From an optimization exercise on the open Yosys and OpenROAD flow, aimed at small area and a short achievable clock period; shortcuts taken in it are not production practice.
At most, simulation tests tie the RTL to the original design; equivalence was not proved.
The series may have gaps, and a smaller design here may also do less where the tests do not look.
The RTL of run 7 was laid out without a check of its function.
Power is estimated from default activity; no workload was simulated.

==> flow/design.v <==
`timescale 1ns / 1ps
module processor(
    input clk, reset,
    input [31:0] Instr,
    output [7:0] PC,
    output [31:0] Result
    );
    wire [6:0] opcode = Instr[6:0];
    wire [4:0] rd     = Instr[11:7];
    wire [2:0] funct3 = Instr[14:12];
    wire [4:0] rs1    = Instr[19:15];
    wire [4:0] rs2    = Instr[24:20];
    wire is_op, is_imm, is_load, is_store, reg_write;
    wire [31:0] A, R2, B, ALU_Result, MemData;
    Controller controller(.Opcode(opcode), .IsOp(is_op), .IsImm(is_imm),
                          .IsLoad(is_load), .IsStore(is_store), .RegWrite(reg_write));
    ImmGen imm_gen(.InstCode(Instr), .R2(R2), .B(B));
    RegFile rf(.clk(clk), .reset(reset), .we(reg_write), .wa(rd),
               .wd(is_load ? MemData : ALU_Result),
               .ra1(rs1), .ra2(rs2), .rd1(A), .rd2(R2));
    ALU_32 alu(.A(A), .B(B), .Funct3(funct3), .B30(Instr[30]), .Instr5(Instr[5]),
               .Instr4(Instr[4]), .Y(ALU_Result));
    DataMem dm(.clk(clk), .we(is_store), .addr(ALU_Result[8:2]), .wd(R2), .rd(MemData));
    FlipFlop pc_reg(.clk(clk), .reset(reset), .q(PC));
    assign Result = ALU_Result;
endmodule
`timescale 1ns / 1ps
module Controller(
    input [6:0] Opcode,
    output IsOp, IsImm, IsLoad, IsStore, RegWrite
    );
    assign IsOp    = (Opcode == 7'b0110011);
    assign IsImm   = (Opcode == 7'b0010011);
    assign IsLoad  = (Opcode == 7'b0000011);
    assign IsStore = (Opcode == 7'b0100011);
    assign RegWrite = IsOp | IsImm | IsLoad;
endmodule
`timescale 1ns / 1ps
module ALU_32(
    input [31:0] A, B,
    input [2:0] Funct3,
    input B30, Instr5, Instr4,
    output reg [31:0] Y
    );
    wire ls  = ~Instr4;
    wire slt = (Funct3 == 3'b010) & ~ls;
    wire sub = ((Funct3 == 3'b000) & B30 & Instr5 & Instr4) | slt;
    wire [31:0] sum = A + (sub ? ~B : B) + {31'b0, sub};
    wire lt = (A[31] ^ B[31]) ? A[31] : sum[31];
    always @(*) begin
        case (Funct3)
            3'b010:  Y = ls ? sum : {31'b0, lt};
            3'b100:  Y = ~(A | B);
            3'b101:  Y = A & B;
            3'b110:  Y = ls ? (A & B) : (A | B);
            3'b111:  Y = A & B;
            default: Y = sum;
        endcase
    end
endmodule
`timescale 1ns / 1ps
module RegFile(
    input clk, reset, we,
    input [4:0] wa, ra1, ra2,
    input [31:0] wd,
    output reg [31:0] rd1, rd2
    );
    wire [32*32-1:0] q;
    wire [31:0] v;
    assign q[31:0] = 32'b0;
    assign v[0] = 1'b0;
    genvar i;
    generate
        for (i = 1; i < 32; i = i + 1) begin : r
            reg [31:0] data;
            reg valid;
            wire wen = we & (wa == i);
            always @(posedge clk)
                if (wen) data <= wd;
            always @(posedge clk or posedge reset)
                if (reset) valid <= 1'b0;
                else if (wen) valid <= 1'b1;
            assign q[i*32 +: 32] = data;
            assign v[i] = valid;
        end
    endgenerate
    integer k;
    always @(*) begin
        rd1 = 32'b0;
        rd2 = 32'b0;
        for (k = 1; k < 32; k = k + 1) begin
            rd1 = rd1 | ({32{v[k] & (ra1 == k)}} & q[k*32 +: 32]);
            rd2 = rd2 | ({32{v[k] & (ra2 == k)}} & q[k*32 +: 32]);
        end
    end
endmodule
`timescale 1 ns / 1 ps
module DataMem(
    input clk, we,
    input [6:0] addr,
    input [31:0] wd,
    output reg [31:0] rd
    );
    wire [128*32-1:0] q;
    genvar w;
    generate
        for (w = 0; w < 128; w = w + 1) begin : m
            reg [31:0] data;
            always @(posedge clk)
                if (we && addr == w) data <= wd;
            assign q[w*32 +: 32] = data;
        end
    endgenerate
    integer k;
    always @(*) begin
        rd = 32'b0;
        for (k = 0; k < 128; k = k + 1)
            rd = rd | ({32{addr == k}} & q[k*32 +: 32]);
    end
endmodule
`timescale 1ns / 1ps
module FlipFlop(
    input clk, reset,
    output [7:0] q
    );
    reg [5:0] pc;
    always @(posedge clk)
        if (reset) pc <= 6'b0;
        else pc <= pc + 6'd1;
    assign q = {pc, 2'b00};
endmodule
`timescale 1ns / 1ps
module ImmGen(
    input [31:0] InstCode,
    input [31:0] R2,
    output [31:0] B
    );
    wire use_reg = InstCode[5] & InstCode[4];
    wire s_type  = InstCode[5] & ~InstCode[4];
    wire [31:0] imm = {{21{InstCode[31]}}, InstCode[30:25],
                       s_type ? InstCode[11:7] : InstCode[24:20]};
    assign B = use_reg ? R2 : imm;
endmodule
==> flow/run.sh <==
#!/bin/bash
# synth_recipe.tcl (not shown) runs the flow's synth.tcl, then flattens the netlist and writes it again
# the make line also repeats each setting of config.mk as NAME=value (left out here)
make -C /OpenROAD-flow-scripts/flow DESIGN_CONFIG=/design/flow/config.mk WORK_HOME=/design/flow/orfs CLKGATE_MAP_FILE= SYNTH_SCRIPT=/design/flow/synth_recipe.tcl finish
==> flow/config.mk <==
export PLATFORM = sky130hd
export DESIGN_NAME = processor
export DESIGN_NICKNAME = processor
export VERILOG_FILES = /design/flow/design.v
export SDC_FILE = /design/flow/constraint.sdc
export NUM_CORES = 4
export LEC_CHECK = 0
export CAP_MARGIN = 30
export CORE_MARGIN = 2
export CORE_UTILIZATION = 30
export PLACE_DENSITY = 0.34
export SETUP_SLACK_MARGIN = 0.3
export SLEW_MARGIN = 45
==> flow/constraint.sdc <==
create_clock -name core_clock -period 12.0 [get_ports {clk}]
set_input_delay 2.4000 -clock core_clock [delete_from_list [all_inputs] [get_ports {clk}]]
set_output_delay 2.4000 -clock core_clock [all_outputs]
set_load 0.01 [all_outputs]
run_1/ff_map.png
Other cells in gray.
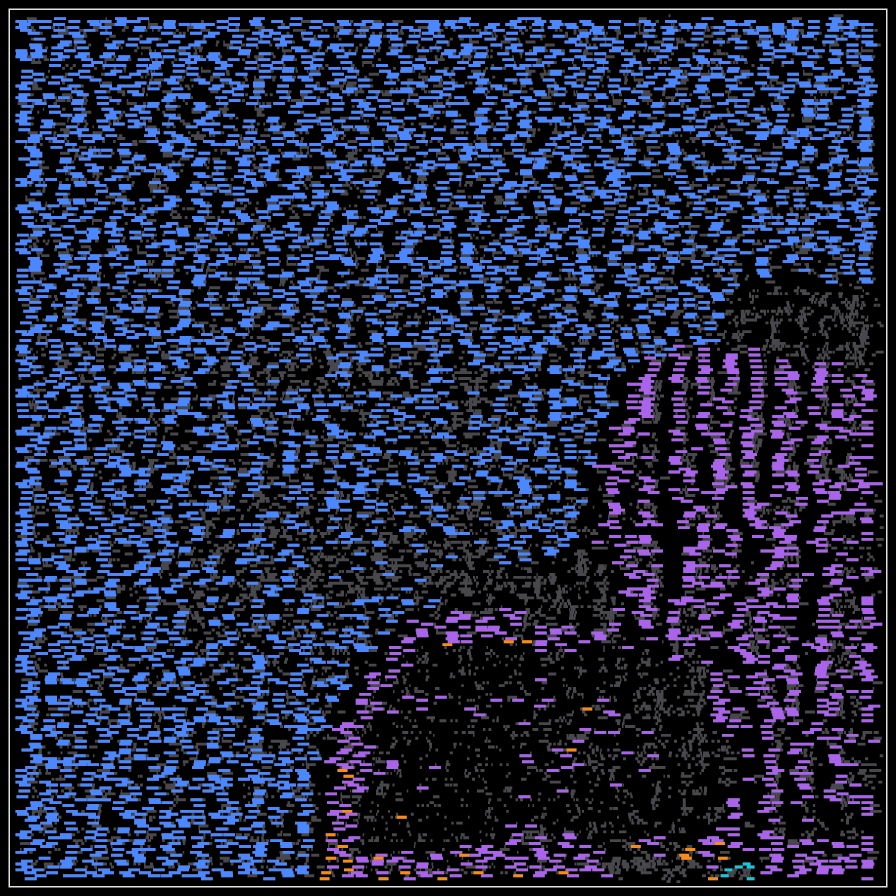
Orange marks rf.r.valid, sequential cells 31, where south. Blue marks dm.m.data, sequential cells 4096, where spread over the die. Purple marks rf.r.data, sequential cells 992. Cyan marks pc_reg.pc, sequential cells 6, where south-east.

run_1/blocks.png
Scale bar: 200 um. Other cells in gray.
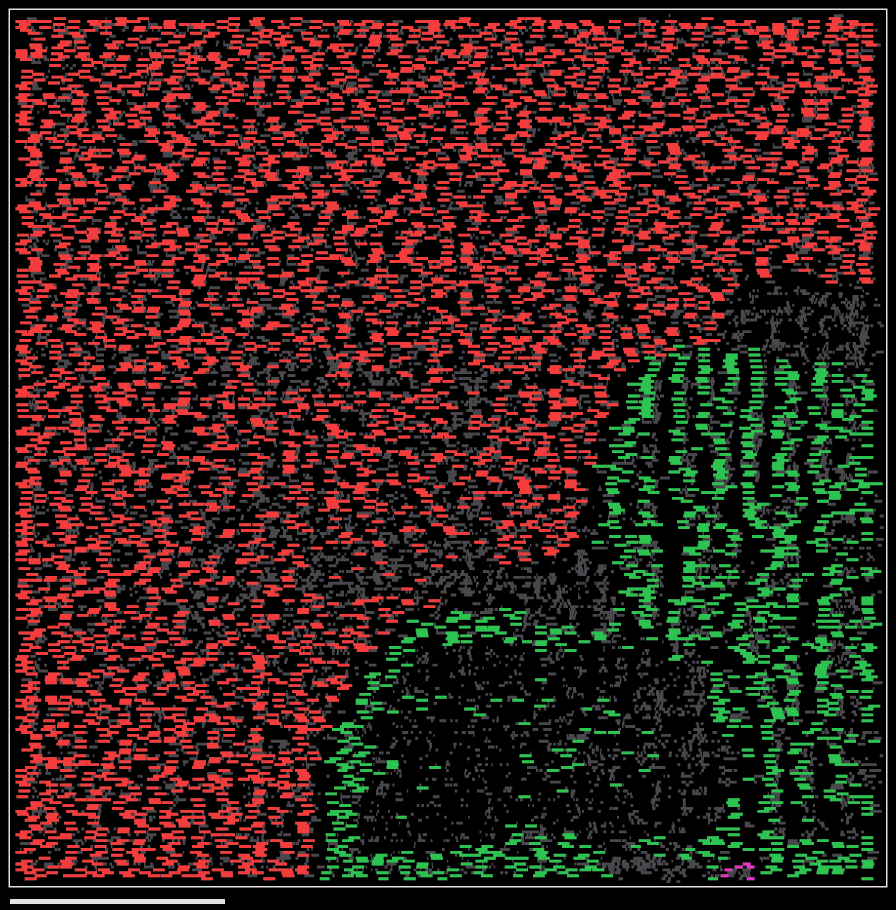
Red marks dm, sequential cells 4096, where spread over the die. Magenta marks pc_reg, sequential cells 6, where south-east. Green marks rf, sequential cells 1023.
post-route core utilization: 0.387
die area: 0.663 sq mm

run_1/critical_path.png
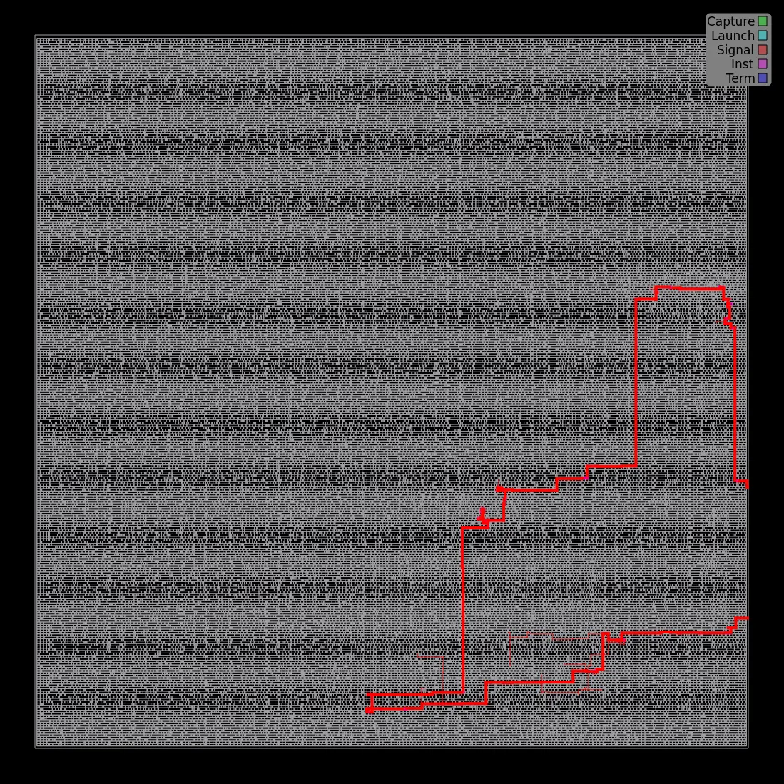
TNS Setup: 0 ns
final non-filler cell total: 23400

run_1/class_map.png
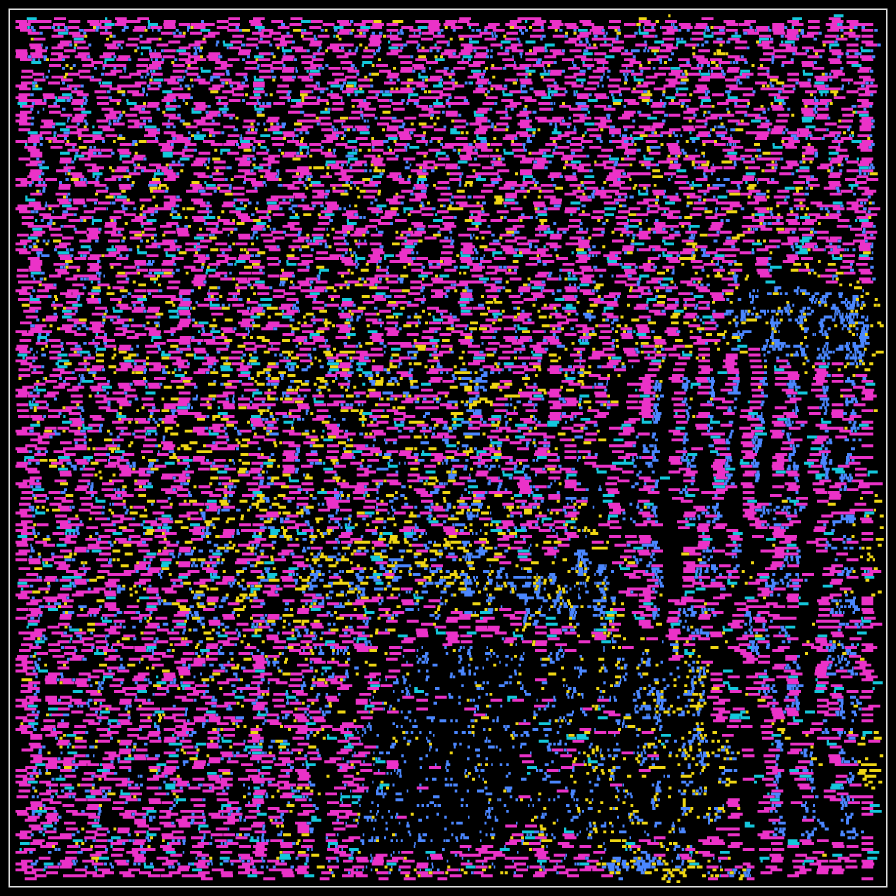
Magenta marks registers, cells 5125, share of their area 63%. Yellow marks remaining buffers and delay cells, cells 2508, share of their area 11%. Cyan marks clock drivers and dummy loads, cells 1071, share of their area 7.6%. Blue marks remaining logic cells, cells 5861, share of their area 18%.
sequential fraction of total cell area: 0.607
Core Area: 0.654 sq mm
Design Area, Final: 0.253 sq mm
placement row count: 297

==> results.sh, run 1 <==
export IMPL_drv_cap=0
export IMPL_hold_path_startpoint="pc_reg.pc[0]"
export IMPL_worst_pin_slew_ns=1.00
export IMPL_synth_edf_count=5088
export IMPL_synthTopCellsByArea="edfxtp_1, a22oi_1, nand4_1"
export IMPL_holdPathEnd="pc_reg.pc[0]"
export IMPL_antenna_found_initial=268
export IMPL_hold_slack_ns=0.476
export IMPL_r2r_cells=35
export IMPL_cts_root_buf="clkbuf_16"
export IMPL_ant_nets=0
export IMPL_top_regs="dm.m.data (4096), rf.r.data (992), rf.r.valid (31)"
export IMPL_drtIter0Drc=34500
export IMPL_fillers=60500
export IMPL_reg2reg_slack_ns=2.36
export IMPL_yosysTopAreaCellShare=0.775
export IMPL_hp_class="reg -> reg"
export IMPL_area_growth_syn_to_layout_pct=28.5
export IMPL_rsz0062_at_grt="true"
export IMPL_largest_reg_flops=4096
export IMPL_syn_area_sq_mm=0.197
export IMPL_grt_max_degree=109
export IMPL_yosys_top_cells_count="edfxtp_1, a22oi_1, nand2_1"
export IMPL_hpwl_um=1000000
export IMPL_drv_slew=0
export IMPL_synthDistinctLibCells=106
export IMPL_worst_ep_arrival_time_ns=9.32
export IMPL_setup_viol=0
export IMPL_ys_warn_count=4
export IMPL_start_util=0.301
export IMPL_route_detailed_drc=0
export IMPL_yosys_area_top_type="edfxtp_1"
export IMPL_wire_per_inst_um=62.2
export IMPL_grt_pass1_vias=141000
export IMPL_crit_type="in -> out"
export IMPL_period_share=0.977
export IMPL_die_x_um=815
export IMPL_vias_per_cell=6.67
export IMPL_die_h_um=815
export IMPL_clock_sinks=5125
export IMPL_drive_gt1_frac=0.266
export IMPL_vias=156000
export IMPL_path_max_fanout=11
export IMPL_yosysSeqAreaShare=0.780
export IMPL_end_kind="primary output"
export IMPL_status="complete, no violations"
export IMPL_grt_pass1_wl_um=1780000
export IMPL_power_density_mw_per_mm2=159
export IMPL_grt_total_usage=0.423
export IMPL_insertion_delay_ns=1.16
export IMPL_routed_wl_um=1450000
export IMPL_postCtsHoldBufs=0
export IMPL_async_reset_ff_frac=0.00605
export IMPL_regArea_sq_mm=0.154
export IMPL_overflow=0
export IMPL_placed_area_sq_mm=0.234
export IMPL_multiInputGateArea_sq_mm=0.0432
export IMPL_cp_start_kind="input port"
export IMPL_reg2reg_from="rf.r[20].valid"
export IMPL_final_hold_viol_count=0
export IMPL_synthFlopType="edfxtp_1"
export IMPL_leakagePower_uw=0.0872
export IMPL_port_buffers=71
export IMPL_cts_buffers=601
export IMPL_drtPass1Iterations=10
export IMPL_cts_tree="yes"
export IMPL_required_ns=9.60
export IMPL_synth_most_common_cell="edfxtp_1"
export IMPL_pin_count=74
export IMPL_vdd_drop_max_v=0.000142
export IMPL_ys_ff_latch=5125
export IMPL_cts_buffer_depth=4
export IMPL_finalNetCount=14200
export IMPL_reg2reg_to="rf.r[22].data[6]"
export IMPL_gp_congestion=0.975
export IMPL_htreeDepth=6
export IMPL_top_register="dm.m.data"
export IMPL_fin_skew_ns=0.0938
export IMPL_whs_path_depth=1
export IMPL_slew_headroom=0.332
export IMPL_fmax_ghz=0.0853
export IMPL_cts_clk_slew_worst_paths_ns=0.06
export IMPL_syn_inst=11800
export IMPL_syn_area_per_cell_sq_um=16.7
export IMPL_period_minus_slack_ns=11.72
-- run 1: logic make-up after synthesis --
group           count (synthesis)  synth area share
other cells                     1         0.0000190
flops                        5125             0.780
simple gates                 2712            0.0751
xor+xnor                       55           0.00244
compound gates               2986             0.121
buf+inv                       883            0.0182
fa+ha+maj                      38           0.00240
mux                            22           0.00119
-- run 1: through the flow --
| step | power (uW) | instances | worst slack, ns | TNS [ns] |
|---|---|---|---|---|
| finish | 40300 | 23400 | 0.278 | 0 |
| global route | 41000 | 23300 | 0.266 | 0 |
| CTS | 40300 | 23200 | 0.320 | 0 |
| detailed placement | 22700 | 22100 | -0.455 | -14.15 |
| global placement | 22700 | 22100 | -1.19 | -466.30 |
| floorplan | 20800 | 11800 | -0.457 | -0.889 |
-- run 1: power by group --
| part | switching (uW) | total (uW) | internal (uW) |
|---|---|---|---|
| Sequential | 20.0 | 19700 | 19700 |
| Clock | 8000 | 17900 | 9920 |
| Combinational | 2020 | 2750 | 726 |
| Total | 10000 | 40300 | 30300 |
-- run 1: layout by cell type (no fill, tap or decap), drive strengths merged, types with 37 or more instances in the layout --
cell type,n
a21oi,92
nor4,141
a2111oi,86
o2111ai,37
clkdlybuf4s50,50
clkinv,237
a222oi,230
or2,38
nor2,137
nand3,292
edfxtp,5088
or4,40
a22oi,1633
and2,55
a22o,266
and4,49
nor3,291
and3,393
inv,73
clkbuf,775
or3,74
buf,2446
o21ai,60
a221oi,248
nand4,487
nand2,615
diode,135
-- run 1: metal layers --
layer,share of wire,vias to the layer above,global-route usage
met2,0.43,13700,0.631
met1,0.39,84700,0.564
met4,0.067,68,0.228
li1,-,54700,-
met3,0.11,2870,0.113
met5,0.00029,-,0
-- run 1: what timing repair did --
item | in CTS | in global routing
endpoints found under the setup margin | 10 | 12
hold endpoints to repair | 0 | 0
pin swaps | 14 | 22
buffers inserted | 7 | 7
gates resized for setup | 40 | 15
-- run 1: critical path, stage by stage --
cell             delay [ns]
clkdlybuf4s50_1        0.45
buf_12                 0.17
and2_4                 0.15
buf_4                  0.20
and3_2                 0.24
buf_4                  0.21
a2111oi_1              0.71
nand4_1                0.25
nor3_2                 0.47
buf_4                  0.31
a21o_1                 0.19
xnor2_1                0.13
ha_1                   0.20
a21o_1                 0.18
a21oi_1                0.08
buf_4                  0.14
o21ai_1                0.19
buf_4                  0.16
a211oi_2               0.08
buf_12                 0.18
or3b_4                 0.39
a21oi_2                0.27
o21bai_2               0.14
a32oi_2                0.26
mux2i_1                0.29
o21ai_1                0.11
buf_4                  0.20
clkdlybuf4s50_1        0.49
-- run 1: layout make-up --
type,count,share of cell area
clock buffer,771,0.0628
sequential,5125,0.607
antenna,135,0.00133
clock inverter,300,0.0103
inverter,46,0.000741
tap,8671,0.0428
timing repair buffer,2508,0.104
multi-input combinational,5815,0.171
-- run 1: worst max-delay path by stage --
stage,startpoint,slack (ns),depth (start not counted),endpoint
after floorplan,Instr[21],-0.46,29,Result[30]
after global placement,Instr[23],-1.19,36,Result[28]
after detailed placement,Instr[23],-0.45,34,Result[28]
after CTS,Instr[18],0.32,28,Result[0]
after global routing,Instr[18],0.27,29,Result[0]
final,Instr[20],0.28,28,Result[0]
run_1/pinout.png
Pins as bars across the die edge, other pins in gray.
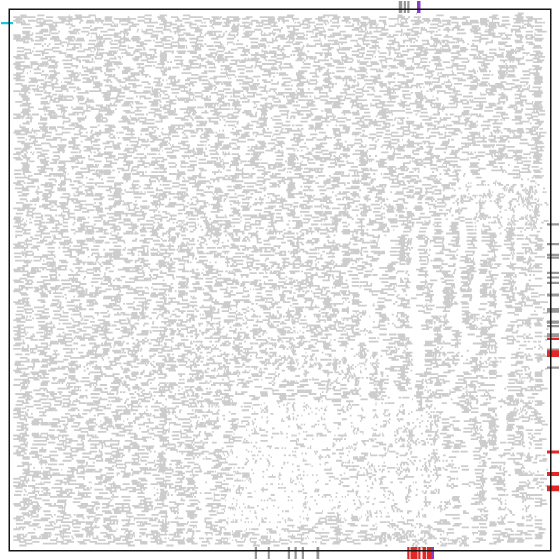

==> run 2: a larger rewrite; changed files in full <==
==> flow/design.v <==
`timescale 1ns / 1ps
module processor(
    input clk, reset,
    input [31:0] Instr,
    output [7:0] PC,
    output [31:0] Result
    );
    wire [6:0] opcode = Instr[6:0];
    wire [4:0] rd     = Instr[11:7];
    wire [2:0] funct3 = Instr[14:12];
    wire [4:0] rs1    = Instr[19:15];
    wire [4:0] rs2    = Instr[24:20];
    wire is_op, is_imm, is_load, is_store, reg_write;
    wire [31:0] A, B, R2, Y, WB, MemData, Imm;
    Controller controller(.Opcode(opcode), .IsOp(is_op), .IsImm(is_imm),
                          .IsLoad(is_load), .IsStore(is_store), .RegWrite(reg_write));
    wire s_type = Instr[5] & ~Instr[4];
    assign Imm = {{21{Instr[31]}}, Instr[30:25], s_type ? Instr[11:7] : Instr[24:20]};
    wire use_reg = Instr[5] & Instr[4];
    RegFile rf(.clk(clk), .reset(reset), .we(reg_write), .wa(rd), .wd(WB),
               .ra1(rs1), .ra2(rs2), .use_reg(use_reg), .imm(Imm),
               .rd1(A), .rdb(B), .rd2(R2));
    ALU_32 alu(.A(A), .B(B), .Funct3(funct3), .B30(Instr[30]), .Instr5(Instr[5]),
               .Instr4(Instr[4]), .MemData(MemData), .Y(Y), .WB(WB));
    DataMem dm(.clk(clk), .we(is_store), .addr(Y[8:2]), .wd(R2), .rd(MemData));
    FlipFlop pc_reg(.clk(clk), .reset(reset), .q(PC));
    assign Result = Y;
endmodule
`timescale 1ns / 1ps
module Controller(
    input [6:0] Opcode,
    output IsOp, IsImm, IsLoad, IsStore, RegWrite
    );
    assign IsOp    = (Opcode == 7'b0110011);
    assign IsImm   = (Opcode == 7'b0010011);
    assign IsLoad  = (Opcode == 7'b0000011);
    assign IsStore = (Opcode == 7'b0100011);
    assign RegWrite = IsOp | IsImm | IsLoad;
endmodule
`timescale 1ns / 1ps
module ALU_32(
    input [31:0] A, B,
    input [2:0] Funct3,
    input B30, Instr5, Instr4,
    input [31:0] MemData,
    output [31:0] Y, WB
    );
    wire ls    = ~Instr4;
    wire s_slt = (Funct3 == 3'b010) & ~ls;
    wire s_sub = (Funct3 == 3'b000) & B30 & Instr5 & Instr4;
    wire s_add = ~Funct3[2] & ~s_slt & ~s_sub;
    wire s_and = (Funct3 == 3'b101) | (Funct3 == 3'b111) | ((Funct3 == 3'b110) & ls);
    wire s_or  = (Funct3 == 3'b110) & ~ls;
    wire s_nor = (Funct3 == 3'b100);
    wire [31:0] x, gna, tna, gns, tns, ca, cs;
    genvar i;
    generate
        for (i = 0; i < 32; i = i + 1) begin : pg
            g_xor2   ux(.a(A[i]), .b(B[i]), .y(x[i]));
            g_pg_add ua(.a(A[i]), .b(B[i]), .gn(gna[i]), .tn(tna[i]));
            g_pg_sub us(.a(A[i]), .b(B[i]), .gn(gns[i]), .tn(tns[i]));
        end
    endgenerate
    KSCarry add_c(.gn0(gna), .tn0(tna), .c(ca));
    KSCarry sub_c(.gn0({gns[31:1], tns[0]}), .tn0(tns), .c(cs));
    wire [31:0] a_and = A & B;
    wire [31:0] a_or  = A | B;
    wire [31:0] lv = ({32{s_and}} & a_and) | ({32{s_or}} & a_or) | ({32{s_nor}} & ~a_or);
    wire e0 = lv[0] | ((s_add | s_sub) & x[0]);
    g_res0 r0(.e(e0), .s_slt(s_slt), .x31(x[31]), .a31(A[31]), .cs31(cs[31]), .y(Y[0]));
    generate
        for (i = 1; i < 32; i = i + 1) begin : res
            g_res u(.x(x[i]), .ca(ca[i-1]), .cs(cs[i-1]), .s_add(s_add), .s_sub(s_sub),
                    .l(lv[i]), .y(Y[i]));
        end
    endgenerate
    wire ld = ~Instr5 & ~Instr4;
    assign WB = ld ? MemData : Y;
endmodule
`timescale 1ns / 1ps
module RegDec(
    input [4:0] ra,
    input [31:1] v,
    input en,
    output [31:1] sel
    );
    genvar k;
    generate
        for (k = 1; k < 32; k = k + 1) begin : d
            assign sel[k] = en & v[k] & (ra == k);
        end
    endgenerate
endmodule
module ReadPort(
    input [31:0] s,
    input [32*32-1:0] q,
    output [31:0] y
    );
    genvar j, k;
    generate
        for (j = 0; j < 32; j = j + 1) begin : b
            wire [31:0] d;
            for (k = 0; k < 32; k = k + 1) begin : w
                assign d[k] = q[k*32 + j];
            end
            g_aomux32 m(.s(s), .d(d), .y(y[j]));
        end
    endgenerate
endmodule
module RegFile(
    input clk, reset, we,
    input [4:0] wa, ra1, ra2,
    input [31:0] wd,
    input use_reg,
    input [31:0] imm,
    output [31:0] rd1, rdb, rd2
    );
    wire [32*32-1:0] q;
    wire [31:1] v;
    genvar i;
    generate
        for (i = 1; i < 32; i = i + 1) begin : r
            reg [31:0] data;
            reg valid;
            wire wen = we & (wa == i);
            always @(posedge clk)
                if (wen) data <= wd;
            always @(posedge clk or posedge reset)
                if (reset) valid <= 1'b0;
                else if (wen) valid <= 1'b1;
            assign q[i*32 +: 32] = data;
            assign v[i] = valid;
        end
    endgenerate
    wire [31:1] s1, sb, s2;
    RegDec d1(.ra(ra1), .v(v), .en(1'b1),    .sel(s1));
    RegDec db(.ra(ra2), .v(v), .en(use_reg), .sel(sb));
    RegDec d2(.ra(ra2), .v(v), .en(1'b1),    .sel(s2));
    ReadPort p1(.s({s1, 1'b0}),     .q({q[32*32-1:32], 32'b0}), .y(rd1));
    ReadPort pb(.s({sb, ~use_reg}), .q({q[32*32-1:32], imm}),   .y(rdb));
    ReadPort p2(.s({s2, 1'b0}),     .q({q[32*32-1:32], 32'b0}), .y(rd2));
endmodule
`timescale 1 ns / 1 ps
module g_aomux32a(input [31:0] s, input [31:0] d, output y);
    wire [15:0] a;
    wire [3:0] n;
    genvar i;
    generate
        for (i = 0; i < 16; i = i + 1) begin : l1
            assign a[i] = ~((s[2*i] & d[2*i]) | (s[2*i+1] & d[2*i+1]));
        end
        for (i = 0; i < 4; i = i + 1) begin : l2
            assign n[i] = ~(a[4*i] & a[4*i+1] & a[4*i+2] & a[4*i+3]);
        end
    endgenerate
    assign y = |n;
endmodule
module DataMem(
    input clk, we,
    input [6:0] addr,
    input [31:0] wd,
    output [31:0] rd
    );
    wire [128*32-1:0] q;
    wire [127:0] sel;
    genvar w, j, c;
    generate
        for (w = 0; w < 128; w = w + 1) begin : m
            reg [31:0] data;
            assign sel[w] = (addr == w);
            always @(posedge clk)
                if (we && sel[w]) data <= wd;
            assign q[w*32 +: 32] = data;
        end
        for (j = 0; j < 32; j = j + 1) begin : b
            wire [3:0] part;
            for (c = 0; c < 4; c = c + 1) begin : c4
                wire [31:0] d;
                for (w = 0; w < 32; w = w + 1) begin : x
                    assign d[w] = q[(c*32 + w)*32 + j];
                end
                g_aomux32a u(.s(sel[c*32 +: 32]), .d(d), .y(part[c]));
            end
            assign rd[j] = |part;
        end
    endgenerate
endmodule
`timescale 1ns / 1ps
module FlipFlop(
    input clk, reset,
    output [7:0] q
    );
    reg [5:0] pc;
    always @(posedge clk)
        if (reset) pc <= 6'b0;
        else pc <= pc + 6'd1;
    assign q = {pc, 2'b00};
endmodule
`timescale 1ns / 1ps
module g_aoi22(input a1, a2, b1, b2, output y);
    assign y = ~((a1 & a2) | (b1 & b2));
endmodule
module g_nand4(input a, b, c, d, output y);
    assign y = ~(a & b & c & d);
endmodule
module g_nor2(input a, b, output y);
    assign y = ~(a | b);
endmodule
module g_nand2(input a, b, output y);
    assign y = ~(a & b);
endmodule
module g_inv(input a, output y);
    assign y = ~a;
endmodule
module g_pre_n(input gn_hi, tn_hi, gn_lo, tn_lo, output g, t);
    assign g = ~(gn_hi & (tn_hi | gn_lo));
    assign t = ~(tn_hi | tn_lo);
endmodule
module g_pre_p(input g_hi, t_hi, g_lo, t_lo, output gn, tn);
    assign gn = ~(g_hi | (t_hi & g_lo));
    assign tn = ~(t_hi & t_lo);
endmodule
module g_aomux32(input [31:0] s, input [31:0] d, output y);
    wire [15:0] a;
    wire [3:0] n;
    wire [1:0] o;
    genvar i;
    generate
        for (i = 0; i < 16; i = i + 1) begin : l1
            assign a[i] = ~((s[2*i] & d[2*i]) | (s[2*i+1] & d[2*i+1]));
        end
        for (i = 0; i < 4; i = i + 1) begin : l2
            assign n[i] = ~(a[4*i] & a[4*i+1] & a[4*i+2] & a[4*i+3]);
        end
    endgenerate
    g_nor2  u0(.a(n[0]), .b(n[1]), .y(o[0]));
    g_nor2  u1(.a(n[2]), .b(n[3]), .y(o[1]));
    g_nand2 u2(.a(o[0]), .b(o[1]), .y(y));
endmodule
module g_pg_add(input a, b, output gn, tn);
    assign gn = ~(a & b);
    assign tn = ~(a | b);
endmodule
module g_pg_sub(input a, b, output gn, tn);
    assign gn = ~(a & ~b);
    assign tn = ~(a | ~b);
endmodule
module g_xor2(input a, b, output y);
    assign y = a ^ b;
endmodule
module KSCarry(input [31:0] gn0, tn0, output [31:0] c);
    wire [32*5-1:0] g, t;
    assign g[31:0] = gn0;
    assign t[31:0] = tn0;
    genvar l, i;
    generate
        for (l = 0; l < 5; l = l + 1) begin : lev
            for (i = 0; i < 32; i = i + 1) begin : b
                if (i >= (1 << l) && l == 4) begin : last
                    assign c[i] = ~(g[l*32+i] & (t[l*32+i] | g[l*32+i-(1<<l)]));
                end else if (i >= (1 << l)) begin : cl
                    if (l % 2 == 0) begin : n
                        g_pre_n u(.gn_hi(g[l*32+i]), .tn_hi(t[l*32+i]),
                                  .gn_lo(g[l*32+i-(1<<l)]), .tn_lo(t[l*32+i-(1<<l)]),
                                  .g(g[(l+1)*32+i]), .t(t[(l+1)*32+i]));
                    end else begin : p
                        g_pre_p u(.g_hi(g[l*32+i]), .t_hi(t[l*32+i]),
                                  .g_lo(g[l*32+i-(1<<l)]), .t_lo(t[l*32+i-(1<<l)]),
                                  .gn(g[(l+1)*32+i]), .tn(t[(l+1)*32+i]));
                    end
                end else if (l == 4) begin : wl
                    assign c[i] = ~g[l*32+i];
                end else begin : w
                    g_inv u(.a(g[l*32+i]), .y(g[(l+1)*32+i]));
                    assign t[(l+1)*32+i] = 1'b0;
                end
            end
        end
    endgenerate
endmodule
module g_res(input x, ca, cs, s_add, s_sub, l, output y);
    assign y = l | (s_add & (x ^ ca)) | (s_sub & ~(x ^ cs));
endmodule
module g_res0(input e, s_slt, x31, a31, cs31, output y);
    assign y = e | (s_slt & (x31 ? a31 : ~cs31));
endmodule
==> flow/config.mk <==
export PLATFORM = sky130hd
export DESIGN_NAME = processor
export DESIGN_NICKNAME = processor
export VERILOG_FILES = /design/flow/design.v
export SDC_FILE = /design/flow/constraint.sdc
export NUM_CORES = 4
export LEC_CHECK = 0
export CAP_MARGIN = 30
export CORE_MARGIN = 2
export CORE_UTILIZATION = 55
export CTS_CLUSTER_DIAMETER = 100
export CTS_CLUSTER_SIZE = 20
export PLACE_DENSITY = 0.62
export SETUP_SLACK_MARGIN = 4.0
export SLEW_MARGIN = 45
export SYNTH_HIERARCHICAL = 1
export TNS_END_PERCENT = 5
run_2/pinout.png
Pins as bars across the die edge, other pins in gray.
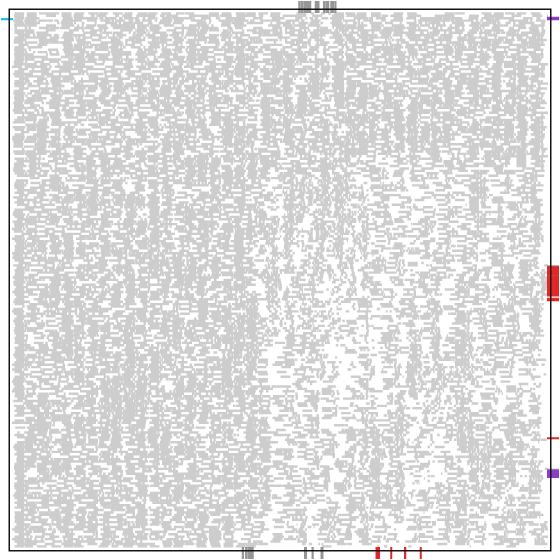
Red marks Instr, pins 32, direction input, edge 26 east, 6 south. Cyan marks clk, pins 1, direction input, edge west. Purple marks PC, pins 8, direction output, edge east.
Port Buf Inserts: 71
Die Ht: 606 um
Die Wd: 606 um

run_2/ff_map.png
Other cells in gray.
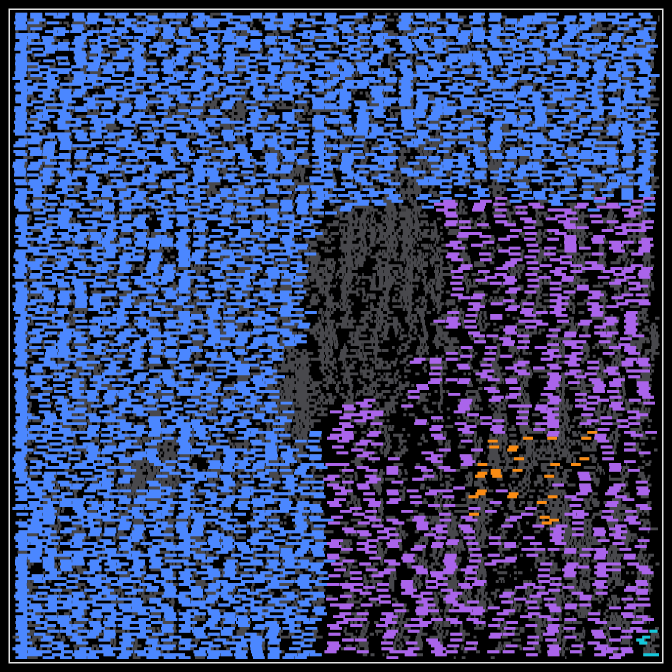
Cyan marks pc_reg.pc, sequential cells 6, where south-east. Purple marks rf.r.data, sequential cells 992. Blue marks dm.m.data, sequential cells 4096, where spread over the die. Orange marks rf.r.valid, sequential cells 31.
Register Area: 0.154 sq mm
Seq. pwr: 20000 uW
post-route core utilization: 0.661
sequential fraction of total cell area: 0.643

run_2/blocks.png
Scale bar: 200 um. Other cells in gray.
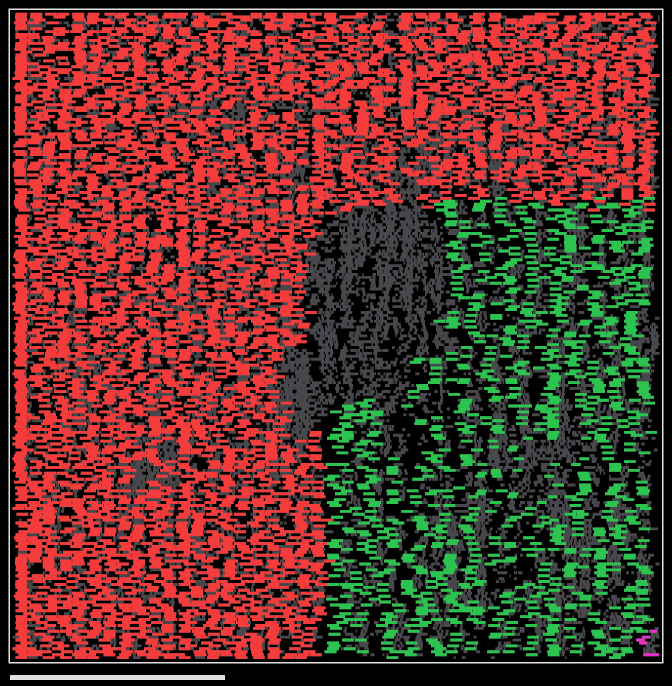
Magenta marks pc_reg, sequential cells 6, where south-east. Green marks rf, sequential cells 1023. Red marks dm, sequential cells 4096, where spread over the die.
die area: 0.368 sq mm
final non-filler cell total: 18600

run_2/critical_path.png
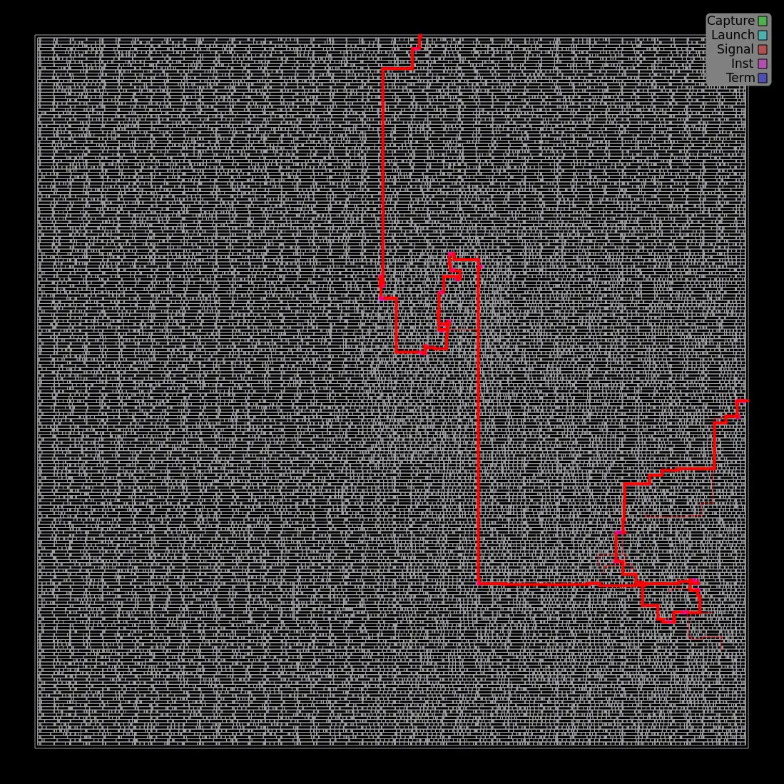
Final WS setup: 2.88 ns
fin crit period: 9.12 ns

==> run 2 against run 1 <==
  * The layout now fails its checks (antenna violations)
  * Count of clock-buffer cells in the layout decreased by 454
  * Sequential power hardly changed
  * Sequential share of layout area up 3.6 points
  * Global-route usage down 0.29 points
  * Critical path type unchanged
  * Critical endpoint is now Result[23]
  * Largest cell class unchanged
==> results.sh, run 2 <==
export IMPL_r2r_cells=31
export IMPL_placed_area_sq_mm=0.218
export IMPL_cp_start_kind="input port"
export IMPL_fmax_ghz=0.110
export IMPL_start_util=0.552
export IMPL_drv_slew=0
export IMPL_drtIter0Drc=26100
export IMPL_cts_clk_slew_worst_paths_ns=0.08
export IMPL_hold_path_startpoint="pc_reg.pc[0]"
export IMPL_cts_buffer_depth=4
export IMPL_power_density_mw_per_mm2=150
export IMPL_required_ns=9.60
export IMPL_so_faults="antenna violations"
export IMPL_gp_congestion=1.04
export IMPL_routed_wl_um=792000
export IMPL_final_cell_mix="edfxtp_1, a22oi_1, buf_4, nand4_1, nor2_4"
export IMPL_clock_sinks=5125
export IMPL_row_count=221
export IMPL_drive_gt1_frac=0.252
export IMPL_final_hold_viol_count=0
export IMPL_cts_buffers=297
export IMPL_finalNetCount=13700
export IMPL_worst_pin_slew_ns=0.892
export IMPL_wire_per_inst_um=42.6
export IMPL_setup_viol=0
export IMPL_drv_cap=0
export IMPL_insertion_delay_ns=0.99
export IMPL_layout_commonest_cell="edfxtp_1"
export IMPL_ys_warn_count=9
export IMPL_status="finished with violations"
export IMPL_p_int_uw=26200
export IMPL_largest_reg_flops=4096
export IMPL_ant_nets=1
export IMPL_path_max_fanout=7
export IMPL_dp_slack_ns=-0.106
export IMPL_clkPwrFrac=0.291
export IMPL_cts_tree="yes"
export IMPL_pin_count=74
export IMPL_top_regs="dm.m.data (4096), rf.r.data (992), rf.r.valid (31)"
export IMPL_hpwl_um=495000
export IMPL_grt_pass1_wl_um=1060000
export IMPL_end_kind="primary output"
run 2: how the worst min path moves through the flow:
stage	slack, ns	endpoint	cells after the start
2_1_floorplan	0.46	rf.r[10].valid	1
3_3_place_gp	0.45	pc_reg.pc[0]	1
3_5_place_dp	0.47	pc_reg.pc[0]	1
4_1_cts	0.49	pc_reg.pc[0]	1
5_1_grt	0.52	pc_reg.pc[0]	1
6_report	0.48	pc_reg.pc[0]	1
run 2: final cells by class:
type	instances	area, sq um	area share
Clock inverter	31	556	0.00232
Sequential cell	5125	154000	0.643
Multi-Input combinational cell	6496	53200	0.222
Tap cell	4794	6000	0.0251
Clock buffer	317	7620	0.0319
Inverter	157	623	0.00261
Antenna cell	99	248	0.00104
Timing Repair Buffer	1559	17200	0.0719
run 2: timing repair:
action / 4_1_cts / 5_1_grt
cloned: 48 / 14
pin swaps: 448 / 197
endpoints found under the setup margin: 4972 / 1024
resized for setup: 1425 / 243
buffers inserted: 454 / 116
run 2: power by group through the flow:
stage	logic [uW]	registers, uW	clock network [uW]
after global placement	3680	20500	0
after detailed placement	3790	20500	0
after global routing	5230	20000	11000
final	5320	20000	10400
after CTS	4740	20000	10400
after floorplan	1320	20500	0
run 2: metrics by stage:
step,hold WS [ns],utilization
floorplan,0.463,-
CTS,0.486,0.653
detailed placement,0.467,0.603
finish,0.482,0.661
global placement,0.454,0.593
global route,0.518,0.661
run 2: routing by layer:
metal	share of wire	routed length [um]	up-vias	global-route usage
li1	-	-	54500	-
met1	0.36	282000	70800	0.575
met2	0.43	339000	11400	0.604
met3	0.14	113000	1808	0.125
met4	0.072	57100	32	0.242
met5	0.00028	222	-	0
run 2: critical path, cell delays in order:
cell      delay (ns)
buf_12          0.12
and2_4          0.22
nor4b_4         0.17
and4b_4         0.24
buf_6           0.13
buf_8           0.13
buf_6           0.11
a22oi_2         0.13
nand4_1         0.48
nor2_4          0.54
nand2_4         0.13
nor2b_4         0.17
buf_6           0.11
nor2_4          0.15
nand2_4         0.10
nor2_4          0.12
buf_4           0.12
buf_6           0.10
nand2_2         0.06
o21ai_4         0.21
inv_2           0.05
a221oi_2        0.28
o21bai_1        0.11
buf_6           0.16
buf_6           0.12
--- run 3 (diff from run 2) ---
--- a/flow/design.v
+++ b/flow/design.v
@@ -142,18 +142,4 @@
 endmodule
 `timescale 1 ns / 1 ps
-module g_aomux32a(input [31:0] s, input [31:0] d, output y);
-    wire [15:0] a;
-    wire [3:0] n;
-    genvar i;
-    generate
-        for (i = 0; i < 16; i = i + 1) begin : l1
-            assign a[i] = ~((s[2*i] & d[2*i]) | (s[2*i+1] & d[2*i+1]));
-        end
-        for (i = 0; i < 4; i = i + 1) begin : l2
-            assign n[i] = ~(a[4*i] & a[4*i+1] & a[4*i+2] & a[4*i+3]);
-        end
-    endgenerate
-    assign y = |n;
-endmodule
 module DataMem(
     input clk, we,
@@ -180,7 +166,10 @@
                     assign d[w] = q[(c*32 + w)*32 + j];
                 end
-                g_aomux32a u(.s(sel[c*32 +: 32]), .d(d), .y(part[c]));
+                g_aomux32 u(.s(sel[c*32 +: 32]), .d(d), .y(part[c]));
             end
-            assign rd[j] = |part;
+            wire [1:0] o;
+            g_nor2  u0(.a(part[0]), .b(part[1]), .y(o[0]));
+            g_nor2  u1(.a(part[2]), .b(part[3]), .y(o[1]));
+            g_nand2 u2(.a(o[0]), .b(o[1]), .y(rd[j]));
         end
     endgenerate
==> flow/config.mk (replaced) <==
export PLATFORM = sky130hd
export DESIGN_NAME = processor
export DESIGN_NICKNAME = processor
export VERILOG_FILES = /design/flow/design.v
export SDC_FILE = /design/flow/constraint.sdc
export NUM_CORES = 4
export LEC_CHECK = 0
export CAP_MARGIN = 20
export CORE_MARGIN = 2
export CORE_UTILIZATION = 65
export CTS_CLUSTER_DIAMETER = 100
export CTS_CLUSTER_SIZE = 20
export PLACE_DENSITY = 0.72
export SETUP_SLACK_MARGIN = 3.4
export SLEW_MARGIN = 25
export SYNTH_HIERARCHICAL = 1
export TNS_END_PERCENT = 5
==> run 3 against run 2 <==
  * Still fails the layout checks on antenna violations
  * Count of clock-buffer cells in the layout down 1
  * Register-to-register slack improved by 0.13 ns
  * Sequential cell count unchanged
  * Global-route usage is 3.4 points higher
  * Synthesized cell count increased by 2.7%
  * Critical path depth decreased by 2
  * Combinational power shrank 19%
  * Die area fell by 15%
  * First-iteration DRC count increased by 5.4%
  * Total power fell by 3.5%
  * Largest cell class unchanged
  * Largest power group unchanged
  * Highest routed layer unchanged
==> results.sh, run 3 <==
export IMPL_status="finished with violations"
export IMPL_so_faults="antenna violations"
export IMPL_pin_count=74
export IMPL_fin_skew_ns=0.0828
export IMPL_power_density_mw_per_mm2=149
export IMPL_gp_congestion=1.01
export IMPL_ys_warn_count=9
export IMPL_overflow=0
export IMPL_hpwl_um=441000
export IMPL_start_util=0.653
export IMPL_routed_wl_um=719000
export IMPL_top_regs="dm.m.data (4096), rf.r.data (992), rf.r.valid (31)"
export IMPL_dp_slack_ns=0.153
export IMPL_grt_total_usage=0.455
export IMPL_cts_buffers=296
export IMPL_row_count=203
export IMPL_cts_buffer_depth=4
export IMPL_cts_tree="yes"
export IMPL_final_area_sq_mm=0.232
export IMPL_placed_area_sq_mm=0.216
export IMPL_finalNetCount=13600
export IMPL_ant_nets=1
export IMPL_drive_gt1_frac=0.202
export IMPL_final_hold_viol_count=0
export IMPL_largest_reg_flops=4096
export IMPL_insertion_delay_ns=0.99
export IMPL_slowest_delay_ns=0.51
export IMPL_layout_commonest_cell="edfxtp_1"
export IMPL_grt_pass1_wl_um=984000
export IMPL_wire_per_inst_um=40.5
export IMPL_path_max_fanout=6
export IMPL_drtIter0Drc=27600
export IMPL_cts_clk_slew_worst_paths_ns=0.07
export IMPL_cp_start_kind="input port"
export IMPL_final_cell_mix="edfxtp_1, a22oi_1, nand4_1, buf_4, nor2_1"
export IMPL_worst_pin_slew_ns=1.22
export IMPL_worst_ep_arrival_time_ns=6.85
export IMPL_drv_cap=0
export IMPL_dieArea_sq_mm=0.311
export IMPL_rsz0062_at_grt="true"
export IMPL_fmax_ghz=0.108
export IMPL_vdd_drop_max_v=0.000152
export IMPL_hp_class="reg -> reg"
export IMPL_drv_slew=0
export IMPL_hold_slack_ns=0.493
export IMPL_end_kind="primary output"
export IMPL_cp_slowest_cell="nand4_1"
export IMPL_path_cells="buf_8 > and2_4 > and4bb_4 > buf_4 > and3_2 > a22oi_1 > nand4_1 > nor2_4 > nand2_4 > nor2b_4 > buf_4 > nor2_4 > buf_6 > nand2_8 > nor2_2 > a21oi_2 > buf_4 > o21ai_4 > inv_2 > a221oi_2 > o21bai_2 > buf_6 > buf_6"
export IMPL_setup_viol=0
export IMPL_htreeDepth=5
export IMPL_period_share=0.771
export IMPL_drtPass1Iterations=9
export IMPL_port_buffers=71
export IMPL_leakagePower_uw=0.0675
export IMPL_required_ns=9.60
export IMPL_crit_type="in -> out"
export IMPL_clock_sinks=5125
export IMPL_slew_headroom=0.185
## run 3: final timing paths
kind | endpoint | cells past startpoint | slack (ns) | start
max in group asynchronous | rf.r[30].valid | 3 | 9.52 | reset
min in group asynchronous | rf.r[13].valid | 3 | 2.08 | reset
setup reg to reg | rf.r[26].data[21] | 33 | 4.24 | rf.r[5].valid
hold reg to reg | pc_reg.pc[0] | 1 | 0.49 | pc_reg.pc[0]
hold / removal | pc_reg.pc[0] | 1 | 0.49 | pc_reg.pc[0]
setup / recovery | Result[27] | 23 | 2.75 | Instr[5]
## run 3: area by class of cell
cell class              instances  area [sq um]
flip-flops and latches       5125        154000
repair buffers               1211         12800
fillers                     17600         74000
diodes                         30          75.1
repair inverters                1          7.51
clock inverters                31           515
well taps                    4100          5130
multi-input cells            6793         51200
clock buffers                 316          7520
inverters                     157           596
## run 3: per-layer routing
metal | part of all wire | up-vias | track usage
met2 | 0.42 | 13000 | 0.648
met4 | 0.079 | 26 | 0.270
met5 | 0.00094 | - | 0.0116
met1 | 0.33 | 68600 | 0.604
li1 | - | 54300 | -
met3 | 0.17 | 2513 | 0.166
## run 3: report_power, final
group	switching, uW	leakage [uW]	total (uW)	internal, uW
sequential	9.21	0.0416	20000	20000
clock	5610	0.00391	10100	4530
combinational	3260	0.0219	4310	1050
## run 3: metrics by stage
step                      instances   util  total power, uW
after global placement        17000  0.703            24000
final                         17800  0.758            34500
after global routing          17700  0.757            35000
after detailed placement      17000  0.707            24100
after CTS                     17700  0.754            34100
after floorplan               12100      -            21900
## run 3: repair_timing
action	in CTS	in global routing
setup endpoints to repair	3065	1024
hold endpoints to repair	0	0
cloned	34	9
buffers inserted	250	42
gates resized for setup	1145	57
hold buffers	0	0
pin swaps	333	48
## run 3: worst max-delay path: cells and delay by family
kind,cells,cell delay [ns]
AO/OA/AOI/OAI,5,0.96
buffers and inverters,8,1.03
AND/OR/NAND/NOR,10,2.41
run_3/ff_map.png
Other cells in gray.
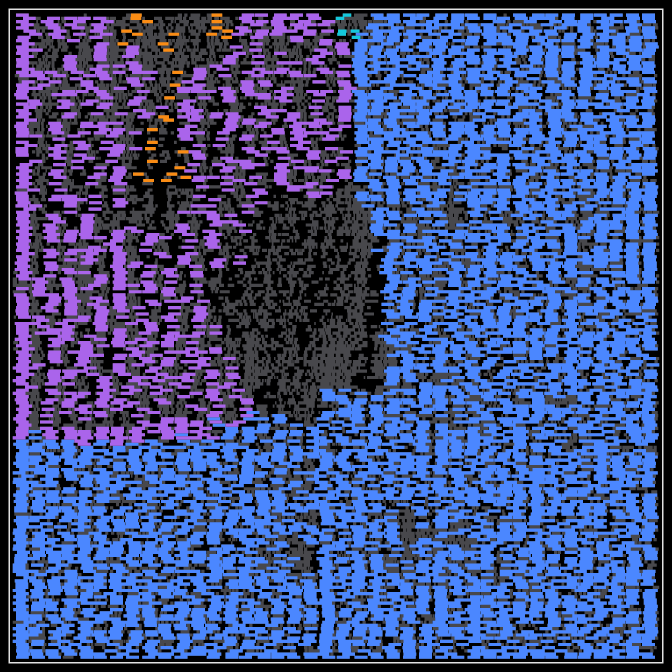
Orange marks rf.r.valid, sequential cells 31, where north-west. Blue marks dm.m.data, sequential cells 4096, where spread over the die. Cyan marks pc_reg.pc, sequential cells 6, where north. Purple marks rf.r.data, sequential cells 992.
post-route core utilization: 0.758
sequential fraction of total cell area: 0.664

run_3/blocks.png
Scale bar: 200 um. Other cells in gray.
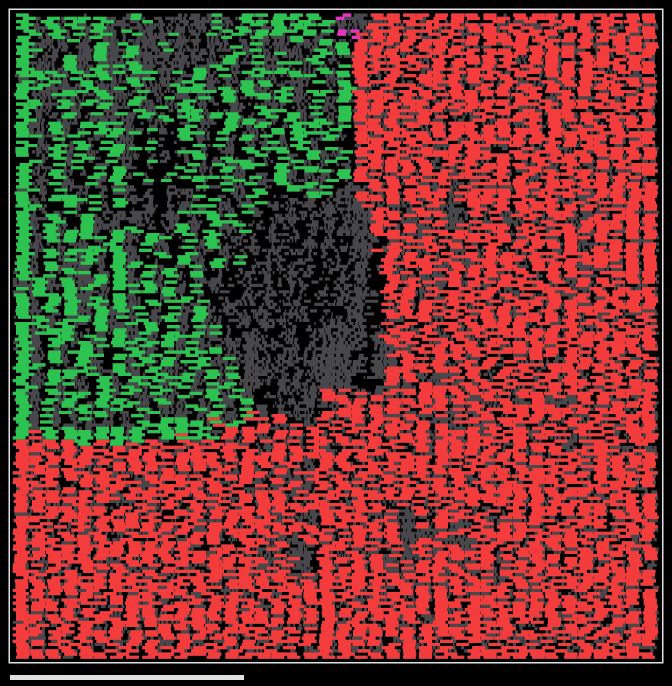
Green marks rf, sequential cells 1023. Red marks dm, sequential cells 4096, where spread over the die. Magenta marks pc_reg, sequential cells 6, where north.

run_3/critical_path.png
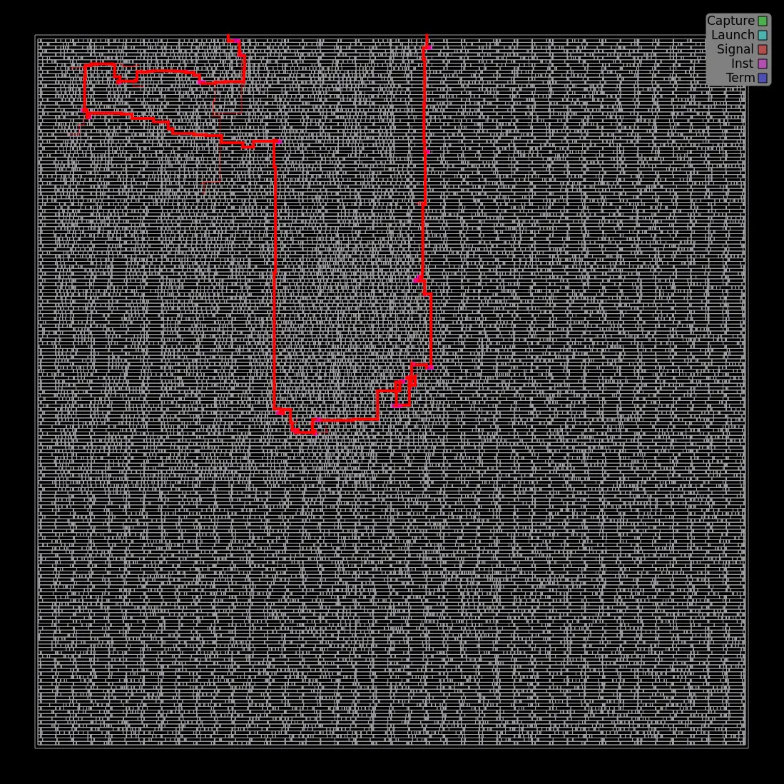
Final WS setup: 2.75 ns
final non-filler cell total: 17800
fin crit period: 9.25 ns

run_3/pinout.png
Pins as bars across the die edge, other pins in gray.
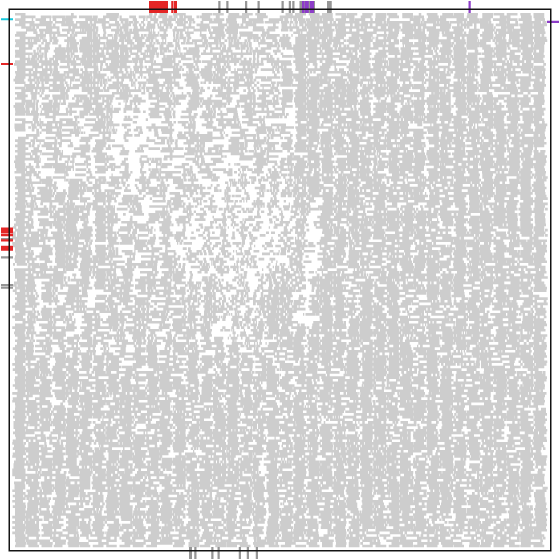
Red marks Instr, pins 32, direction input, edge 22 north, 10 west. Cyan marks clk, pins 1, direction input, edge west. Purple marks PC, pins 8, direction output, edge 7 north, 1 east.
Die Ht: 558 um
Die Wd: 558 um

--- run 4 (diff from run 3) ---
--- a/flow/config.mk
+++ b/flow/config.mk
@@ -8,8 +8,8 @@
 export CAP_MARGIN = 20
 export CORE_MARGIN = 2
-export CORE_UTILIZATION = 65
+export CORE_UTILIZATION = 60
 export CTS_CLUSTER_DIAMETER = 100
 export CTS_CLUSTER_SIZE = 20
-export PLACE_DENSITY = 0.72
+export PLACE_DENSITY = 0.68
 export SETUP_SLACK_MARGIN = 3.4
 export SLEW_MARGIN = 25
==> run 4 against run 3 <==
  * The run now finishes clean
  * Core utilization shrank 5.9 points
  * Cell area down 0.22%
  * Sequential cell count did not move
  * Worst setup slack better by 0.28 ns
  * Non-clock buffer count is 96 higher
  * Global-route usage shrank 2.2 points
  * Synthesized cell count unchanged
  * Total power rose by 0.13%
  * Sequential share of layout area rose by 0.14 points
  * Via count shrank 0.11%
  * Worst hold slack improved by 0.023 ns
  * Cell count grew 2.0%
  * Critical endpoint is now rf.r[27].data[26]
  * Highest routed layer unchanged
==> results.sh, run 4 <==
export IMPL_status="complete, no violations"
export IMPL_cts_buffer_depth=4
export IMPL_path_max_fanout=33
export IMPL_finalNetCount=13700
export IMPL_ant_nets=0
export IMPL_hold_path_startpoint="pc_reg.pc[5]"
export IMPL_cts_root_buf="clkbuf_16"
export IMPL_worst_pin_slew_ns=1.24
export IMPL_final_hold_viol_count=0
export IMPL_reg2reg_from="rf.r[4].valid"
export IMPL_top_register="dm.m.data"
export IMPL_area_growth_syn_to_layout_pct=15.8
export IMPL_grt_total_usage=0.433
export IMPL_hpwl_um=474000
export IMPL_vias=138000
export IMPL_start_util=0.603
export IMPL_r2r_cells=27
export IMPL_clkPwrFrac=0.296
export IMPL_routed_wl_um=743000
export IMPL_htreeDepth=5
export IMPL_postCtsHoldBufs=0
export IMPL_hp_class="reg -> reg"
export IMPL_leakagePower_uw=0.0675
export IMPL_syn_area_per_cell_sq_um=16.6
export IMPL_largest_reg_flops=4096
export IMPL_drv_slew=0
export IMPL_cts_buffers=295
export IMPL_vdd_drop_max_v=0.000156
export IMPL_antenna_found_initial=46
export IMPL_port_buffers=71
export IMPL_setup_viol=0
export IMPL_ys_warn_count=9
export IMPL_setup_tns_ns=0
export IMPL_grt_pass1_wl_um=1020000
export IMPL_period_share=0.747
export IMPL_route_detailed_drc=0
export IMPL_power_frac_seq=0.580
export IMPL_top_regs="dm.m.data (4096), rf.r.data (992), rf.r.valid (31)"
export IMPL_layout_commonest_cell="edfxtp_1"
export IMPL_drv_cap=0
export IMPL_drive_gt1_frac=0.205
export IMPL_power_net_switching_uw=8850
export IMPL_gp_congestion=1.03
export IMPL_rsz0062_at_grt="true"
export IMPL_power_density_mw_per_mm2=150
export IMPL_reg2reg_slack_ns=4.50
export IMPL_wire_per_inst_um=41.0
export IMPL_fin_skew_ns=0.0532
export IMPL_slew_headroom=0.175
export IMPL_syn_area_sq_mm=0.199
export IMPL_syn_inst=12000
export IMPL_comb_power_share=0.124
export IMPL_reg2reg_to="rf.r[27].data[26]"
export IMPL_cp_start_kind="input port"
export IMPL_vias_per_cell=7.63
export IMPL_cts_clk_slew_worst_paths_ns=0.08
export IMPL_whs_path_depth=2
export IMPL_final_cell_mix="edfxtp_1, a22oi_1, buf_4, nand4_1, nor2_1"
export IMPL_fillers=21400
export IMPL_required_ns=12.66
export IMPL_cp_slowest_cell="nor2_1"
export IMPL_overflow=0
export IMPL_grt_max_degree=90
export IMPL_insertion_delay_ns=0.98
export IMPL_slowest_delay_ns=0.62
export IMPL_p_int_uw=25700
export IMPL_grt_pass1_vias=131000
export IMPL_worst_ep_arrival_time_ns=9.63
export IMPL_crit_top_cell="buf_4"
export IMPL_holdPathEnd="pc_reg.pc[5]"
export IMPL_clock_sinks=5125
export IMPL_switching_share=0.256
export IMPL_crit_type="in -> reg"
export IMPL_drtIter0Drc=26200
export IMPL_period_minus_slack_ns=8.97
export IMPL_fmax_ghz=0.112
export IMPL_pin_count=74
export IMPL_cts_tree="yes"
export IMPL_drtPass1Iterations=10
export IMPL_end_kind="register"
run 4: repair_timing:
| item | in CTS | in global routing |
|---|---|---|
| pin swaps | 243 | 67 |
| buffers inserted | 203 | 52 |
| gates resized for setup | 1025 | 81 |
| endpoints found under the hold margin | 0 | 0 |
| cloned | 14 | 4 |
| endpoints found under the setup margin | 2455 | 1024 |
run 4: worst max-delay path, delay by kind of cell:
family / cells / cell delay (ns)
AND/OR/NAND/NOR: 15 / 3.72
buffers and inverters: 12 / 1.98
multiplexers: 1 / 0.35
AO/OA/AOI/OAI: 5 / 1.05
run 4: stage by stage:
stage | cell area [sq um] | total power (uW) | setup WS, ns | std cells | hold slack (ns)
floorplan | 201000 | 21900 | 0.114 | 12100 | 0.463
global placement | 217000 | 24200 | 0.208 | 17400 | 0.454
detailed placement | 217000 | 24200 | 0.157 | 17500 | 0.494
CTS | 230000 | 34200 | 3.36 | 18000 | 0.510
global route | 231000 | 35100 | 3.14 | 18100 | 0.538
finish | 231000 | 34500 | 3.03 | 18100 | 0.516
run 4: how the worst max path moves through the flow:
| stage | start | to | slack [ns] | cells past startpoint |
|---|---|---|---|---|
| 6_report | Instr[21] | rf.r[27].data[26] | 3.03 | 33 |
| 5_1_grt | Instr[18] | rf.r[26].data[26] | 3.14 | 36 |
| 4_1_cts | Instr[17] | Result[1] | 3.36 | 19 |
| 3_5_place_dp | Instr[21] | rf.r[22].data[13] | 0.16 | 28 |
| 3_3_place_gp | Instr[21] | rf.r[19].data[13] | 0.21 | 28 |
| 2_1_floorplan | Instr[14] | dm.m[21].data[0] | 0.11 | 10 |
run 4: cell type report:
type	count	area [sq um]	area share
antenna	22	55.1	0.000238
clock buffer	326	7650	0.0331
clock inverter	25	323	0.00140
inverter	157	594	0.00257
multi-input combinational	6786	50900	0.220
sequential	5125	154000	0.665
tap	4366	5460	0.0236
timing repair buffer	1307	12400	0.0536
run 4: power groups by stage:
stage | clock [uW] | combinational, uW | sequential, uW
after floorplan | 0 | 1380 | 20500
after global placement | 0 | 3720 | 20500
after detailed placement | 0 | 3770 | 20500
after CTS | 10200 | 4010 | 20000
after global routing | 10800 | 4300 | 20000
final | 10200 | 4290 | 20000
run 4: layer usage:
metal	wire [um]	vias to the layer above	share of wire	global-route usage
met3	110000	2357	0.15	0.136
met5	127	-	0.00017	0
met4	57300	20	0.077	0.269
met1	251000	69300	0.34	0.569
li1	-	54400	-	-
met2	324000	12100	0.44	0.634
run_4/ff_map.png
Other cells in gray.
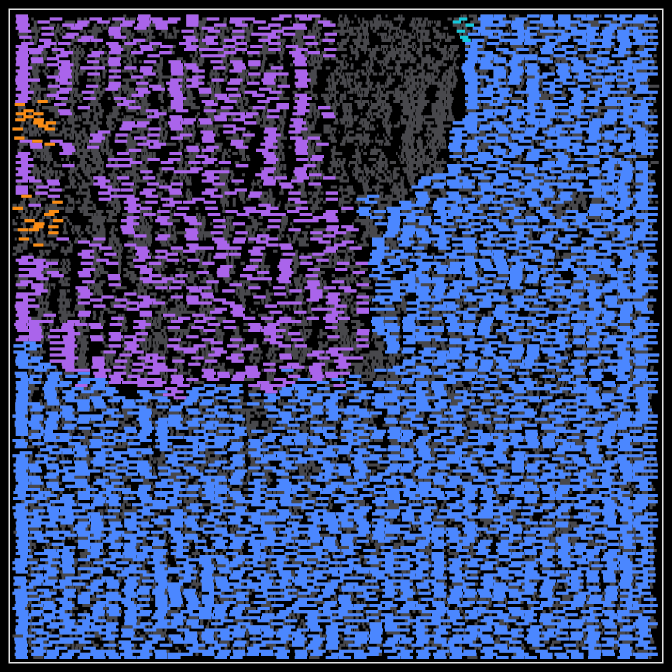
Cyan marks pc_reg.pc, sequential cells 6. Orange marks rf.r.valid, sequential cells 31, where north-west. Blue marks dm.m.data, sequential cells 4096, where spread over the die. Purple marks rf.r.data, sequential cells 992.

run_4/pinout.png
Pins as bars across the die edge, other pins in gray.
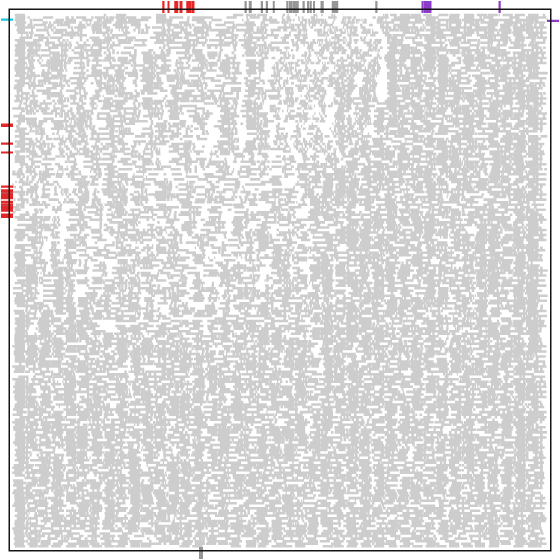
Purple marks PC, pins 8, direction output, edge 7 north, 1 east. Cyan marks clk, pins 1, direction input, edge west. Red marks Instr, pins 32, direction input, edge 20 west, 12 north.
All pins by edge: 47 north, 23 west, 3 south, 1 east.
Die Wd: 581 um
Die Ht: 581 um

run_4/class_map.png
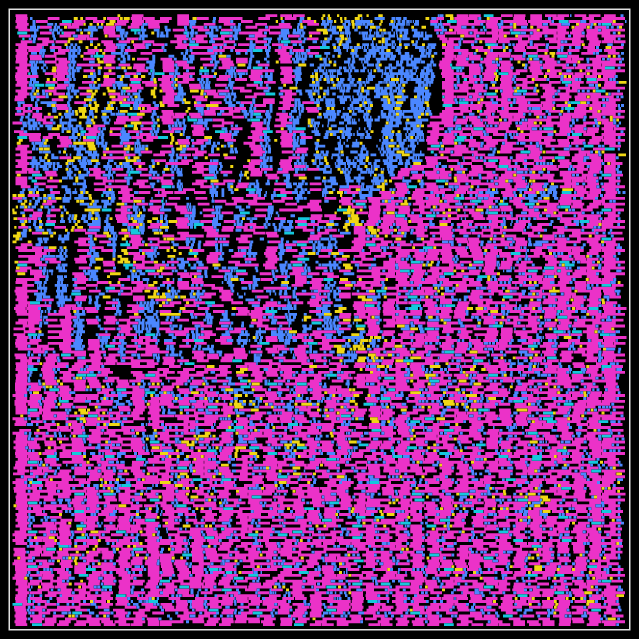
Cyan marks clock drivers and dummy loads, cells 351, share of their area 3.5%. Yellow marks remaining buffers and delay cells, cells 1307, share of their area 5.5%. Blue marks remaining logic cells, cells 6943, share of their area 23%. Magenta marks registers, cells 5125, share of their area 68%.
Design Area, Final: 0.231 sq mm
sequential fraction of total cell area: 0.665
placement row count: 211
Core Area: 0.331 sq mm

run_4/blocks.png
Scale bar: 200 um. Other cells in gray.
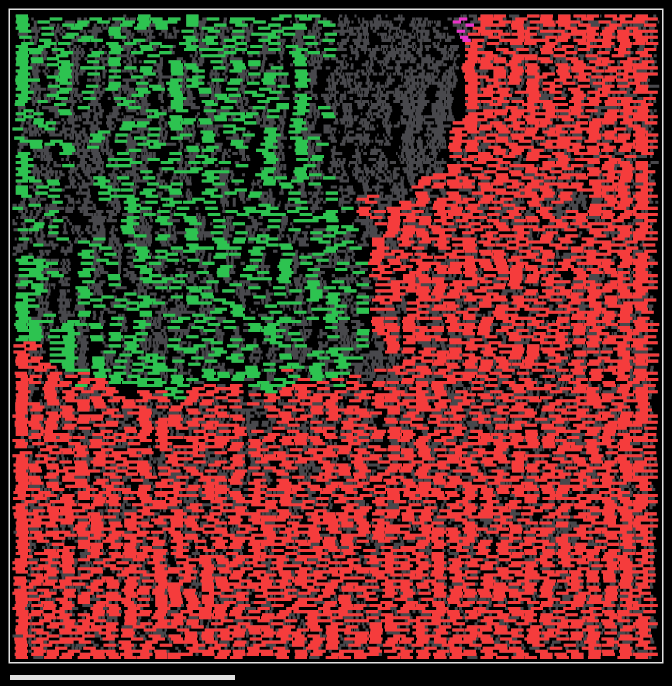
Green marks rf, sequential cells 1023. Magenta marks pc_reg, sequential cells 6. Red marks dm, sequential cells 4096, where spread over the die.
post-route core utilization: 0.699
final non-filler cell total: 18100
die area: 0.337 sq mm

--- run 5 (diff from run 4) ---
--- a/flow/config.mk
+++ b/flow/config.mk
@@ -6,12 +6,12 @@
 export NUM_CORES = 4
 export LEC_CHECK = 0
-export CAP_MARGIN = 20
+export CAP_MARGIN = 30
 export CORE_MARGIN = 2
-export CORE_UTILIZATION = 60
+export CORE_UTILIZATION = 45
 export CTS_CLUSTER_DIAMETER = 100
 export CTS_CLUSTER_SIZE = 20
-export PLACE_DENSITY = 0.68
+export PLACE_DENSITY = 0.55
 export SETUP_SLACK_MARGIN = 3.4
-export SLEW_MARGIN = 25
+export SLEW_MARGIN = 45
 export SYNTH_HIERARCHICAL = 1
 export TNS_END_PERCENT = 5
run_5/critical_path.png
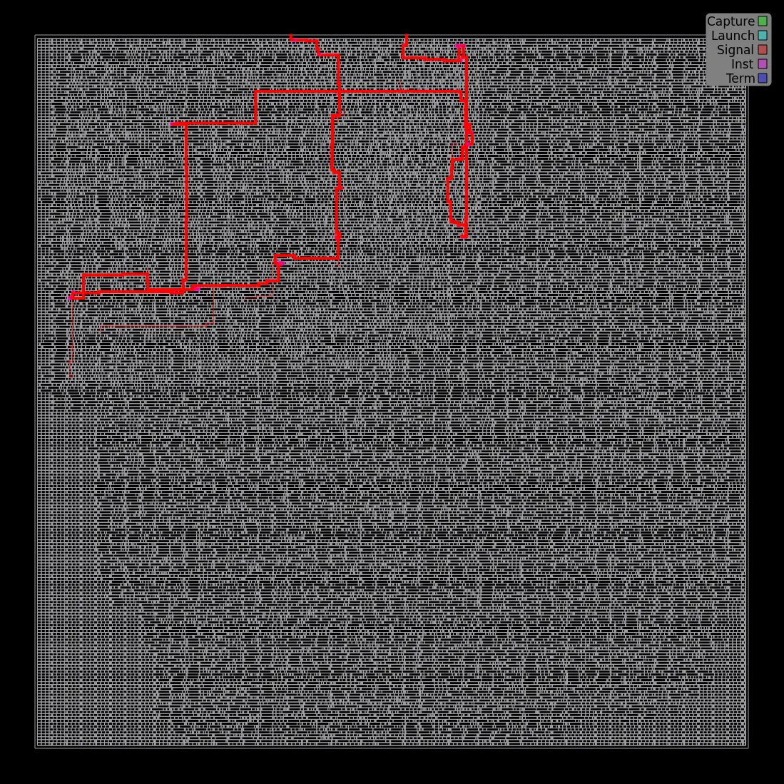
final non-filler cell total: 19700
Final WS setup: 3.07 ns
post-route core utilization: 0.533
fin crit period: 8.93 ns

run_5/class_map.png
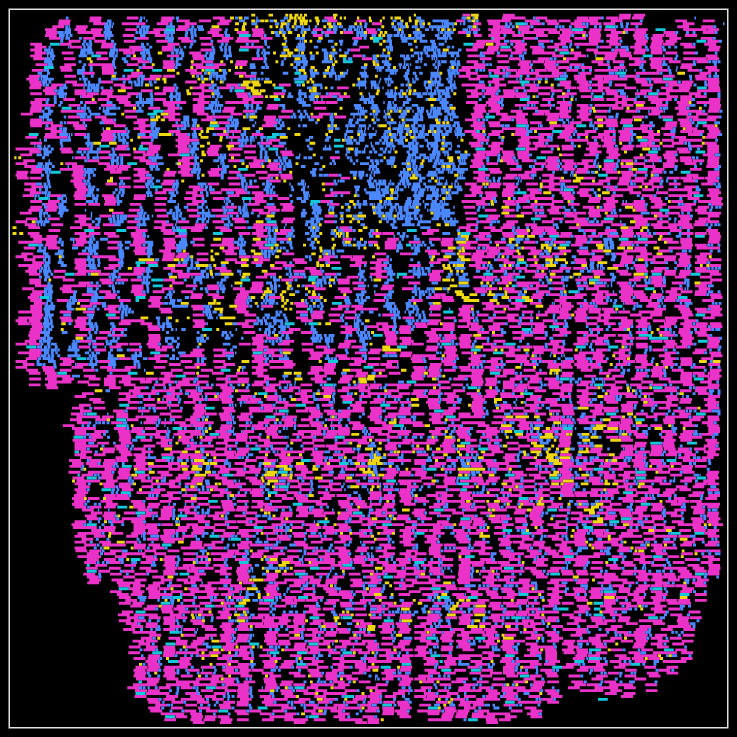
Magenta marks registers, cells 5125, share of their area 67%. Cyan marks clock drivers and dummy loads, cells 345, share of their area 3.5%. Yellow marks remaining buffers and delay cells, cells 1353, share of their area 6.3%. Blue marks remaining logic cells, cells 6937, share of their area 23%.

run_5/blocks.png
Scale bar: 200 um. Other cells in gray.
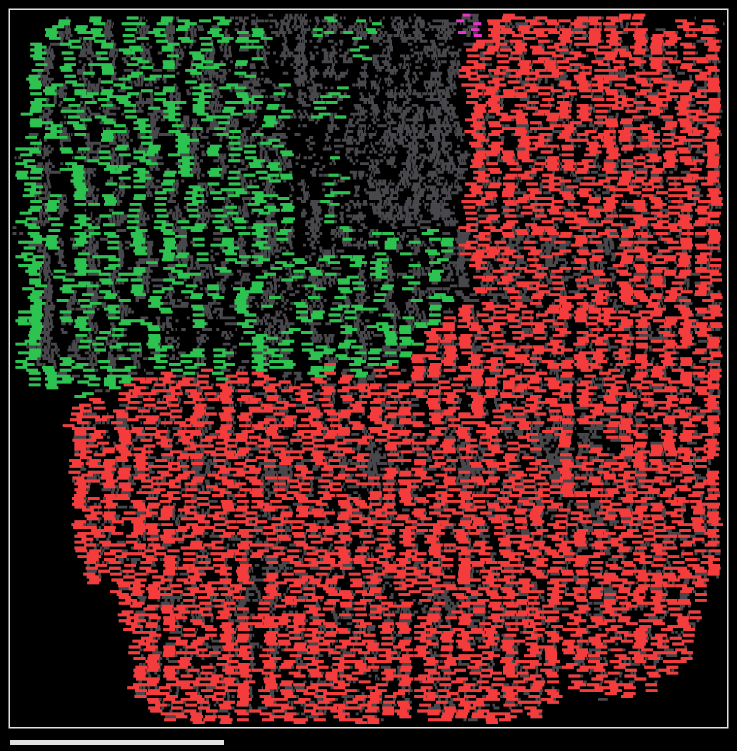
die area: 0.449 sq mm

run_5/pinout.png
Pins as bars across the die edge, other pins in gray.
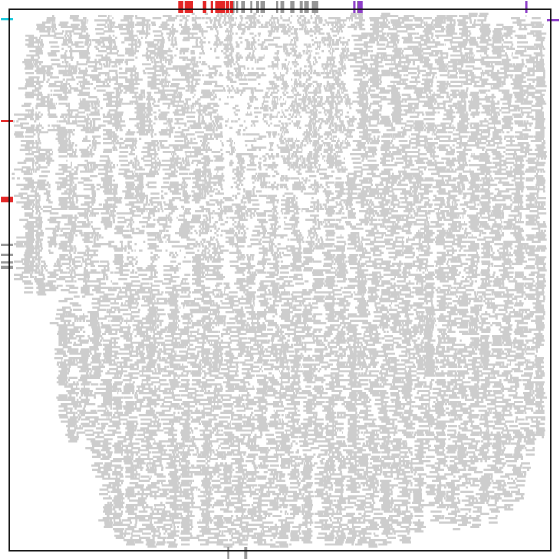
Cyan marks clk, pins 1, direction input, edge west. Purple marks PC, pins 8, direction output, edge 7 north, 1 east. Red marks Instr, pins 32, direction input, edge 27 north, 5 west.
Die Wd: 670 um
Die Ht: 670 um

==> run 5 against run 4 <==
  * Register-to-register slack improved by 0.20 ns
  * Worst setup slack gained 0.040 ns
  * Critical path type is now in -> out
  * Core utilization is 17 points lower
  * Sequential power barely moved
  * Clock power barely moved
  * Die area increased by 33%
==> results.sh, run 5 <==
export IMPL_cp_start_kind="input port"
export IMPL_layout_commonest_cell="edfxtp_1"
export IMPL_setup_tns_ns=0
export IMPL_row_count=244
export IMPL_rsz0062_at_grt="true"
export IMPL_reg2reg_to="rf.r[2].data[23]"
export IMPL_vdd_drop_max_v=0.000117
export IMPL_drive_gt1_frac=0.211
export IMPL_worst_pin_slew_ns=0.944
export IMPL_reg2reg_from="rf.r[8].valid"
export IMPL_ys_warn_count=9
export IMPL_final_cell_mix="edfxtp_1, a22oi_1, nand4_1, buf_4, nor2_4"
export IMPL_insertion_delay_ns=1.01
export IMPL_final_hold_viol_count=0
export IMPL_syn_area_sq_mm=0.199
export IMPL_r2r_cells=28
export IMPL_hold_path_startpoint="pc_reg.pc[0]"
export IMPL_cts_tree="yes"
export IMPL_end_kind="primary output"
export IMPL_whs_path_depth=1
export IMPL_antenna_found_initial=45
export IMPL_cts_buffers=298
export IMPL_top_regs="dm.m.data (4096), rf.r.data (992), rf.r.valid (31)"
export IMPL_core_region_area_sq_mm=0.441
export IMPL_cts_clk_slew_worst_paths_ns=0.08
export IMPL_overflow=0
export IMPL_grt_max_degree=105
export IMPL_reg2reg_slack_ns=4.70
export IMPL_pin_count=74
export IMPL_cts_root_buf="clkbuf_16"
export IMPL_worst_ep_arrival_time_ns=6.53
export IMPL_vias_per_cell=6.91
export IMPL_place_inst=19100
export IMPL_path_max_fanout=6
export IMPL_clock_sinks=5125
export IMPL_largest_reg_flops=4096
export IMPL_grt_pass1_wl_um=1060000
export IMPL_wire_per_inst_um=39.9
export IMPL_leakagePower_uw=0.0682
export IMPL_vias=136000
export IMPL_crit_type="in -> out"
export IMPL_gp_congestion=0.985
export IMPL_drtPass1Iterations=9
export IMPL_drv_cap=0
export IMPL_fillers=35500
export IMPL_period_share=0.744
export IMPL_syn_inst=12000
export IMPL_htreeDepth=5
export IMPL_routed_wl_um=785000
export IMPL_drtIter0Drc=23900
export IMPL_finalNetCount=13800
export IMPL_port_buffers=71
export IMPL_hpwl_um=506000
export IMPL_drv_slew=0
export IMPL_top_register="dm.m.data"
export IMPL_hp_class="reg -> reg"
export IMPL_ant_nets=0
export IMPL_start_util=0.452
export IMPL_status="complete, no violations"
export IMPL_grt_total_usage=0.339
export IMPL_route_detailed_drc=0
export IMPL_fin_skew_ns=0.0646
export IMPL_slew_headroom=0.370
export IMPL_required_ns=9.60
export IMPL_fmax_ghz=0.112
export IMPL_holdPathEnd="pc_reg.pc[0]"
export IMPL_area_growth_syn_to_layout_pct=17.9
export IMPL_grt_pass1_vias=130000
export IMPL_setup_viol=0
export IMPL_power_density_mw_per_mm2=148
export IMPL_syn_area_per_cell_sq_um=16.6
export IMPL_cts_buffer_depth=4
==> run 5: routing by layer <==
metal,vias to the layer above,wire length [um],GRT usage
met1,69800,295000,0.458
met2,9933,344000,0.505
met3,1764,102000,0.102
met5,-,57,0
li1,54500,-,-
met4,8,43700,0.158
==> run 5: through the flow <==
step	total power (uW)	cell area (sq um)	hold slack, ns	setup slack [ns]	util
2_1_floorplan	21900	201000	0.463	0.114	-
3_3_place_gp	24400	219000	0.456	0.325	0.496
3_5_place_dp	24500	221000	0.463	0.368	0.502
4_1_cts	34800	234000	0.482	3.29	0.529
5_1_grt	35600	235000	0.498	3.14	0.533
6_report	34800	235000	0.482	3.07	0.533
==> run 5: worst max-delay path by stage <==
stage                     depth (start not counted)          endpoint       from
after floorplan                                  10  dm.m[21].data[0]  Instr[14]
after global routing                             22        Result[24]   Instr[4]
after detailed placement                         29  rf.r[6].data[20]   Instr[5]
after global placement                           29  rf.r[1].data[20]   Instr[5]
final                                            21        Result[24]   Instr[4]
after CTS                                        23        Result[20]   Instr[4]
==> run 5: report_power, final <==
group,leakage [uW],internal [uW],switching (uW)
Clock,0.00395,4650,5730
Combinational,0.0227,1220,3210
Sequential,0.0416,20000,11.0
==> run 5: cell type report <==
cell class	instances	area, sq um	area share
multi-input cells	6780	51100	0.217
clock buffers	317	7690	0.0327
inverters	157	589	0.00251
clock inverters	28	378	0.00161
flip-flops and latches	5125	154000	0.653
well taps	5904	7390	0.0314
diodes	15	37.5	0.000160
repair buffers	1353	14300	0.0610
==> run 5: critical path: stages <==
cell	delay, ns
buf_6	0.10
and2_4	0.18
buf_6	0.14
and4bb_2	0.27
and3_4	0.25
buf_12	0.17
buf_12	0.15
a22oi_2	0.18
nand4_1	0.34
nor2_4	0.39
nand2_8	0.16
nor2b_4	0.20
nor2_4	0.14
nand2_4	0.09
nor2_4	0.21
nand2_2	0.11
o21ai_4	0.31
inv_2	0.09
a221oi_4	0.30
o21bai_2	0.13
buf_2	0.16
==> run 5: repair_timing <==
action,in CTS,in global routing
hold buffers,0,0
gates cloned,6,7
pin swaps,226,93
buffers inserted,133,69
setup endpoints to repair,1469,1024
resized for setup,958,119
--- run 6 (diff from run 5) ---
==> flow/config.mk (replaced) <==
export PLATFORM = sky130hd
export DESIGN_NAME = processor
export DESIGN_NICKNAME = processor
export VERILOG_FILES = /design/flow/design.v
export SDC_FILE = /design/flow/constraint.sdc
export NUM_CORES = 4
export LEC_CHECK = 0
export CAP_MARGIN = 20
export CORE_MARGIN = 2
export CORE_UTILIZATION = 60
export CTS_CLUSTER_DIAMETER = 120
export CTS_CLUSTER_SIZE = 24
export PLACE_DENSITY = 0.68
export SETUP_SLACK_MARGIN = 3.1
export SLEW_MARGIN = 25
export SYNTH_HIERARCHICAL = 1
export TNS_END_PERCENT = 5
run_6/pinout.png
Pins as bars across the die edge, other pins in gray.
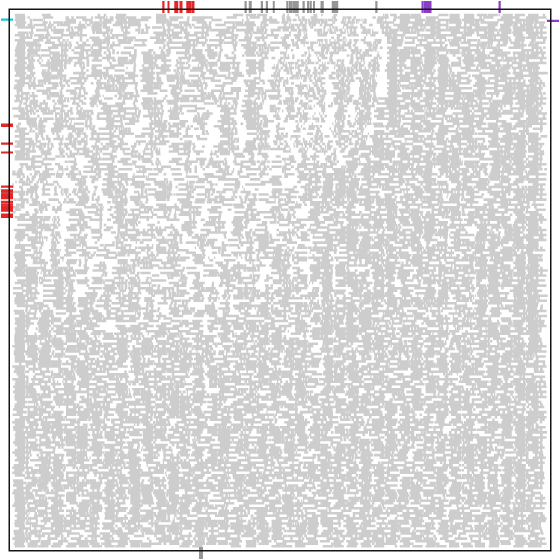
Cyan marks clk, pins 1, direction input, edge west. Purple marks PC, pins 8, direction output, edge 7 north, 1 east. Red marks Instr, pins 32, direction input, edge 20 west, 12 north.
Die Ht: 581 um
Die Wd: 581 um

run_6/critical_path.png
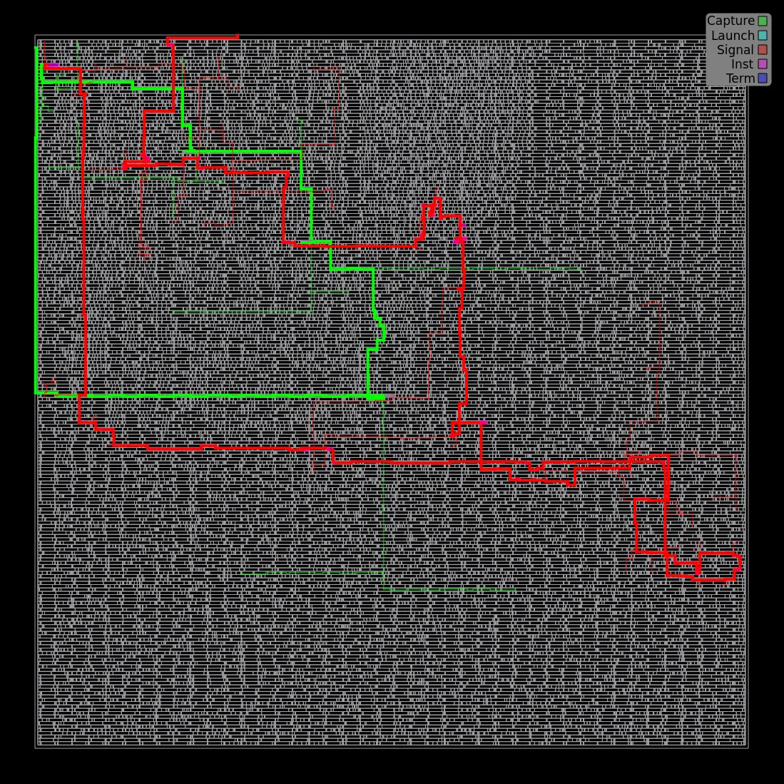
Final WS setup: 2.95 ns
post-route core utilization: 0.689
fin crit period: 9.05 ns

run_6/ff_map.png
Other cells in gray.
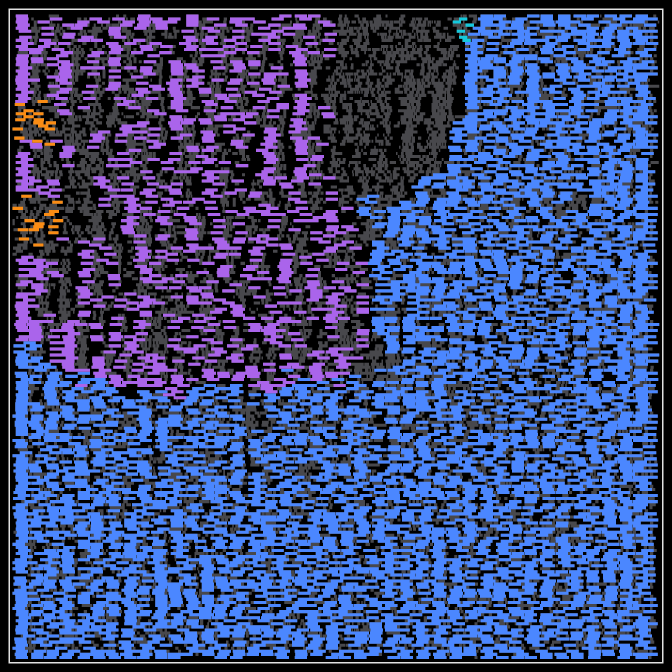
Cyan marks pc_reg.pc, sequential cells 6. Purple marks rf.r.data, sequential cells 992. Orange marks rf.r.valid, sequential cells 31, where north-west. Blue marks dm.m.data, sequential cells 4096, where spread over the die.
sequential fraction of total cell area: 0.674

run_6/blocks.png
Scale bar: 200 um. Other cells in gray.
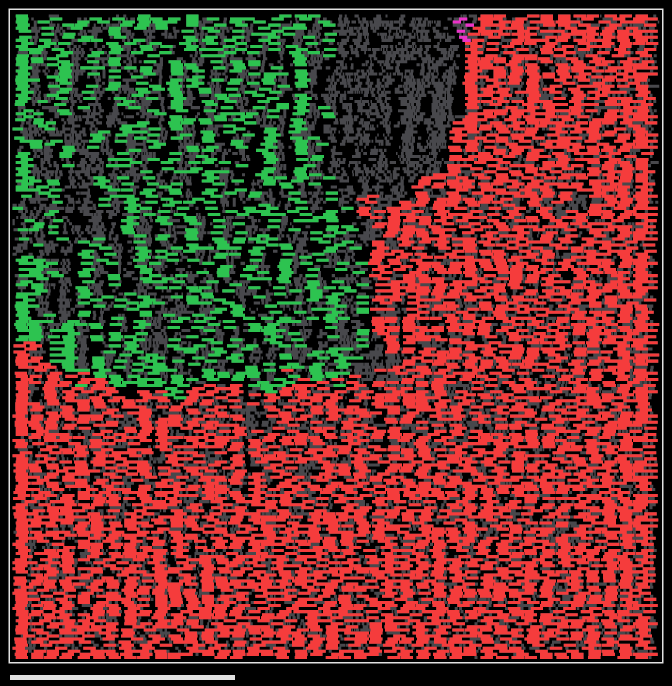
Green marks rf, sequential cells 1023. Magenta marks pc_reg, sequential cells 6. Red marks dm, sequential cells 4096, where spread over the die.

==> run 6 against run 5 <==
  * Cell count decreased by 8.8%
  * Routed wire length decreased by 6.2%
  * Clock power decreased by 13%
  * Sequential share of layout area increased by 2.1 points
  * Core utilization increased by 16 points
  * Sequential power about the same
  * Critical path depth increased by 11
  * Synthesized cell count unchanged
  * Area after synthesis unchanged
==> results.sh, run 6 <==
export IMPL_fillers=21700
export IMPL_required_ns=12.69
export IMPL_end_kind="register"
export IMPL_htreeDepth=4
export IMPL_gp_congestion=1.03
export IMPL_ys_warn_count=9
export IMPL_cp_slowest_cell="nor2_1"
export IMPL_start_util=0.603
export IMPL_hp_class="reg -> reg"
export IMPL_startpoint="Instr[18]"
export IMPL_cp_num_buf_inv=11
export IMPL_syn_area_per_cell_sq_um=16.6
export IMPL_worst_pin_slew_ns=1.17
export IMPL_largest_reg_flops=4096
export IMPL_syn_area_sq_mm=0.199
export IMPL_cp_start_kind="input port"
export IMPL_slew_headroom=0.222
export IMPL_path_depth=32
export IMPL_power_density_mw_per_mm2=146
export IMPL_slowest_delay_ns=0.48
export IMPL_clock_sinks=5125
export IMPL_vias_per_cell=7.64
export IMPL_critPathTopFamily="simple AND/OR/NAND/NOR gates"
export IMPL_row_count=211
export IMPL_fmax_ghz=0.110
export IMPL_vias=137000
export IMPL_area_growth_syn_to_layout_pct=14.2
export IMPL_dr_wl_met3_um=106000
export IMPL_insertion_delay_ns=1.06
export IMPL_drv_cap=0
export IMPL_period_share=0.754
export IMPL_port_buffers=71
export IMPL_whs_path_depth=2
export IMPL_crit_type="in -> reg"
export IMPL_reg2reg_from="rf.r[4].valid"
export IMPL_cts_clk_slew_worst_paths_ns=0.09
export IMPL_comb_power_share=0.126
export IMPL_path_max_fanout=31
export IMPL_top_register="dm.m.data"
export IMPL_worst_ep_arrival_time_ns=9.74
export IMPL_routed_wl_um=736000
export IMPL_drtIter0Drc=25500
export IMPL_hpwl_um=474000
export IMPL_hold_path_startpoint="pc_reg.pc[5]"
export IMPL_route_detailed_drc=0
export IMPL_highest_layer="met5"
export IMPL_core_region_area_sq_mm=0.331
export IMPL_syn_inst=12000
export IMPL_rsz0062_at_grt="true"
export IMPL_layout_commonest_cell="edfxtp_1"
export IMPL_ant_nets=0
export IMPL_grt_pass1_vias=130000
export IMPL_switching_share=0.257
export IMPL_cts_root_buf="clkbuf_16"
export IMPL_cts_tree="yes"
export IMPL_grt_max_degree=90
export IMPL_fin_skew_ns=0.124
export IMPL_grt_total_usage=0.429
export IMPL_setup_viol=0
export IMPL_status="complete, no violations"
export IMPL_grt_pass1_wl_um=1010000
export IMPL_drtPass1Iterations=9
export IMPL_wl_met1_um=251000
export IMPL_r2r_cells=28
export IMPL_setup_tns_ns=0
-- run 6: layer usage --
layer | vias up | GRT usage
met5 | - | 0.000142
met4 | 14 | 0.260
met3 | 2316 | 0.131
met2 | 11900 | 0.634
met1 | 68900 | 0.565
li1 | 54100 | -
-- run 6: power groups by stage --
stage               Sequential, uW  Clock (uW)  Combinational (uW)
global placement             20500           0                3720
finish                       20000        9040                4200
CTS                          20000        9000                3980
detailed placement           20500           0                3770
global route                 20000        9580                4230
floorplan                    20500           0                1380
-- run 6: final timing paths --
path | to | slack, ns
hold reg to reg | pc_reg.pc[5] | 0.52
hold / removal | pc_reg.pc[5] | 0.52
setup reg to reg | rf.r[5].data[0] | 4.47
min in group asynchronous | rf.r[27].valid | 2.28
max in group asynchronous | rf.r[8].valid | 9.29
setup / recovery | rf.r[19].data[10] | 2.95
-- run 6: layout make-up --
class	count	share of cell area
diodes	20	0.000220
clock buffers	267	0.0268
clock inverters	13	0.00107
inverters	157	0.00259
multi-input cells	6779	0.221
flip-flops and latches	5125	0.674
well taps	4366	0.0240
repair buffers	1213	0.0498
-- run 6: worst min-delay path, cell delays in order (launching register included) --
cell and delay (ns):
dfxtp_1 0.35, nand2b_1 0.08, o21bai_1 0.06
-- run 6: repair_timing --
item / 4_1_cts / 5_1_grt
pin swaps: 181 / 39
setup buffers: 143 / 19
gates resized for setup: 814 / 92
endpoints found under the hold margin: 0 / 0
gates cloned: 9 / 0
setup endpoints to repair: 1175 / 1024
-- run 6: per-stage QoR --
step / setup WS (ns) / instance area [sq um] / cells
finish: 2.95 / 228000 / 17900
floorplan: 0.114 / 201000 / 12100
global placement: 0.208 / 217000 / 17400
CTS: 3.01 / 227000 / 17900
detailed placement: 0.157 / 217000 / 17500
global route: 2.96 / 228000 / 17900
--- run 7 (changed files replaced; the others as in run 6) ---
==> flow/design.v <==
`timescale 1ns / 1ps
module processor(
    input clk, reset,
    input [31:0] Instr,
    output [7:0] PC,
    output [31:0] Result
    );
    wire [6:0] Funct7, Opcode;
    wire [2:0] Funct3;
    wire [3:0] Operation;
    wire ALUSrc, MemtoReg, RegWrite, MemRead, MemWrite;
    wire [1:0] ALUOp;
    Controller controller(.Opcode(Opcode), .ALUSrc(ALUSrc), .MemtoReg(MemtoReg), .RegWrite(RegWrite), .MemRead(MemRead), .MemWrite(MemWrite), .ALUOp(ALUOp));
    ALUController alu_controller(.ALUOp(ALUOp), .Funct7(Funct7), .Funct3(Funct3), .Operation(Operation));
    data_path datapath(.clk(clk), .reset(reset), .reg_write(RegWrite), .mem2reg(MemtoReg), .alu_src(ALUSrc), .mem_write(MemWrite), .mem_read(MemRead), .alu_cc(Operation), .opcode(Opcode), .funct7(Funct7), .funct3(Funct3), .instr(Instr), .pc(PC), .alu_result(Result));
endmodule   
`timescale 1 ns / 1 ps
module data_path #(
    parameter PC_W = 8,                 
    parameter INS_W = 32,               
    parameter RF_ADDRESS = 5,           
    parameter DATA_W = 32,              
    parameter DM_ADDRESS = 9,           
    parameter ALU_CC_W = 4              
)(                                      
    input                  clk,         
    input                  reset,       
    input                  reg_write,   
    input                  mem2reg,     
    input                  alu_src,     
    input                  mem_write,   
    input                  mem_read,    
    input  [ALU_CC_W-1:0]  alu_cc,      
    output          [6:0]  opcode,      
    output          [6:0]  funct7,      
    output          [2:0]  funct3,      
    input    [INS_W-1:0]  instr,       
    output          [7:0]  pc,          
    output   [DATA_W-1:0]  alu_result   
);
    wire [7:0] PC;
    wire carry_out, zero, overflow;
    wire [31:0] instruct, Reg1, Reg2, SrcB, ExtImm, WriteBack_Data, ALU_Result, DataMem_Read;
    ALU_32 ALU_instant(.A_in(Reg1), .B_in(SrcB), .ALU_ctrl(alu_cc), .ALU_out(ALU_Result), .carry_out(carry_out), .zero(zero), .overflow(overflow));
    FlipFlop FF_instant(.clk(clk), .reset(reset), .d(PC + 4), .q(PC));
    ImmGen IG_instant(.InstCode(instruct[31:0]), .ImmOut(ExtImm));
    mux21 MUX0_instant(.S(alu_src), .D1(Reg2), .D2(ExtImm), .Y(SrcB));
    mux21 MUX1_instant(.S(mem2reg), .D1(ALU_Result), .D2(DataMem_Read), .Y(WriteBack_Data));
    DataMem DM_instant(.clk(clk), .MemRead(mem_read), .MemWrite(mem_write), .addr(ALU_Result[8:0]), .write_data(Reg2), .read_data(DataMem_Read));
    RegFile RF_instant(.clk(clk), .reset(reset), .rg_wrt_en(reg_write), .rg_wrt_addr(instruct[11:7]), .rg_rd_addr1(instruct[19:15]), .rg_rd_addr2(instruct[24:20]), .rg_wrt_data(WriteBack_Data), .rg_rd_data1(Reg1), .rg_rd_data2(Reg2));
    assign instruct = instr;
    assign pc = PC;
    assign opcode = instruct[6:0];
    assign funct7 = instruct[31:25];
    assign funct3 = instruct[14:12];
    assign alu_result = ALU_Result;
endmodule   
`timescale 1ns / 1ps
module Controller(
    Opcode,
    ALUSrc,
    MemtoReg,
    RegWrite,
    MemRead,
    MemWrite,
    ALUOp
    );
    input [6:0] Opcode;
    output reg ALUSrc, MemtoReg, RegWrite, MemRead, MemWrite;
    output reg [1:0] ALUOp;
    always @(*)
    begin
        MemtoReg = 1'b0;
        MemWrite = 1'b0;
        MemRead = 1'b0;
        ALUSrc = 1'b0;
        RegWrite = 1'b0;
        ALUOp = 2'b00;
        case(Opcode)
            7'b0100011: begin
                MemtoReg = 1'b0;
                MemWrite = 1'b1;
                MemRead = 1'b0;
                ALUSrc = 1'b1;
                RegWrite = 1'b0;
                ALUOp = 2'b01;
            end
            7'b0000011: begin
                MemtoReg = 1'b1;
                MemWrite = 1'b0;
                MemRead = 1'b1;
                ALUSrc = 1'b1;
                RegWrite = 1'b1;
                ALUOp = 2'b01;
            end
            7'b0010011: begin
                MemtoReg = 1'b0;
                MemWrite = 1'b0;
                MemRead = 1'b0;
                ALUSrc = 1'b1;
                RegWrite = 1'b1;
                ALUOp = 2'b00;
            end
            7'b0110011: begin
                MemtoReg = 1'b0;
                MemWrite = 1'b0;
                MemRead = 1'b0;
                ALUSrc = 1'b0;
                RegWrite = 1'b1;
                ALUOp = 2'b10;
            end
        endcase
    end
endmodule   
`timescale 1ns / 1ps
module ALUController (
    ALUOp, Funct7, Funct3, Operation
    );
    input [1:0] ALUOp;
    input [6:0] Funct7;
    input [2:0] Funct3;
    output [3:0] Operation;
    assign Operation[0]=
        ((Funct3[1] == 1)&&
         (Funct3 != 3'b111)&&
         (ALUOp[0] == 0))
         ? 1'b1 : 1'b0;
    assign Operation[1] = (Funct3[2] == 1) ? 1'b0 : 1'b1;
    assign Operation[2]=
        ((Funct3 == 3'b100)||
         (Funct7[5] == 1 && Funct3 == 3'b000 && ALUOp == 2'b10)||
         (Funct3 == 3'b010 && ALUOp[0] != 1))
         ? 1'b1 : 1'b0;
    assign Operation[3] = (Funct3 == 3'b100) ? 1'b1 : 1'b0;
endmodule  
`timescale 1ns / 1ps
module ALU_32(A_in, B_in, ALU_ctrl, ALU_out, carry_out, zero, overflow);
    input [31:0] A_in, B_in;
    input [3:0] ALU_ctrl;
    output [31:0] ALU_out;
    output overflow, zero, carry_out;
    reg [31:0] ALU_reg;
    reg [32:0] tmp;
    assign ALU_out = ALU_reg;
    assign carry_out = tmp[32];
    always @(*)
    begin
        tmp = 33'b0;
        case(ALU_ctrl)
            4'b0000: ALU_reg = A_in & B_in;
            4'b0001: ALU_reg = A_in | B_in;
            4'b0010: {tmp, ALU_reg} = $signed(A_in) + $signed(B_in);
            4'b0110: {tmp, ALU_reg} = $signed(A_in) - $signed(B_in);
            4'b0111: ALU_reg = $signed(A_in) < $signed(B_in);
            4'b1100: ALU_reg = ~(A_in | B_in);
            4'b1111: ALU_reg = A_in == B_in;
            default: {tmp, ALU_reg} = $signed(A_in) + $signed(B_in);  
        endcase
    end
    assign overflow = (A_in[31] == B_in[31]) & (A_in[31] != ALU_out[31]);
    assign zero = (ALU_out == 32'b0);
endmodule  
`timescale 1ns / 1ps
module RegFile(
    clk, reset, rg_wrt_en,
    rg_wrt_addr,
    rg_rd_addr1,
    rg_rd_addr2,
    rg_wrt_data,
    rg_rd_data1,
    rg_rd_data2
    );
    input clk, reset, rg_wrt_en;
    input [4:0] rg_wrt_addr, rg_rd_addr1, rg_rd_addr2;
    input [31:0] rg_wrt_data;
    output reg [31:0] rg_rd_data1, rg_rd_data2;
    reg [31:0] register_file [31:0];
    integer i;
    always @(posedge clk or posedge reset) begin
        if (reset) begin
            for(i = 0; i < 32; i = i + 1) begin
                register_file[i] <= 32'h00000000;
            end
        end else begin
            if (rg_wrt_en && rg_wrt_addr != 5'b0) begin  
                register_file[rg_wrt_addr] <= rg_wrt_data;
            end
        end
    end
    always @(*) begin
        rg_rd_data1 = register_file[rg_rd_addr1];
        rg_rd_data2 = register_file[rg_rd_addr2];
    end
endmodule  
`timescale 1 ns / 1 ps
module DataMem(clk, MemRead, MemWrite, addr, write_data, read_data);
    input clk, MemRead, MemWrite;
    input [8:0] addr;
    input [31:0] write_data;
    output reg [31:0] read_data;
    reg [31:0] data_mem [127:0];   
    wire [6:0] mem_addr = addr[8:2];   
    assign read_data = (MemRead) ? data_mem[mem_addr] : 32'b0;
    always @(posedge clk) begin
        if (MemWrite) begin
            data_mem[mem_addr] <= write_data;   
        end
    end
endmodule   
`timescale 1ns / 1ps
module FlipFlop(clk, reset, d, q);
    input clk, reset;  
    input [7:0] d;  
    output reg [7:0] q;
    always @(posedge clk)
        begin
            if (reset == 1'b1)
                q <= 8'b00000000;
            else
                q <= d;
        end
endmodule  
`timescale 1ns / 1ps
module mux21(
    input S,
    input [31:0] D1,
    input [31:0] D2,
    output [31:0] Y);
    assign Y = S ? D2 : D1;
endmodule
`timescale 1ns / 1ps
module ImmGen(InstCode, ImmOut);
    input [31:0] InstCode;
    output reg [31:0] ImmOut;
    always @(InstCode) begin
        case (InstCode [6:0])
            7'b0000011:
                ImmOut = {InstCode [31]? {20{1'b1}}:20'b0, InstCode [31:20]};
            7'b0010011:
                ImmOut = {InstCode [31]? {20{1'b1}}:20'b0, InstCode [31:20]};
            7'b0100011:
                ImmOut = {InstCode [31]? {20{1'b1}}:20'b0, InstCode [31:25], InstCode [11:7]};
            7'b0010111:
                ImmOut = {InstCode [31:12], 12'b0};
            default:
                ImmOut = {32'b0};
        endcase
    end
endmodule
==> flow/config.mk <==
export PLATFORM = sky130hd
export DESIGN_NAME = processor
export DESIGN_NICKNAME = processor
export VERILOG_FILES = /design/flow/design.v
export SDC_FILE = /design/flow/constraint.sdc
export NUM_CORES = 4
export LEC_CHECK = 0
export CAP_MARGIN = 30
export CORE_MARGIN = 2
export CORE_UTILIZATION = 30
export PLACE_DENSITY = 0.34
export SETUP_SLACK_MARGIN = 0.3
export SLEW_MARGIN = 45
==> run 7 against run 6 <==
  * Clock skew down 0.028 ns
  * Core utilization down 33 points
  * First-iteration DRC count down 15%
  * Count of clock-buffer cells in the layout up 581
  * Register-to-register slack worse by 0.76 ns
  * Critical path depth down 8
  * Routed wire length up 60%
  * Largest cell class unchanged
  * Global-route usage down 12 points
  * Maximum frequency down 21%
  * Critical path type is now in -> out
  * Sequential power down 4%
==> results.sh, run 7 <==
export IMPL_status="complete, no violations"
export IMPL_ys_warn_count=9
export IMPL_synth_edf_count=4096
export IMPL_top_register="datapath.DM_instant.data_mem"
export IMPL_syn_inst=18100
export IMPL_worst_pin_slew_ns=0.880
export IMPL_grt_pass1_vias=154000
export IMPL_drtIter0Drc=21700
export IMPL_gp_congestion=0.918
export IMPL_port_buffers=71
export IMPL_dieArea_sq_mm=0.733
export IMPL_cts_root_buf="clkbuf_16"
export IMPL_dp_slack_ns=-0.473
export IMPL_drv_slew=0
export IMPL_vias_per_cell=5.65
export IMPL_cts_buffer_depth=4
export IMPL_layout_commonest_cell="nand2_1"
export IMPL_syn_area_sq_mm=0.218
export IMPL_synthTopCellsByArea="edfxtp_1, dfrtp_1, nand2_1"
export IMPL_top_regs="datapath.DM_instant.data_mem (4096), datapath.RF_instant.register_file (1024), datapath.FF_instant.q (6)"
export IMPL_power_density_mw_per_mm2=160
export IMPL_route_detailed_drc=0
export IMPL_setup_viol=0
export IMPL_setup_tns_ns=0
export IMPL_cts_clk_slew_worst_paths_ns=0.05
export IMPL_drive_gt1_frac=0.152
export IMPL_required_ns=9.60
export IMPL_synthDistinctLibCells=111
export IMPL_grt_total_usage=0.311
export IMPL_grt_pass1_wl_um=1550000
export IMPL_insertion_delay_ns=1.15
export IMPL_end_kind="primary output"
export IMPL_syn_area_per_cell_sq_um=12.1
export IMPL_period_share=0.952
export IMPL_yosys_area_top_type="edfxtp_1"
export IMPL_final_hold_viol_count=0
export IMPL_htreeDepth=6
export IMPL_vdd_drop_max_v=0.000158
export IMPL_drv_cap=0
export IMPL_final_cell_mix="nand2_1, edfxtp_1, nand3_1, dfrtp_1, buf_4"
export IMPL_start_util=0.300
export IMPL_routed_wl_um=1180000
export IMPL_overflow=0
export IMPL_leakagePower_uw=0.0950
export IMPL_hpwl_um=772000
export IMPL_crit_type="in -> out"
export IMPL_worst_ep_arrival_time_ns=9.03
export IMPL_vias=163000
export IMPL_wire_per_inst_um=40.8
export IMPL_fmax_ghz=0.0875
export IMPL_async_reset_ff_frac=0.200
export IMPL_pin_count=74
export IMPL_clock_sinks=5126
export IMPL_hold_slack_ns=0.401
export IMPL_postCtsHoldBufs=0
export IMPL_hp_class="reg -> reg"
export IMPL_area_growth_syn_to_layout_pct=20.2
export IMPL_yosysTopAreaCellShare=0.564
export IMPL_ant_nets=0
export IMPL_fin_skew_ns=0.0956
export IMPL_cts_tree="yes"
export IMPL_cp_start_kind="input port"
export IMPL_cts_buffers=621
export IMPL_grt_max_degree=118
export IMPL_finalNetCount=18800
export IMPL_synth_most_common_cell="nand2_1"
export IMPL_yosysSeqAreaShare=0.683
export IMPL_antenna_found_initial=128
export IMPL_ys_ff_latch=5126
export IMPL_largest_reg_flops=4096
export IMPL_rsz0062_at_grt="false"
export IMPL_place_inst=27700
export IMPL_path_max_fanout=22
export IMPL_drtPass1Iterations=6
export IMPL_slew_headroom=0.411
export IMPL_yosys_top_cells_count="nand2_1, edfxtp_1, nand3_1"
export IMPL_synthFlopType="edfxtp_1"
-- run 7: cell families (layout without fill, tap and decap cells) --
| kind of cell | Yosys count | in the layout | share of synthesized area |
|---|---|---|---|
| adder cells (fa/ha/maj) | 90 | 90 | 0.00524 |
| multiplexers | 625 | 625 | 0.0295 |
| AO/OA/AOI/OAI | 3652 | 3652 | 0.113 |
| buffers and inverters | 1545 | 2694 | 0.0314 |
| flip-flops | 5126 | 5126 | 0.683 |
| XOR/XNOR | 12 | 12 | 0.000482 |
| other | 1 | 107 | 0.0000172 |
| AND/OR/NAND/NOR | 7000 | 7000 | 0.138 |
-- run 7: worst paths after layout --
kind / from / to / slack (ns) / depth (start not counted)
max: Instr[19] / Result[20] / 0.57 / 24
min: datapath.RF_instant.register_file[0][13] / datapath.RF_instant.register_file[0][13] / 0.40 / 0
max reg2reg: datapath.RF_instant.register_file[24][0] / datapath.RF_instant.register_file[31][24] / 3.71 / 27
min reg2reg: datapath.RF_instant.register_file[0][13] / datapath.RF_instant.register_file[0][13] / 0.40 / 0
max in group asynchronous: reset / datapath.RF_instant.register_file[13][25] / 8.22 / 7
min in group asynchronous: reset / datapath.RF_instant.register_file[5][20] / 1.92 / 3
-- run 7: cell type report --
type                    count  area (sq um)
multi-input cells       11400         66000
clock inverters           264          2060
inverters                 126           524
clock buffers             848         16900
well taps                9607         12000
repair buffers           1456         15400
flip-flops and latches   5126        149000
diodes                    105           263
fillers                 71100        463000
-- run 7: worst max-delay path, cell delays in order --
cell and delay [ns]:
dlymetal6s2s_1 0.25, buf_4 0.28, nor2_1 0.28, inv_1 0.16
nor3_2 0.43, buf_4 0.52, buf_4 0.42, a22oi_1 0.13
nand2_1 0.08, nor4_1 0.05, nand2_1 0.07, o21a_1 0.47
ha_1 0.41, o21ai_0 0.14, nand2b_1 0.12, and3_1 0.20
a211oi_2 0.40, buf_4 0.23, o31ai_1 0.10, a311oi_1 0.47
mux2i_1 0.33, nand3_2 0.28, buf_4 0.27, clkdlybuf4s50_1 0.49
-- run 7: metrics by stage --
stage / cell area [sq um] / power (uW)
6_report: 262000 / 41900
3_3_place_gp: 241000 / 23900
5_1_grt: 262000 / 43000
2_1_floorplan: 218000 / 21400
3_5_place_dp: 242000 / 24000
4_1_cts: 261000 / 42200
-- run 7: layer usage --
metal | wire length (um) | share of wire | global-route usage | vias to the layer above
li1 | - | - | - | 68600
met1 | 530000 | 0.45 | 0.449 | 86400
met2 | 526000 | 0.45 | 0.483 | 6826
met3 | 77300 | 0.066 | 0.0457 | 1490
met4 | 45900 | 0.039 | 0.0996 | 10
met5 | 60 | 0.000051 | 0 | -
-- run 7: repair_timing --
item / in CTS / in global routing
endpoints found under the setup margin: 18 / 17
setup buffers: 3 / 3
pin swaps: 2 / 1
resized for setup: 21 / 23
-- run 7: report_power, final --
part           internal (uW)  switching [uW]
sequential             19100            63.7
combinational           1130            3340
clock                  10300            7940
total                  30500           11300
run_7/layers.png
Two of the layers only.
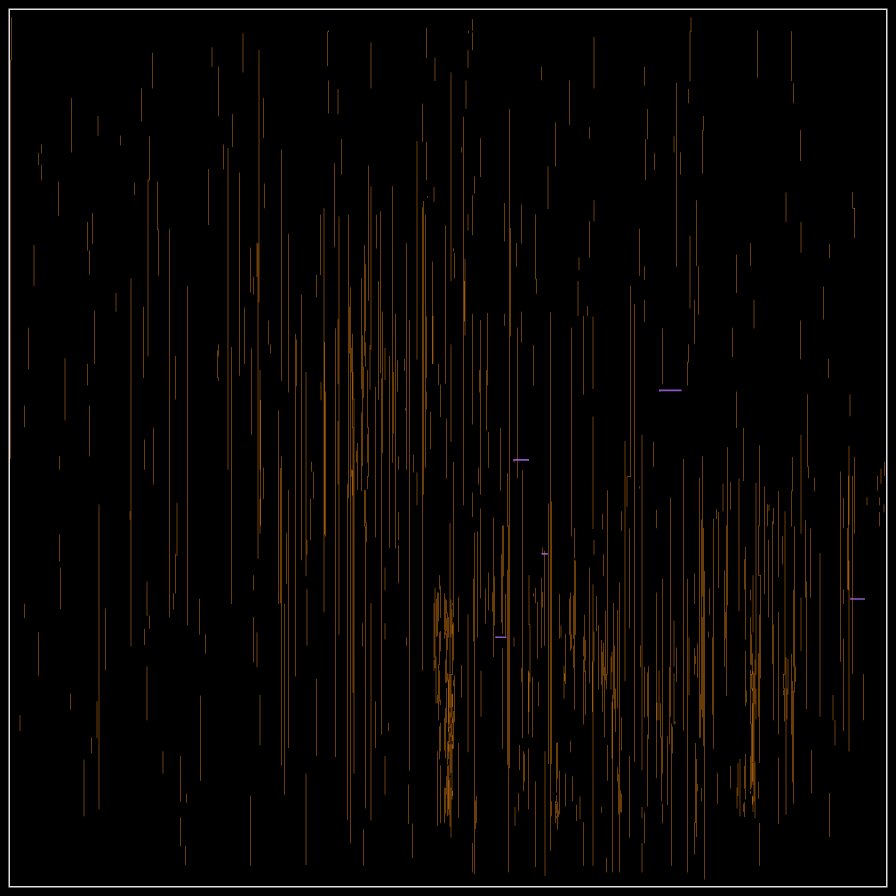
Orange marks M4, wire length 45.9 mm. Purple marks M5, wire length 60.7 um.

run_7/pinout.png
Pins as bars across the die edge, other pins in gray.
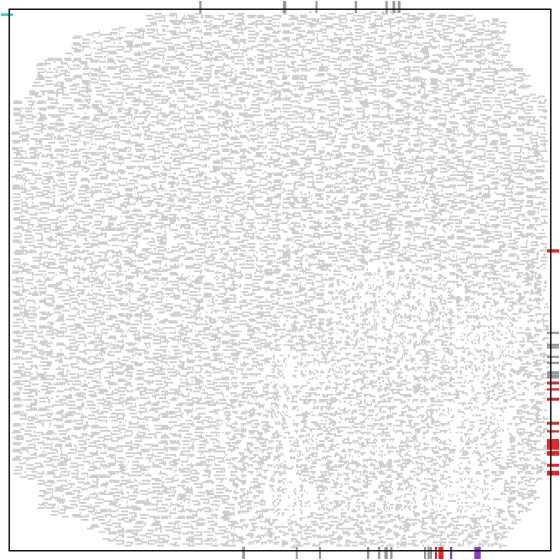
Die Ht: 856 um
Die Wd: 856 um

run_7/critical_path.png
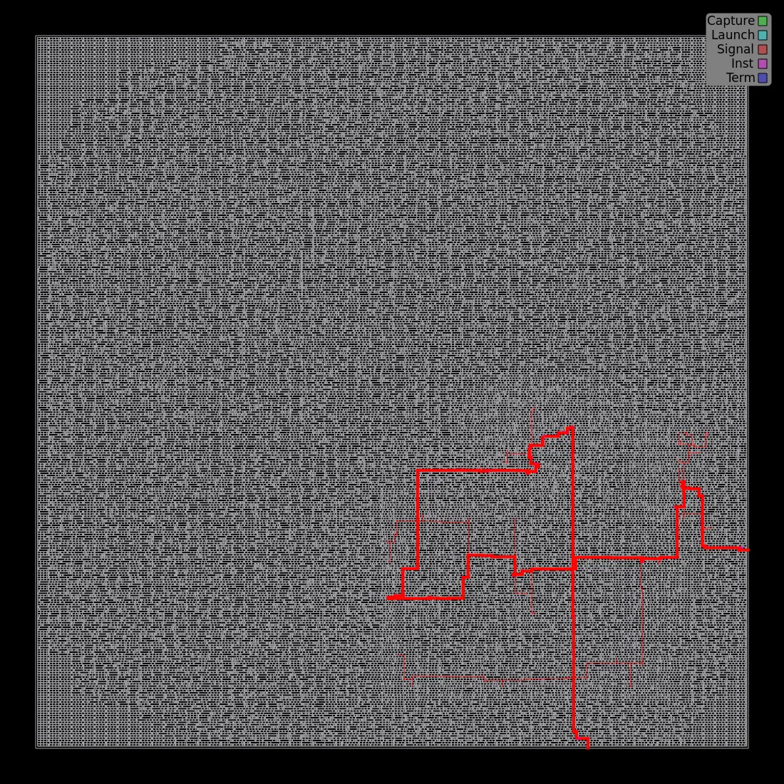
post-route core utilization: 0.361
fin crit period: 11.43 ns
Final WS setup: 0.571 ns
final non-filler cell total: 28900

run_7/class_map.png
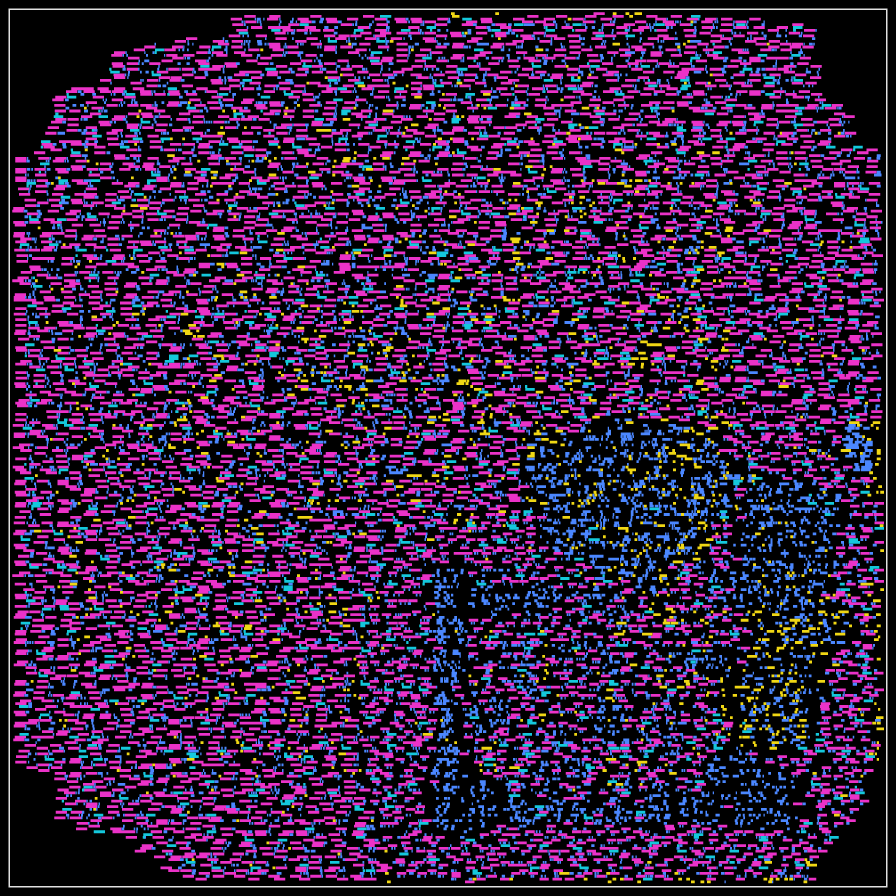
placement row count: 313
Core Area: 0.725 sq mm
sequential fraction of total cell area: 0.568
Design Area, Final: 0.262 sq mm

afterwards: timing with drivers on the ports:
The flow's constraints put no driver on any port. The routed layouts listed below were extracted and timed again, unchanged, in two steps. Step 1 sets driving cells, clkbuf_16 on the clock port and buf_2 on the other inputs (assumed; they add their load-dependent delay and slew). Step 2 times the ports against the registers' clock, not the clock port: input delays grow and output delays shrink by t, the midpoint of the rising clock arrivals with the driver on. Slacks: ideal / step 1 / step 2; pairs: ideal / step 1.
run	t, ns	slack for setup (ns)	slew at the worst register clock pin (ns)	worst data-port slew with drivers (ns)	pins driven straight from the clock port
run 1	1.254	0.278 / 0.242 / -0.022	0.07 / 0.07	0.16	1
run 2	1.071	2.879 / 2.743 / 1.784	0.09 / 0.09	0.20	1
run 3	1.058	2.753 / 2.712 / 1.832	0.09 / 0.09	0.05	1
run 4	1.079	3.033 / 2.991 / 1.946	0.09 / 0.09	0.17	1
run 5	1.090	3.073 / 3.027 / 2.188	0.10 / 0.10	0.06	1
run 6	1.118	2.949 / 2.820 / 1.855	0.11 / 0.11	0.17	1
run 7	1.244	0.571 / 0.549 / 0.549	0.07 / 0.07	0.21	1
With both steps, setup timing fails in run 1, where it was met with ideal ports. For run 2, which loses most, drivers alone change the setup slack by -0.136 ns; drivers and shift together by -1.095 ns.
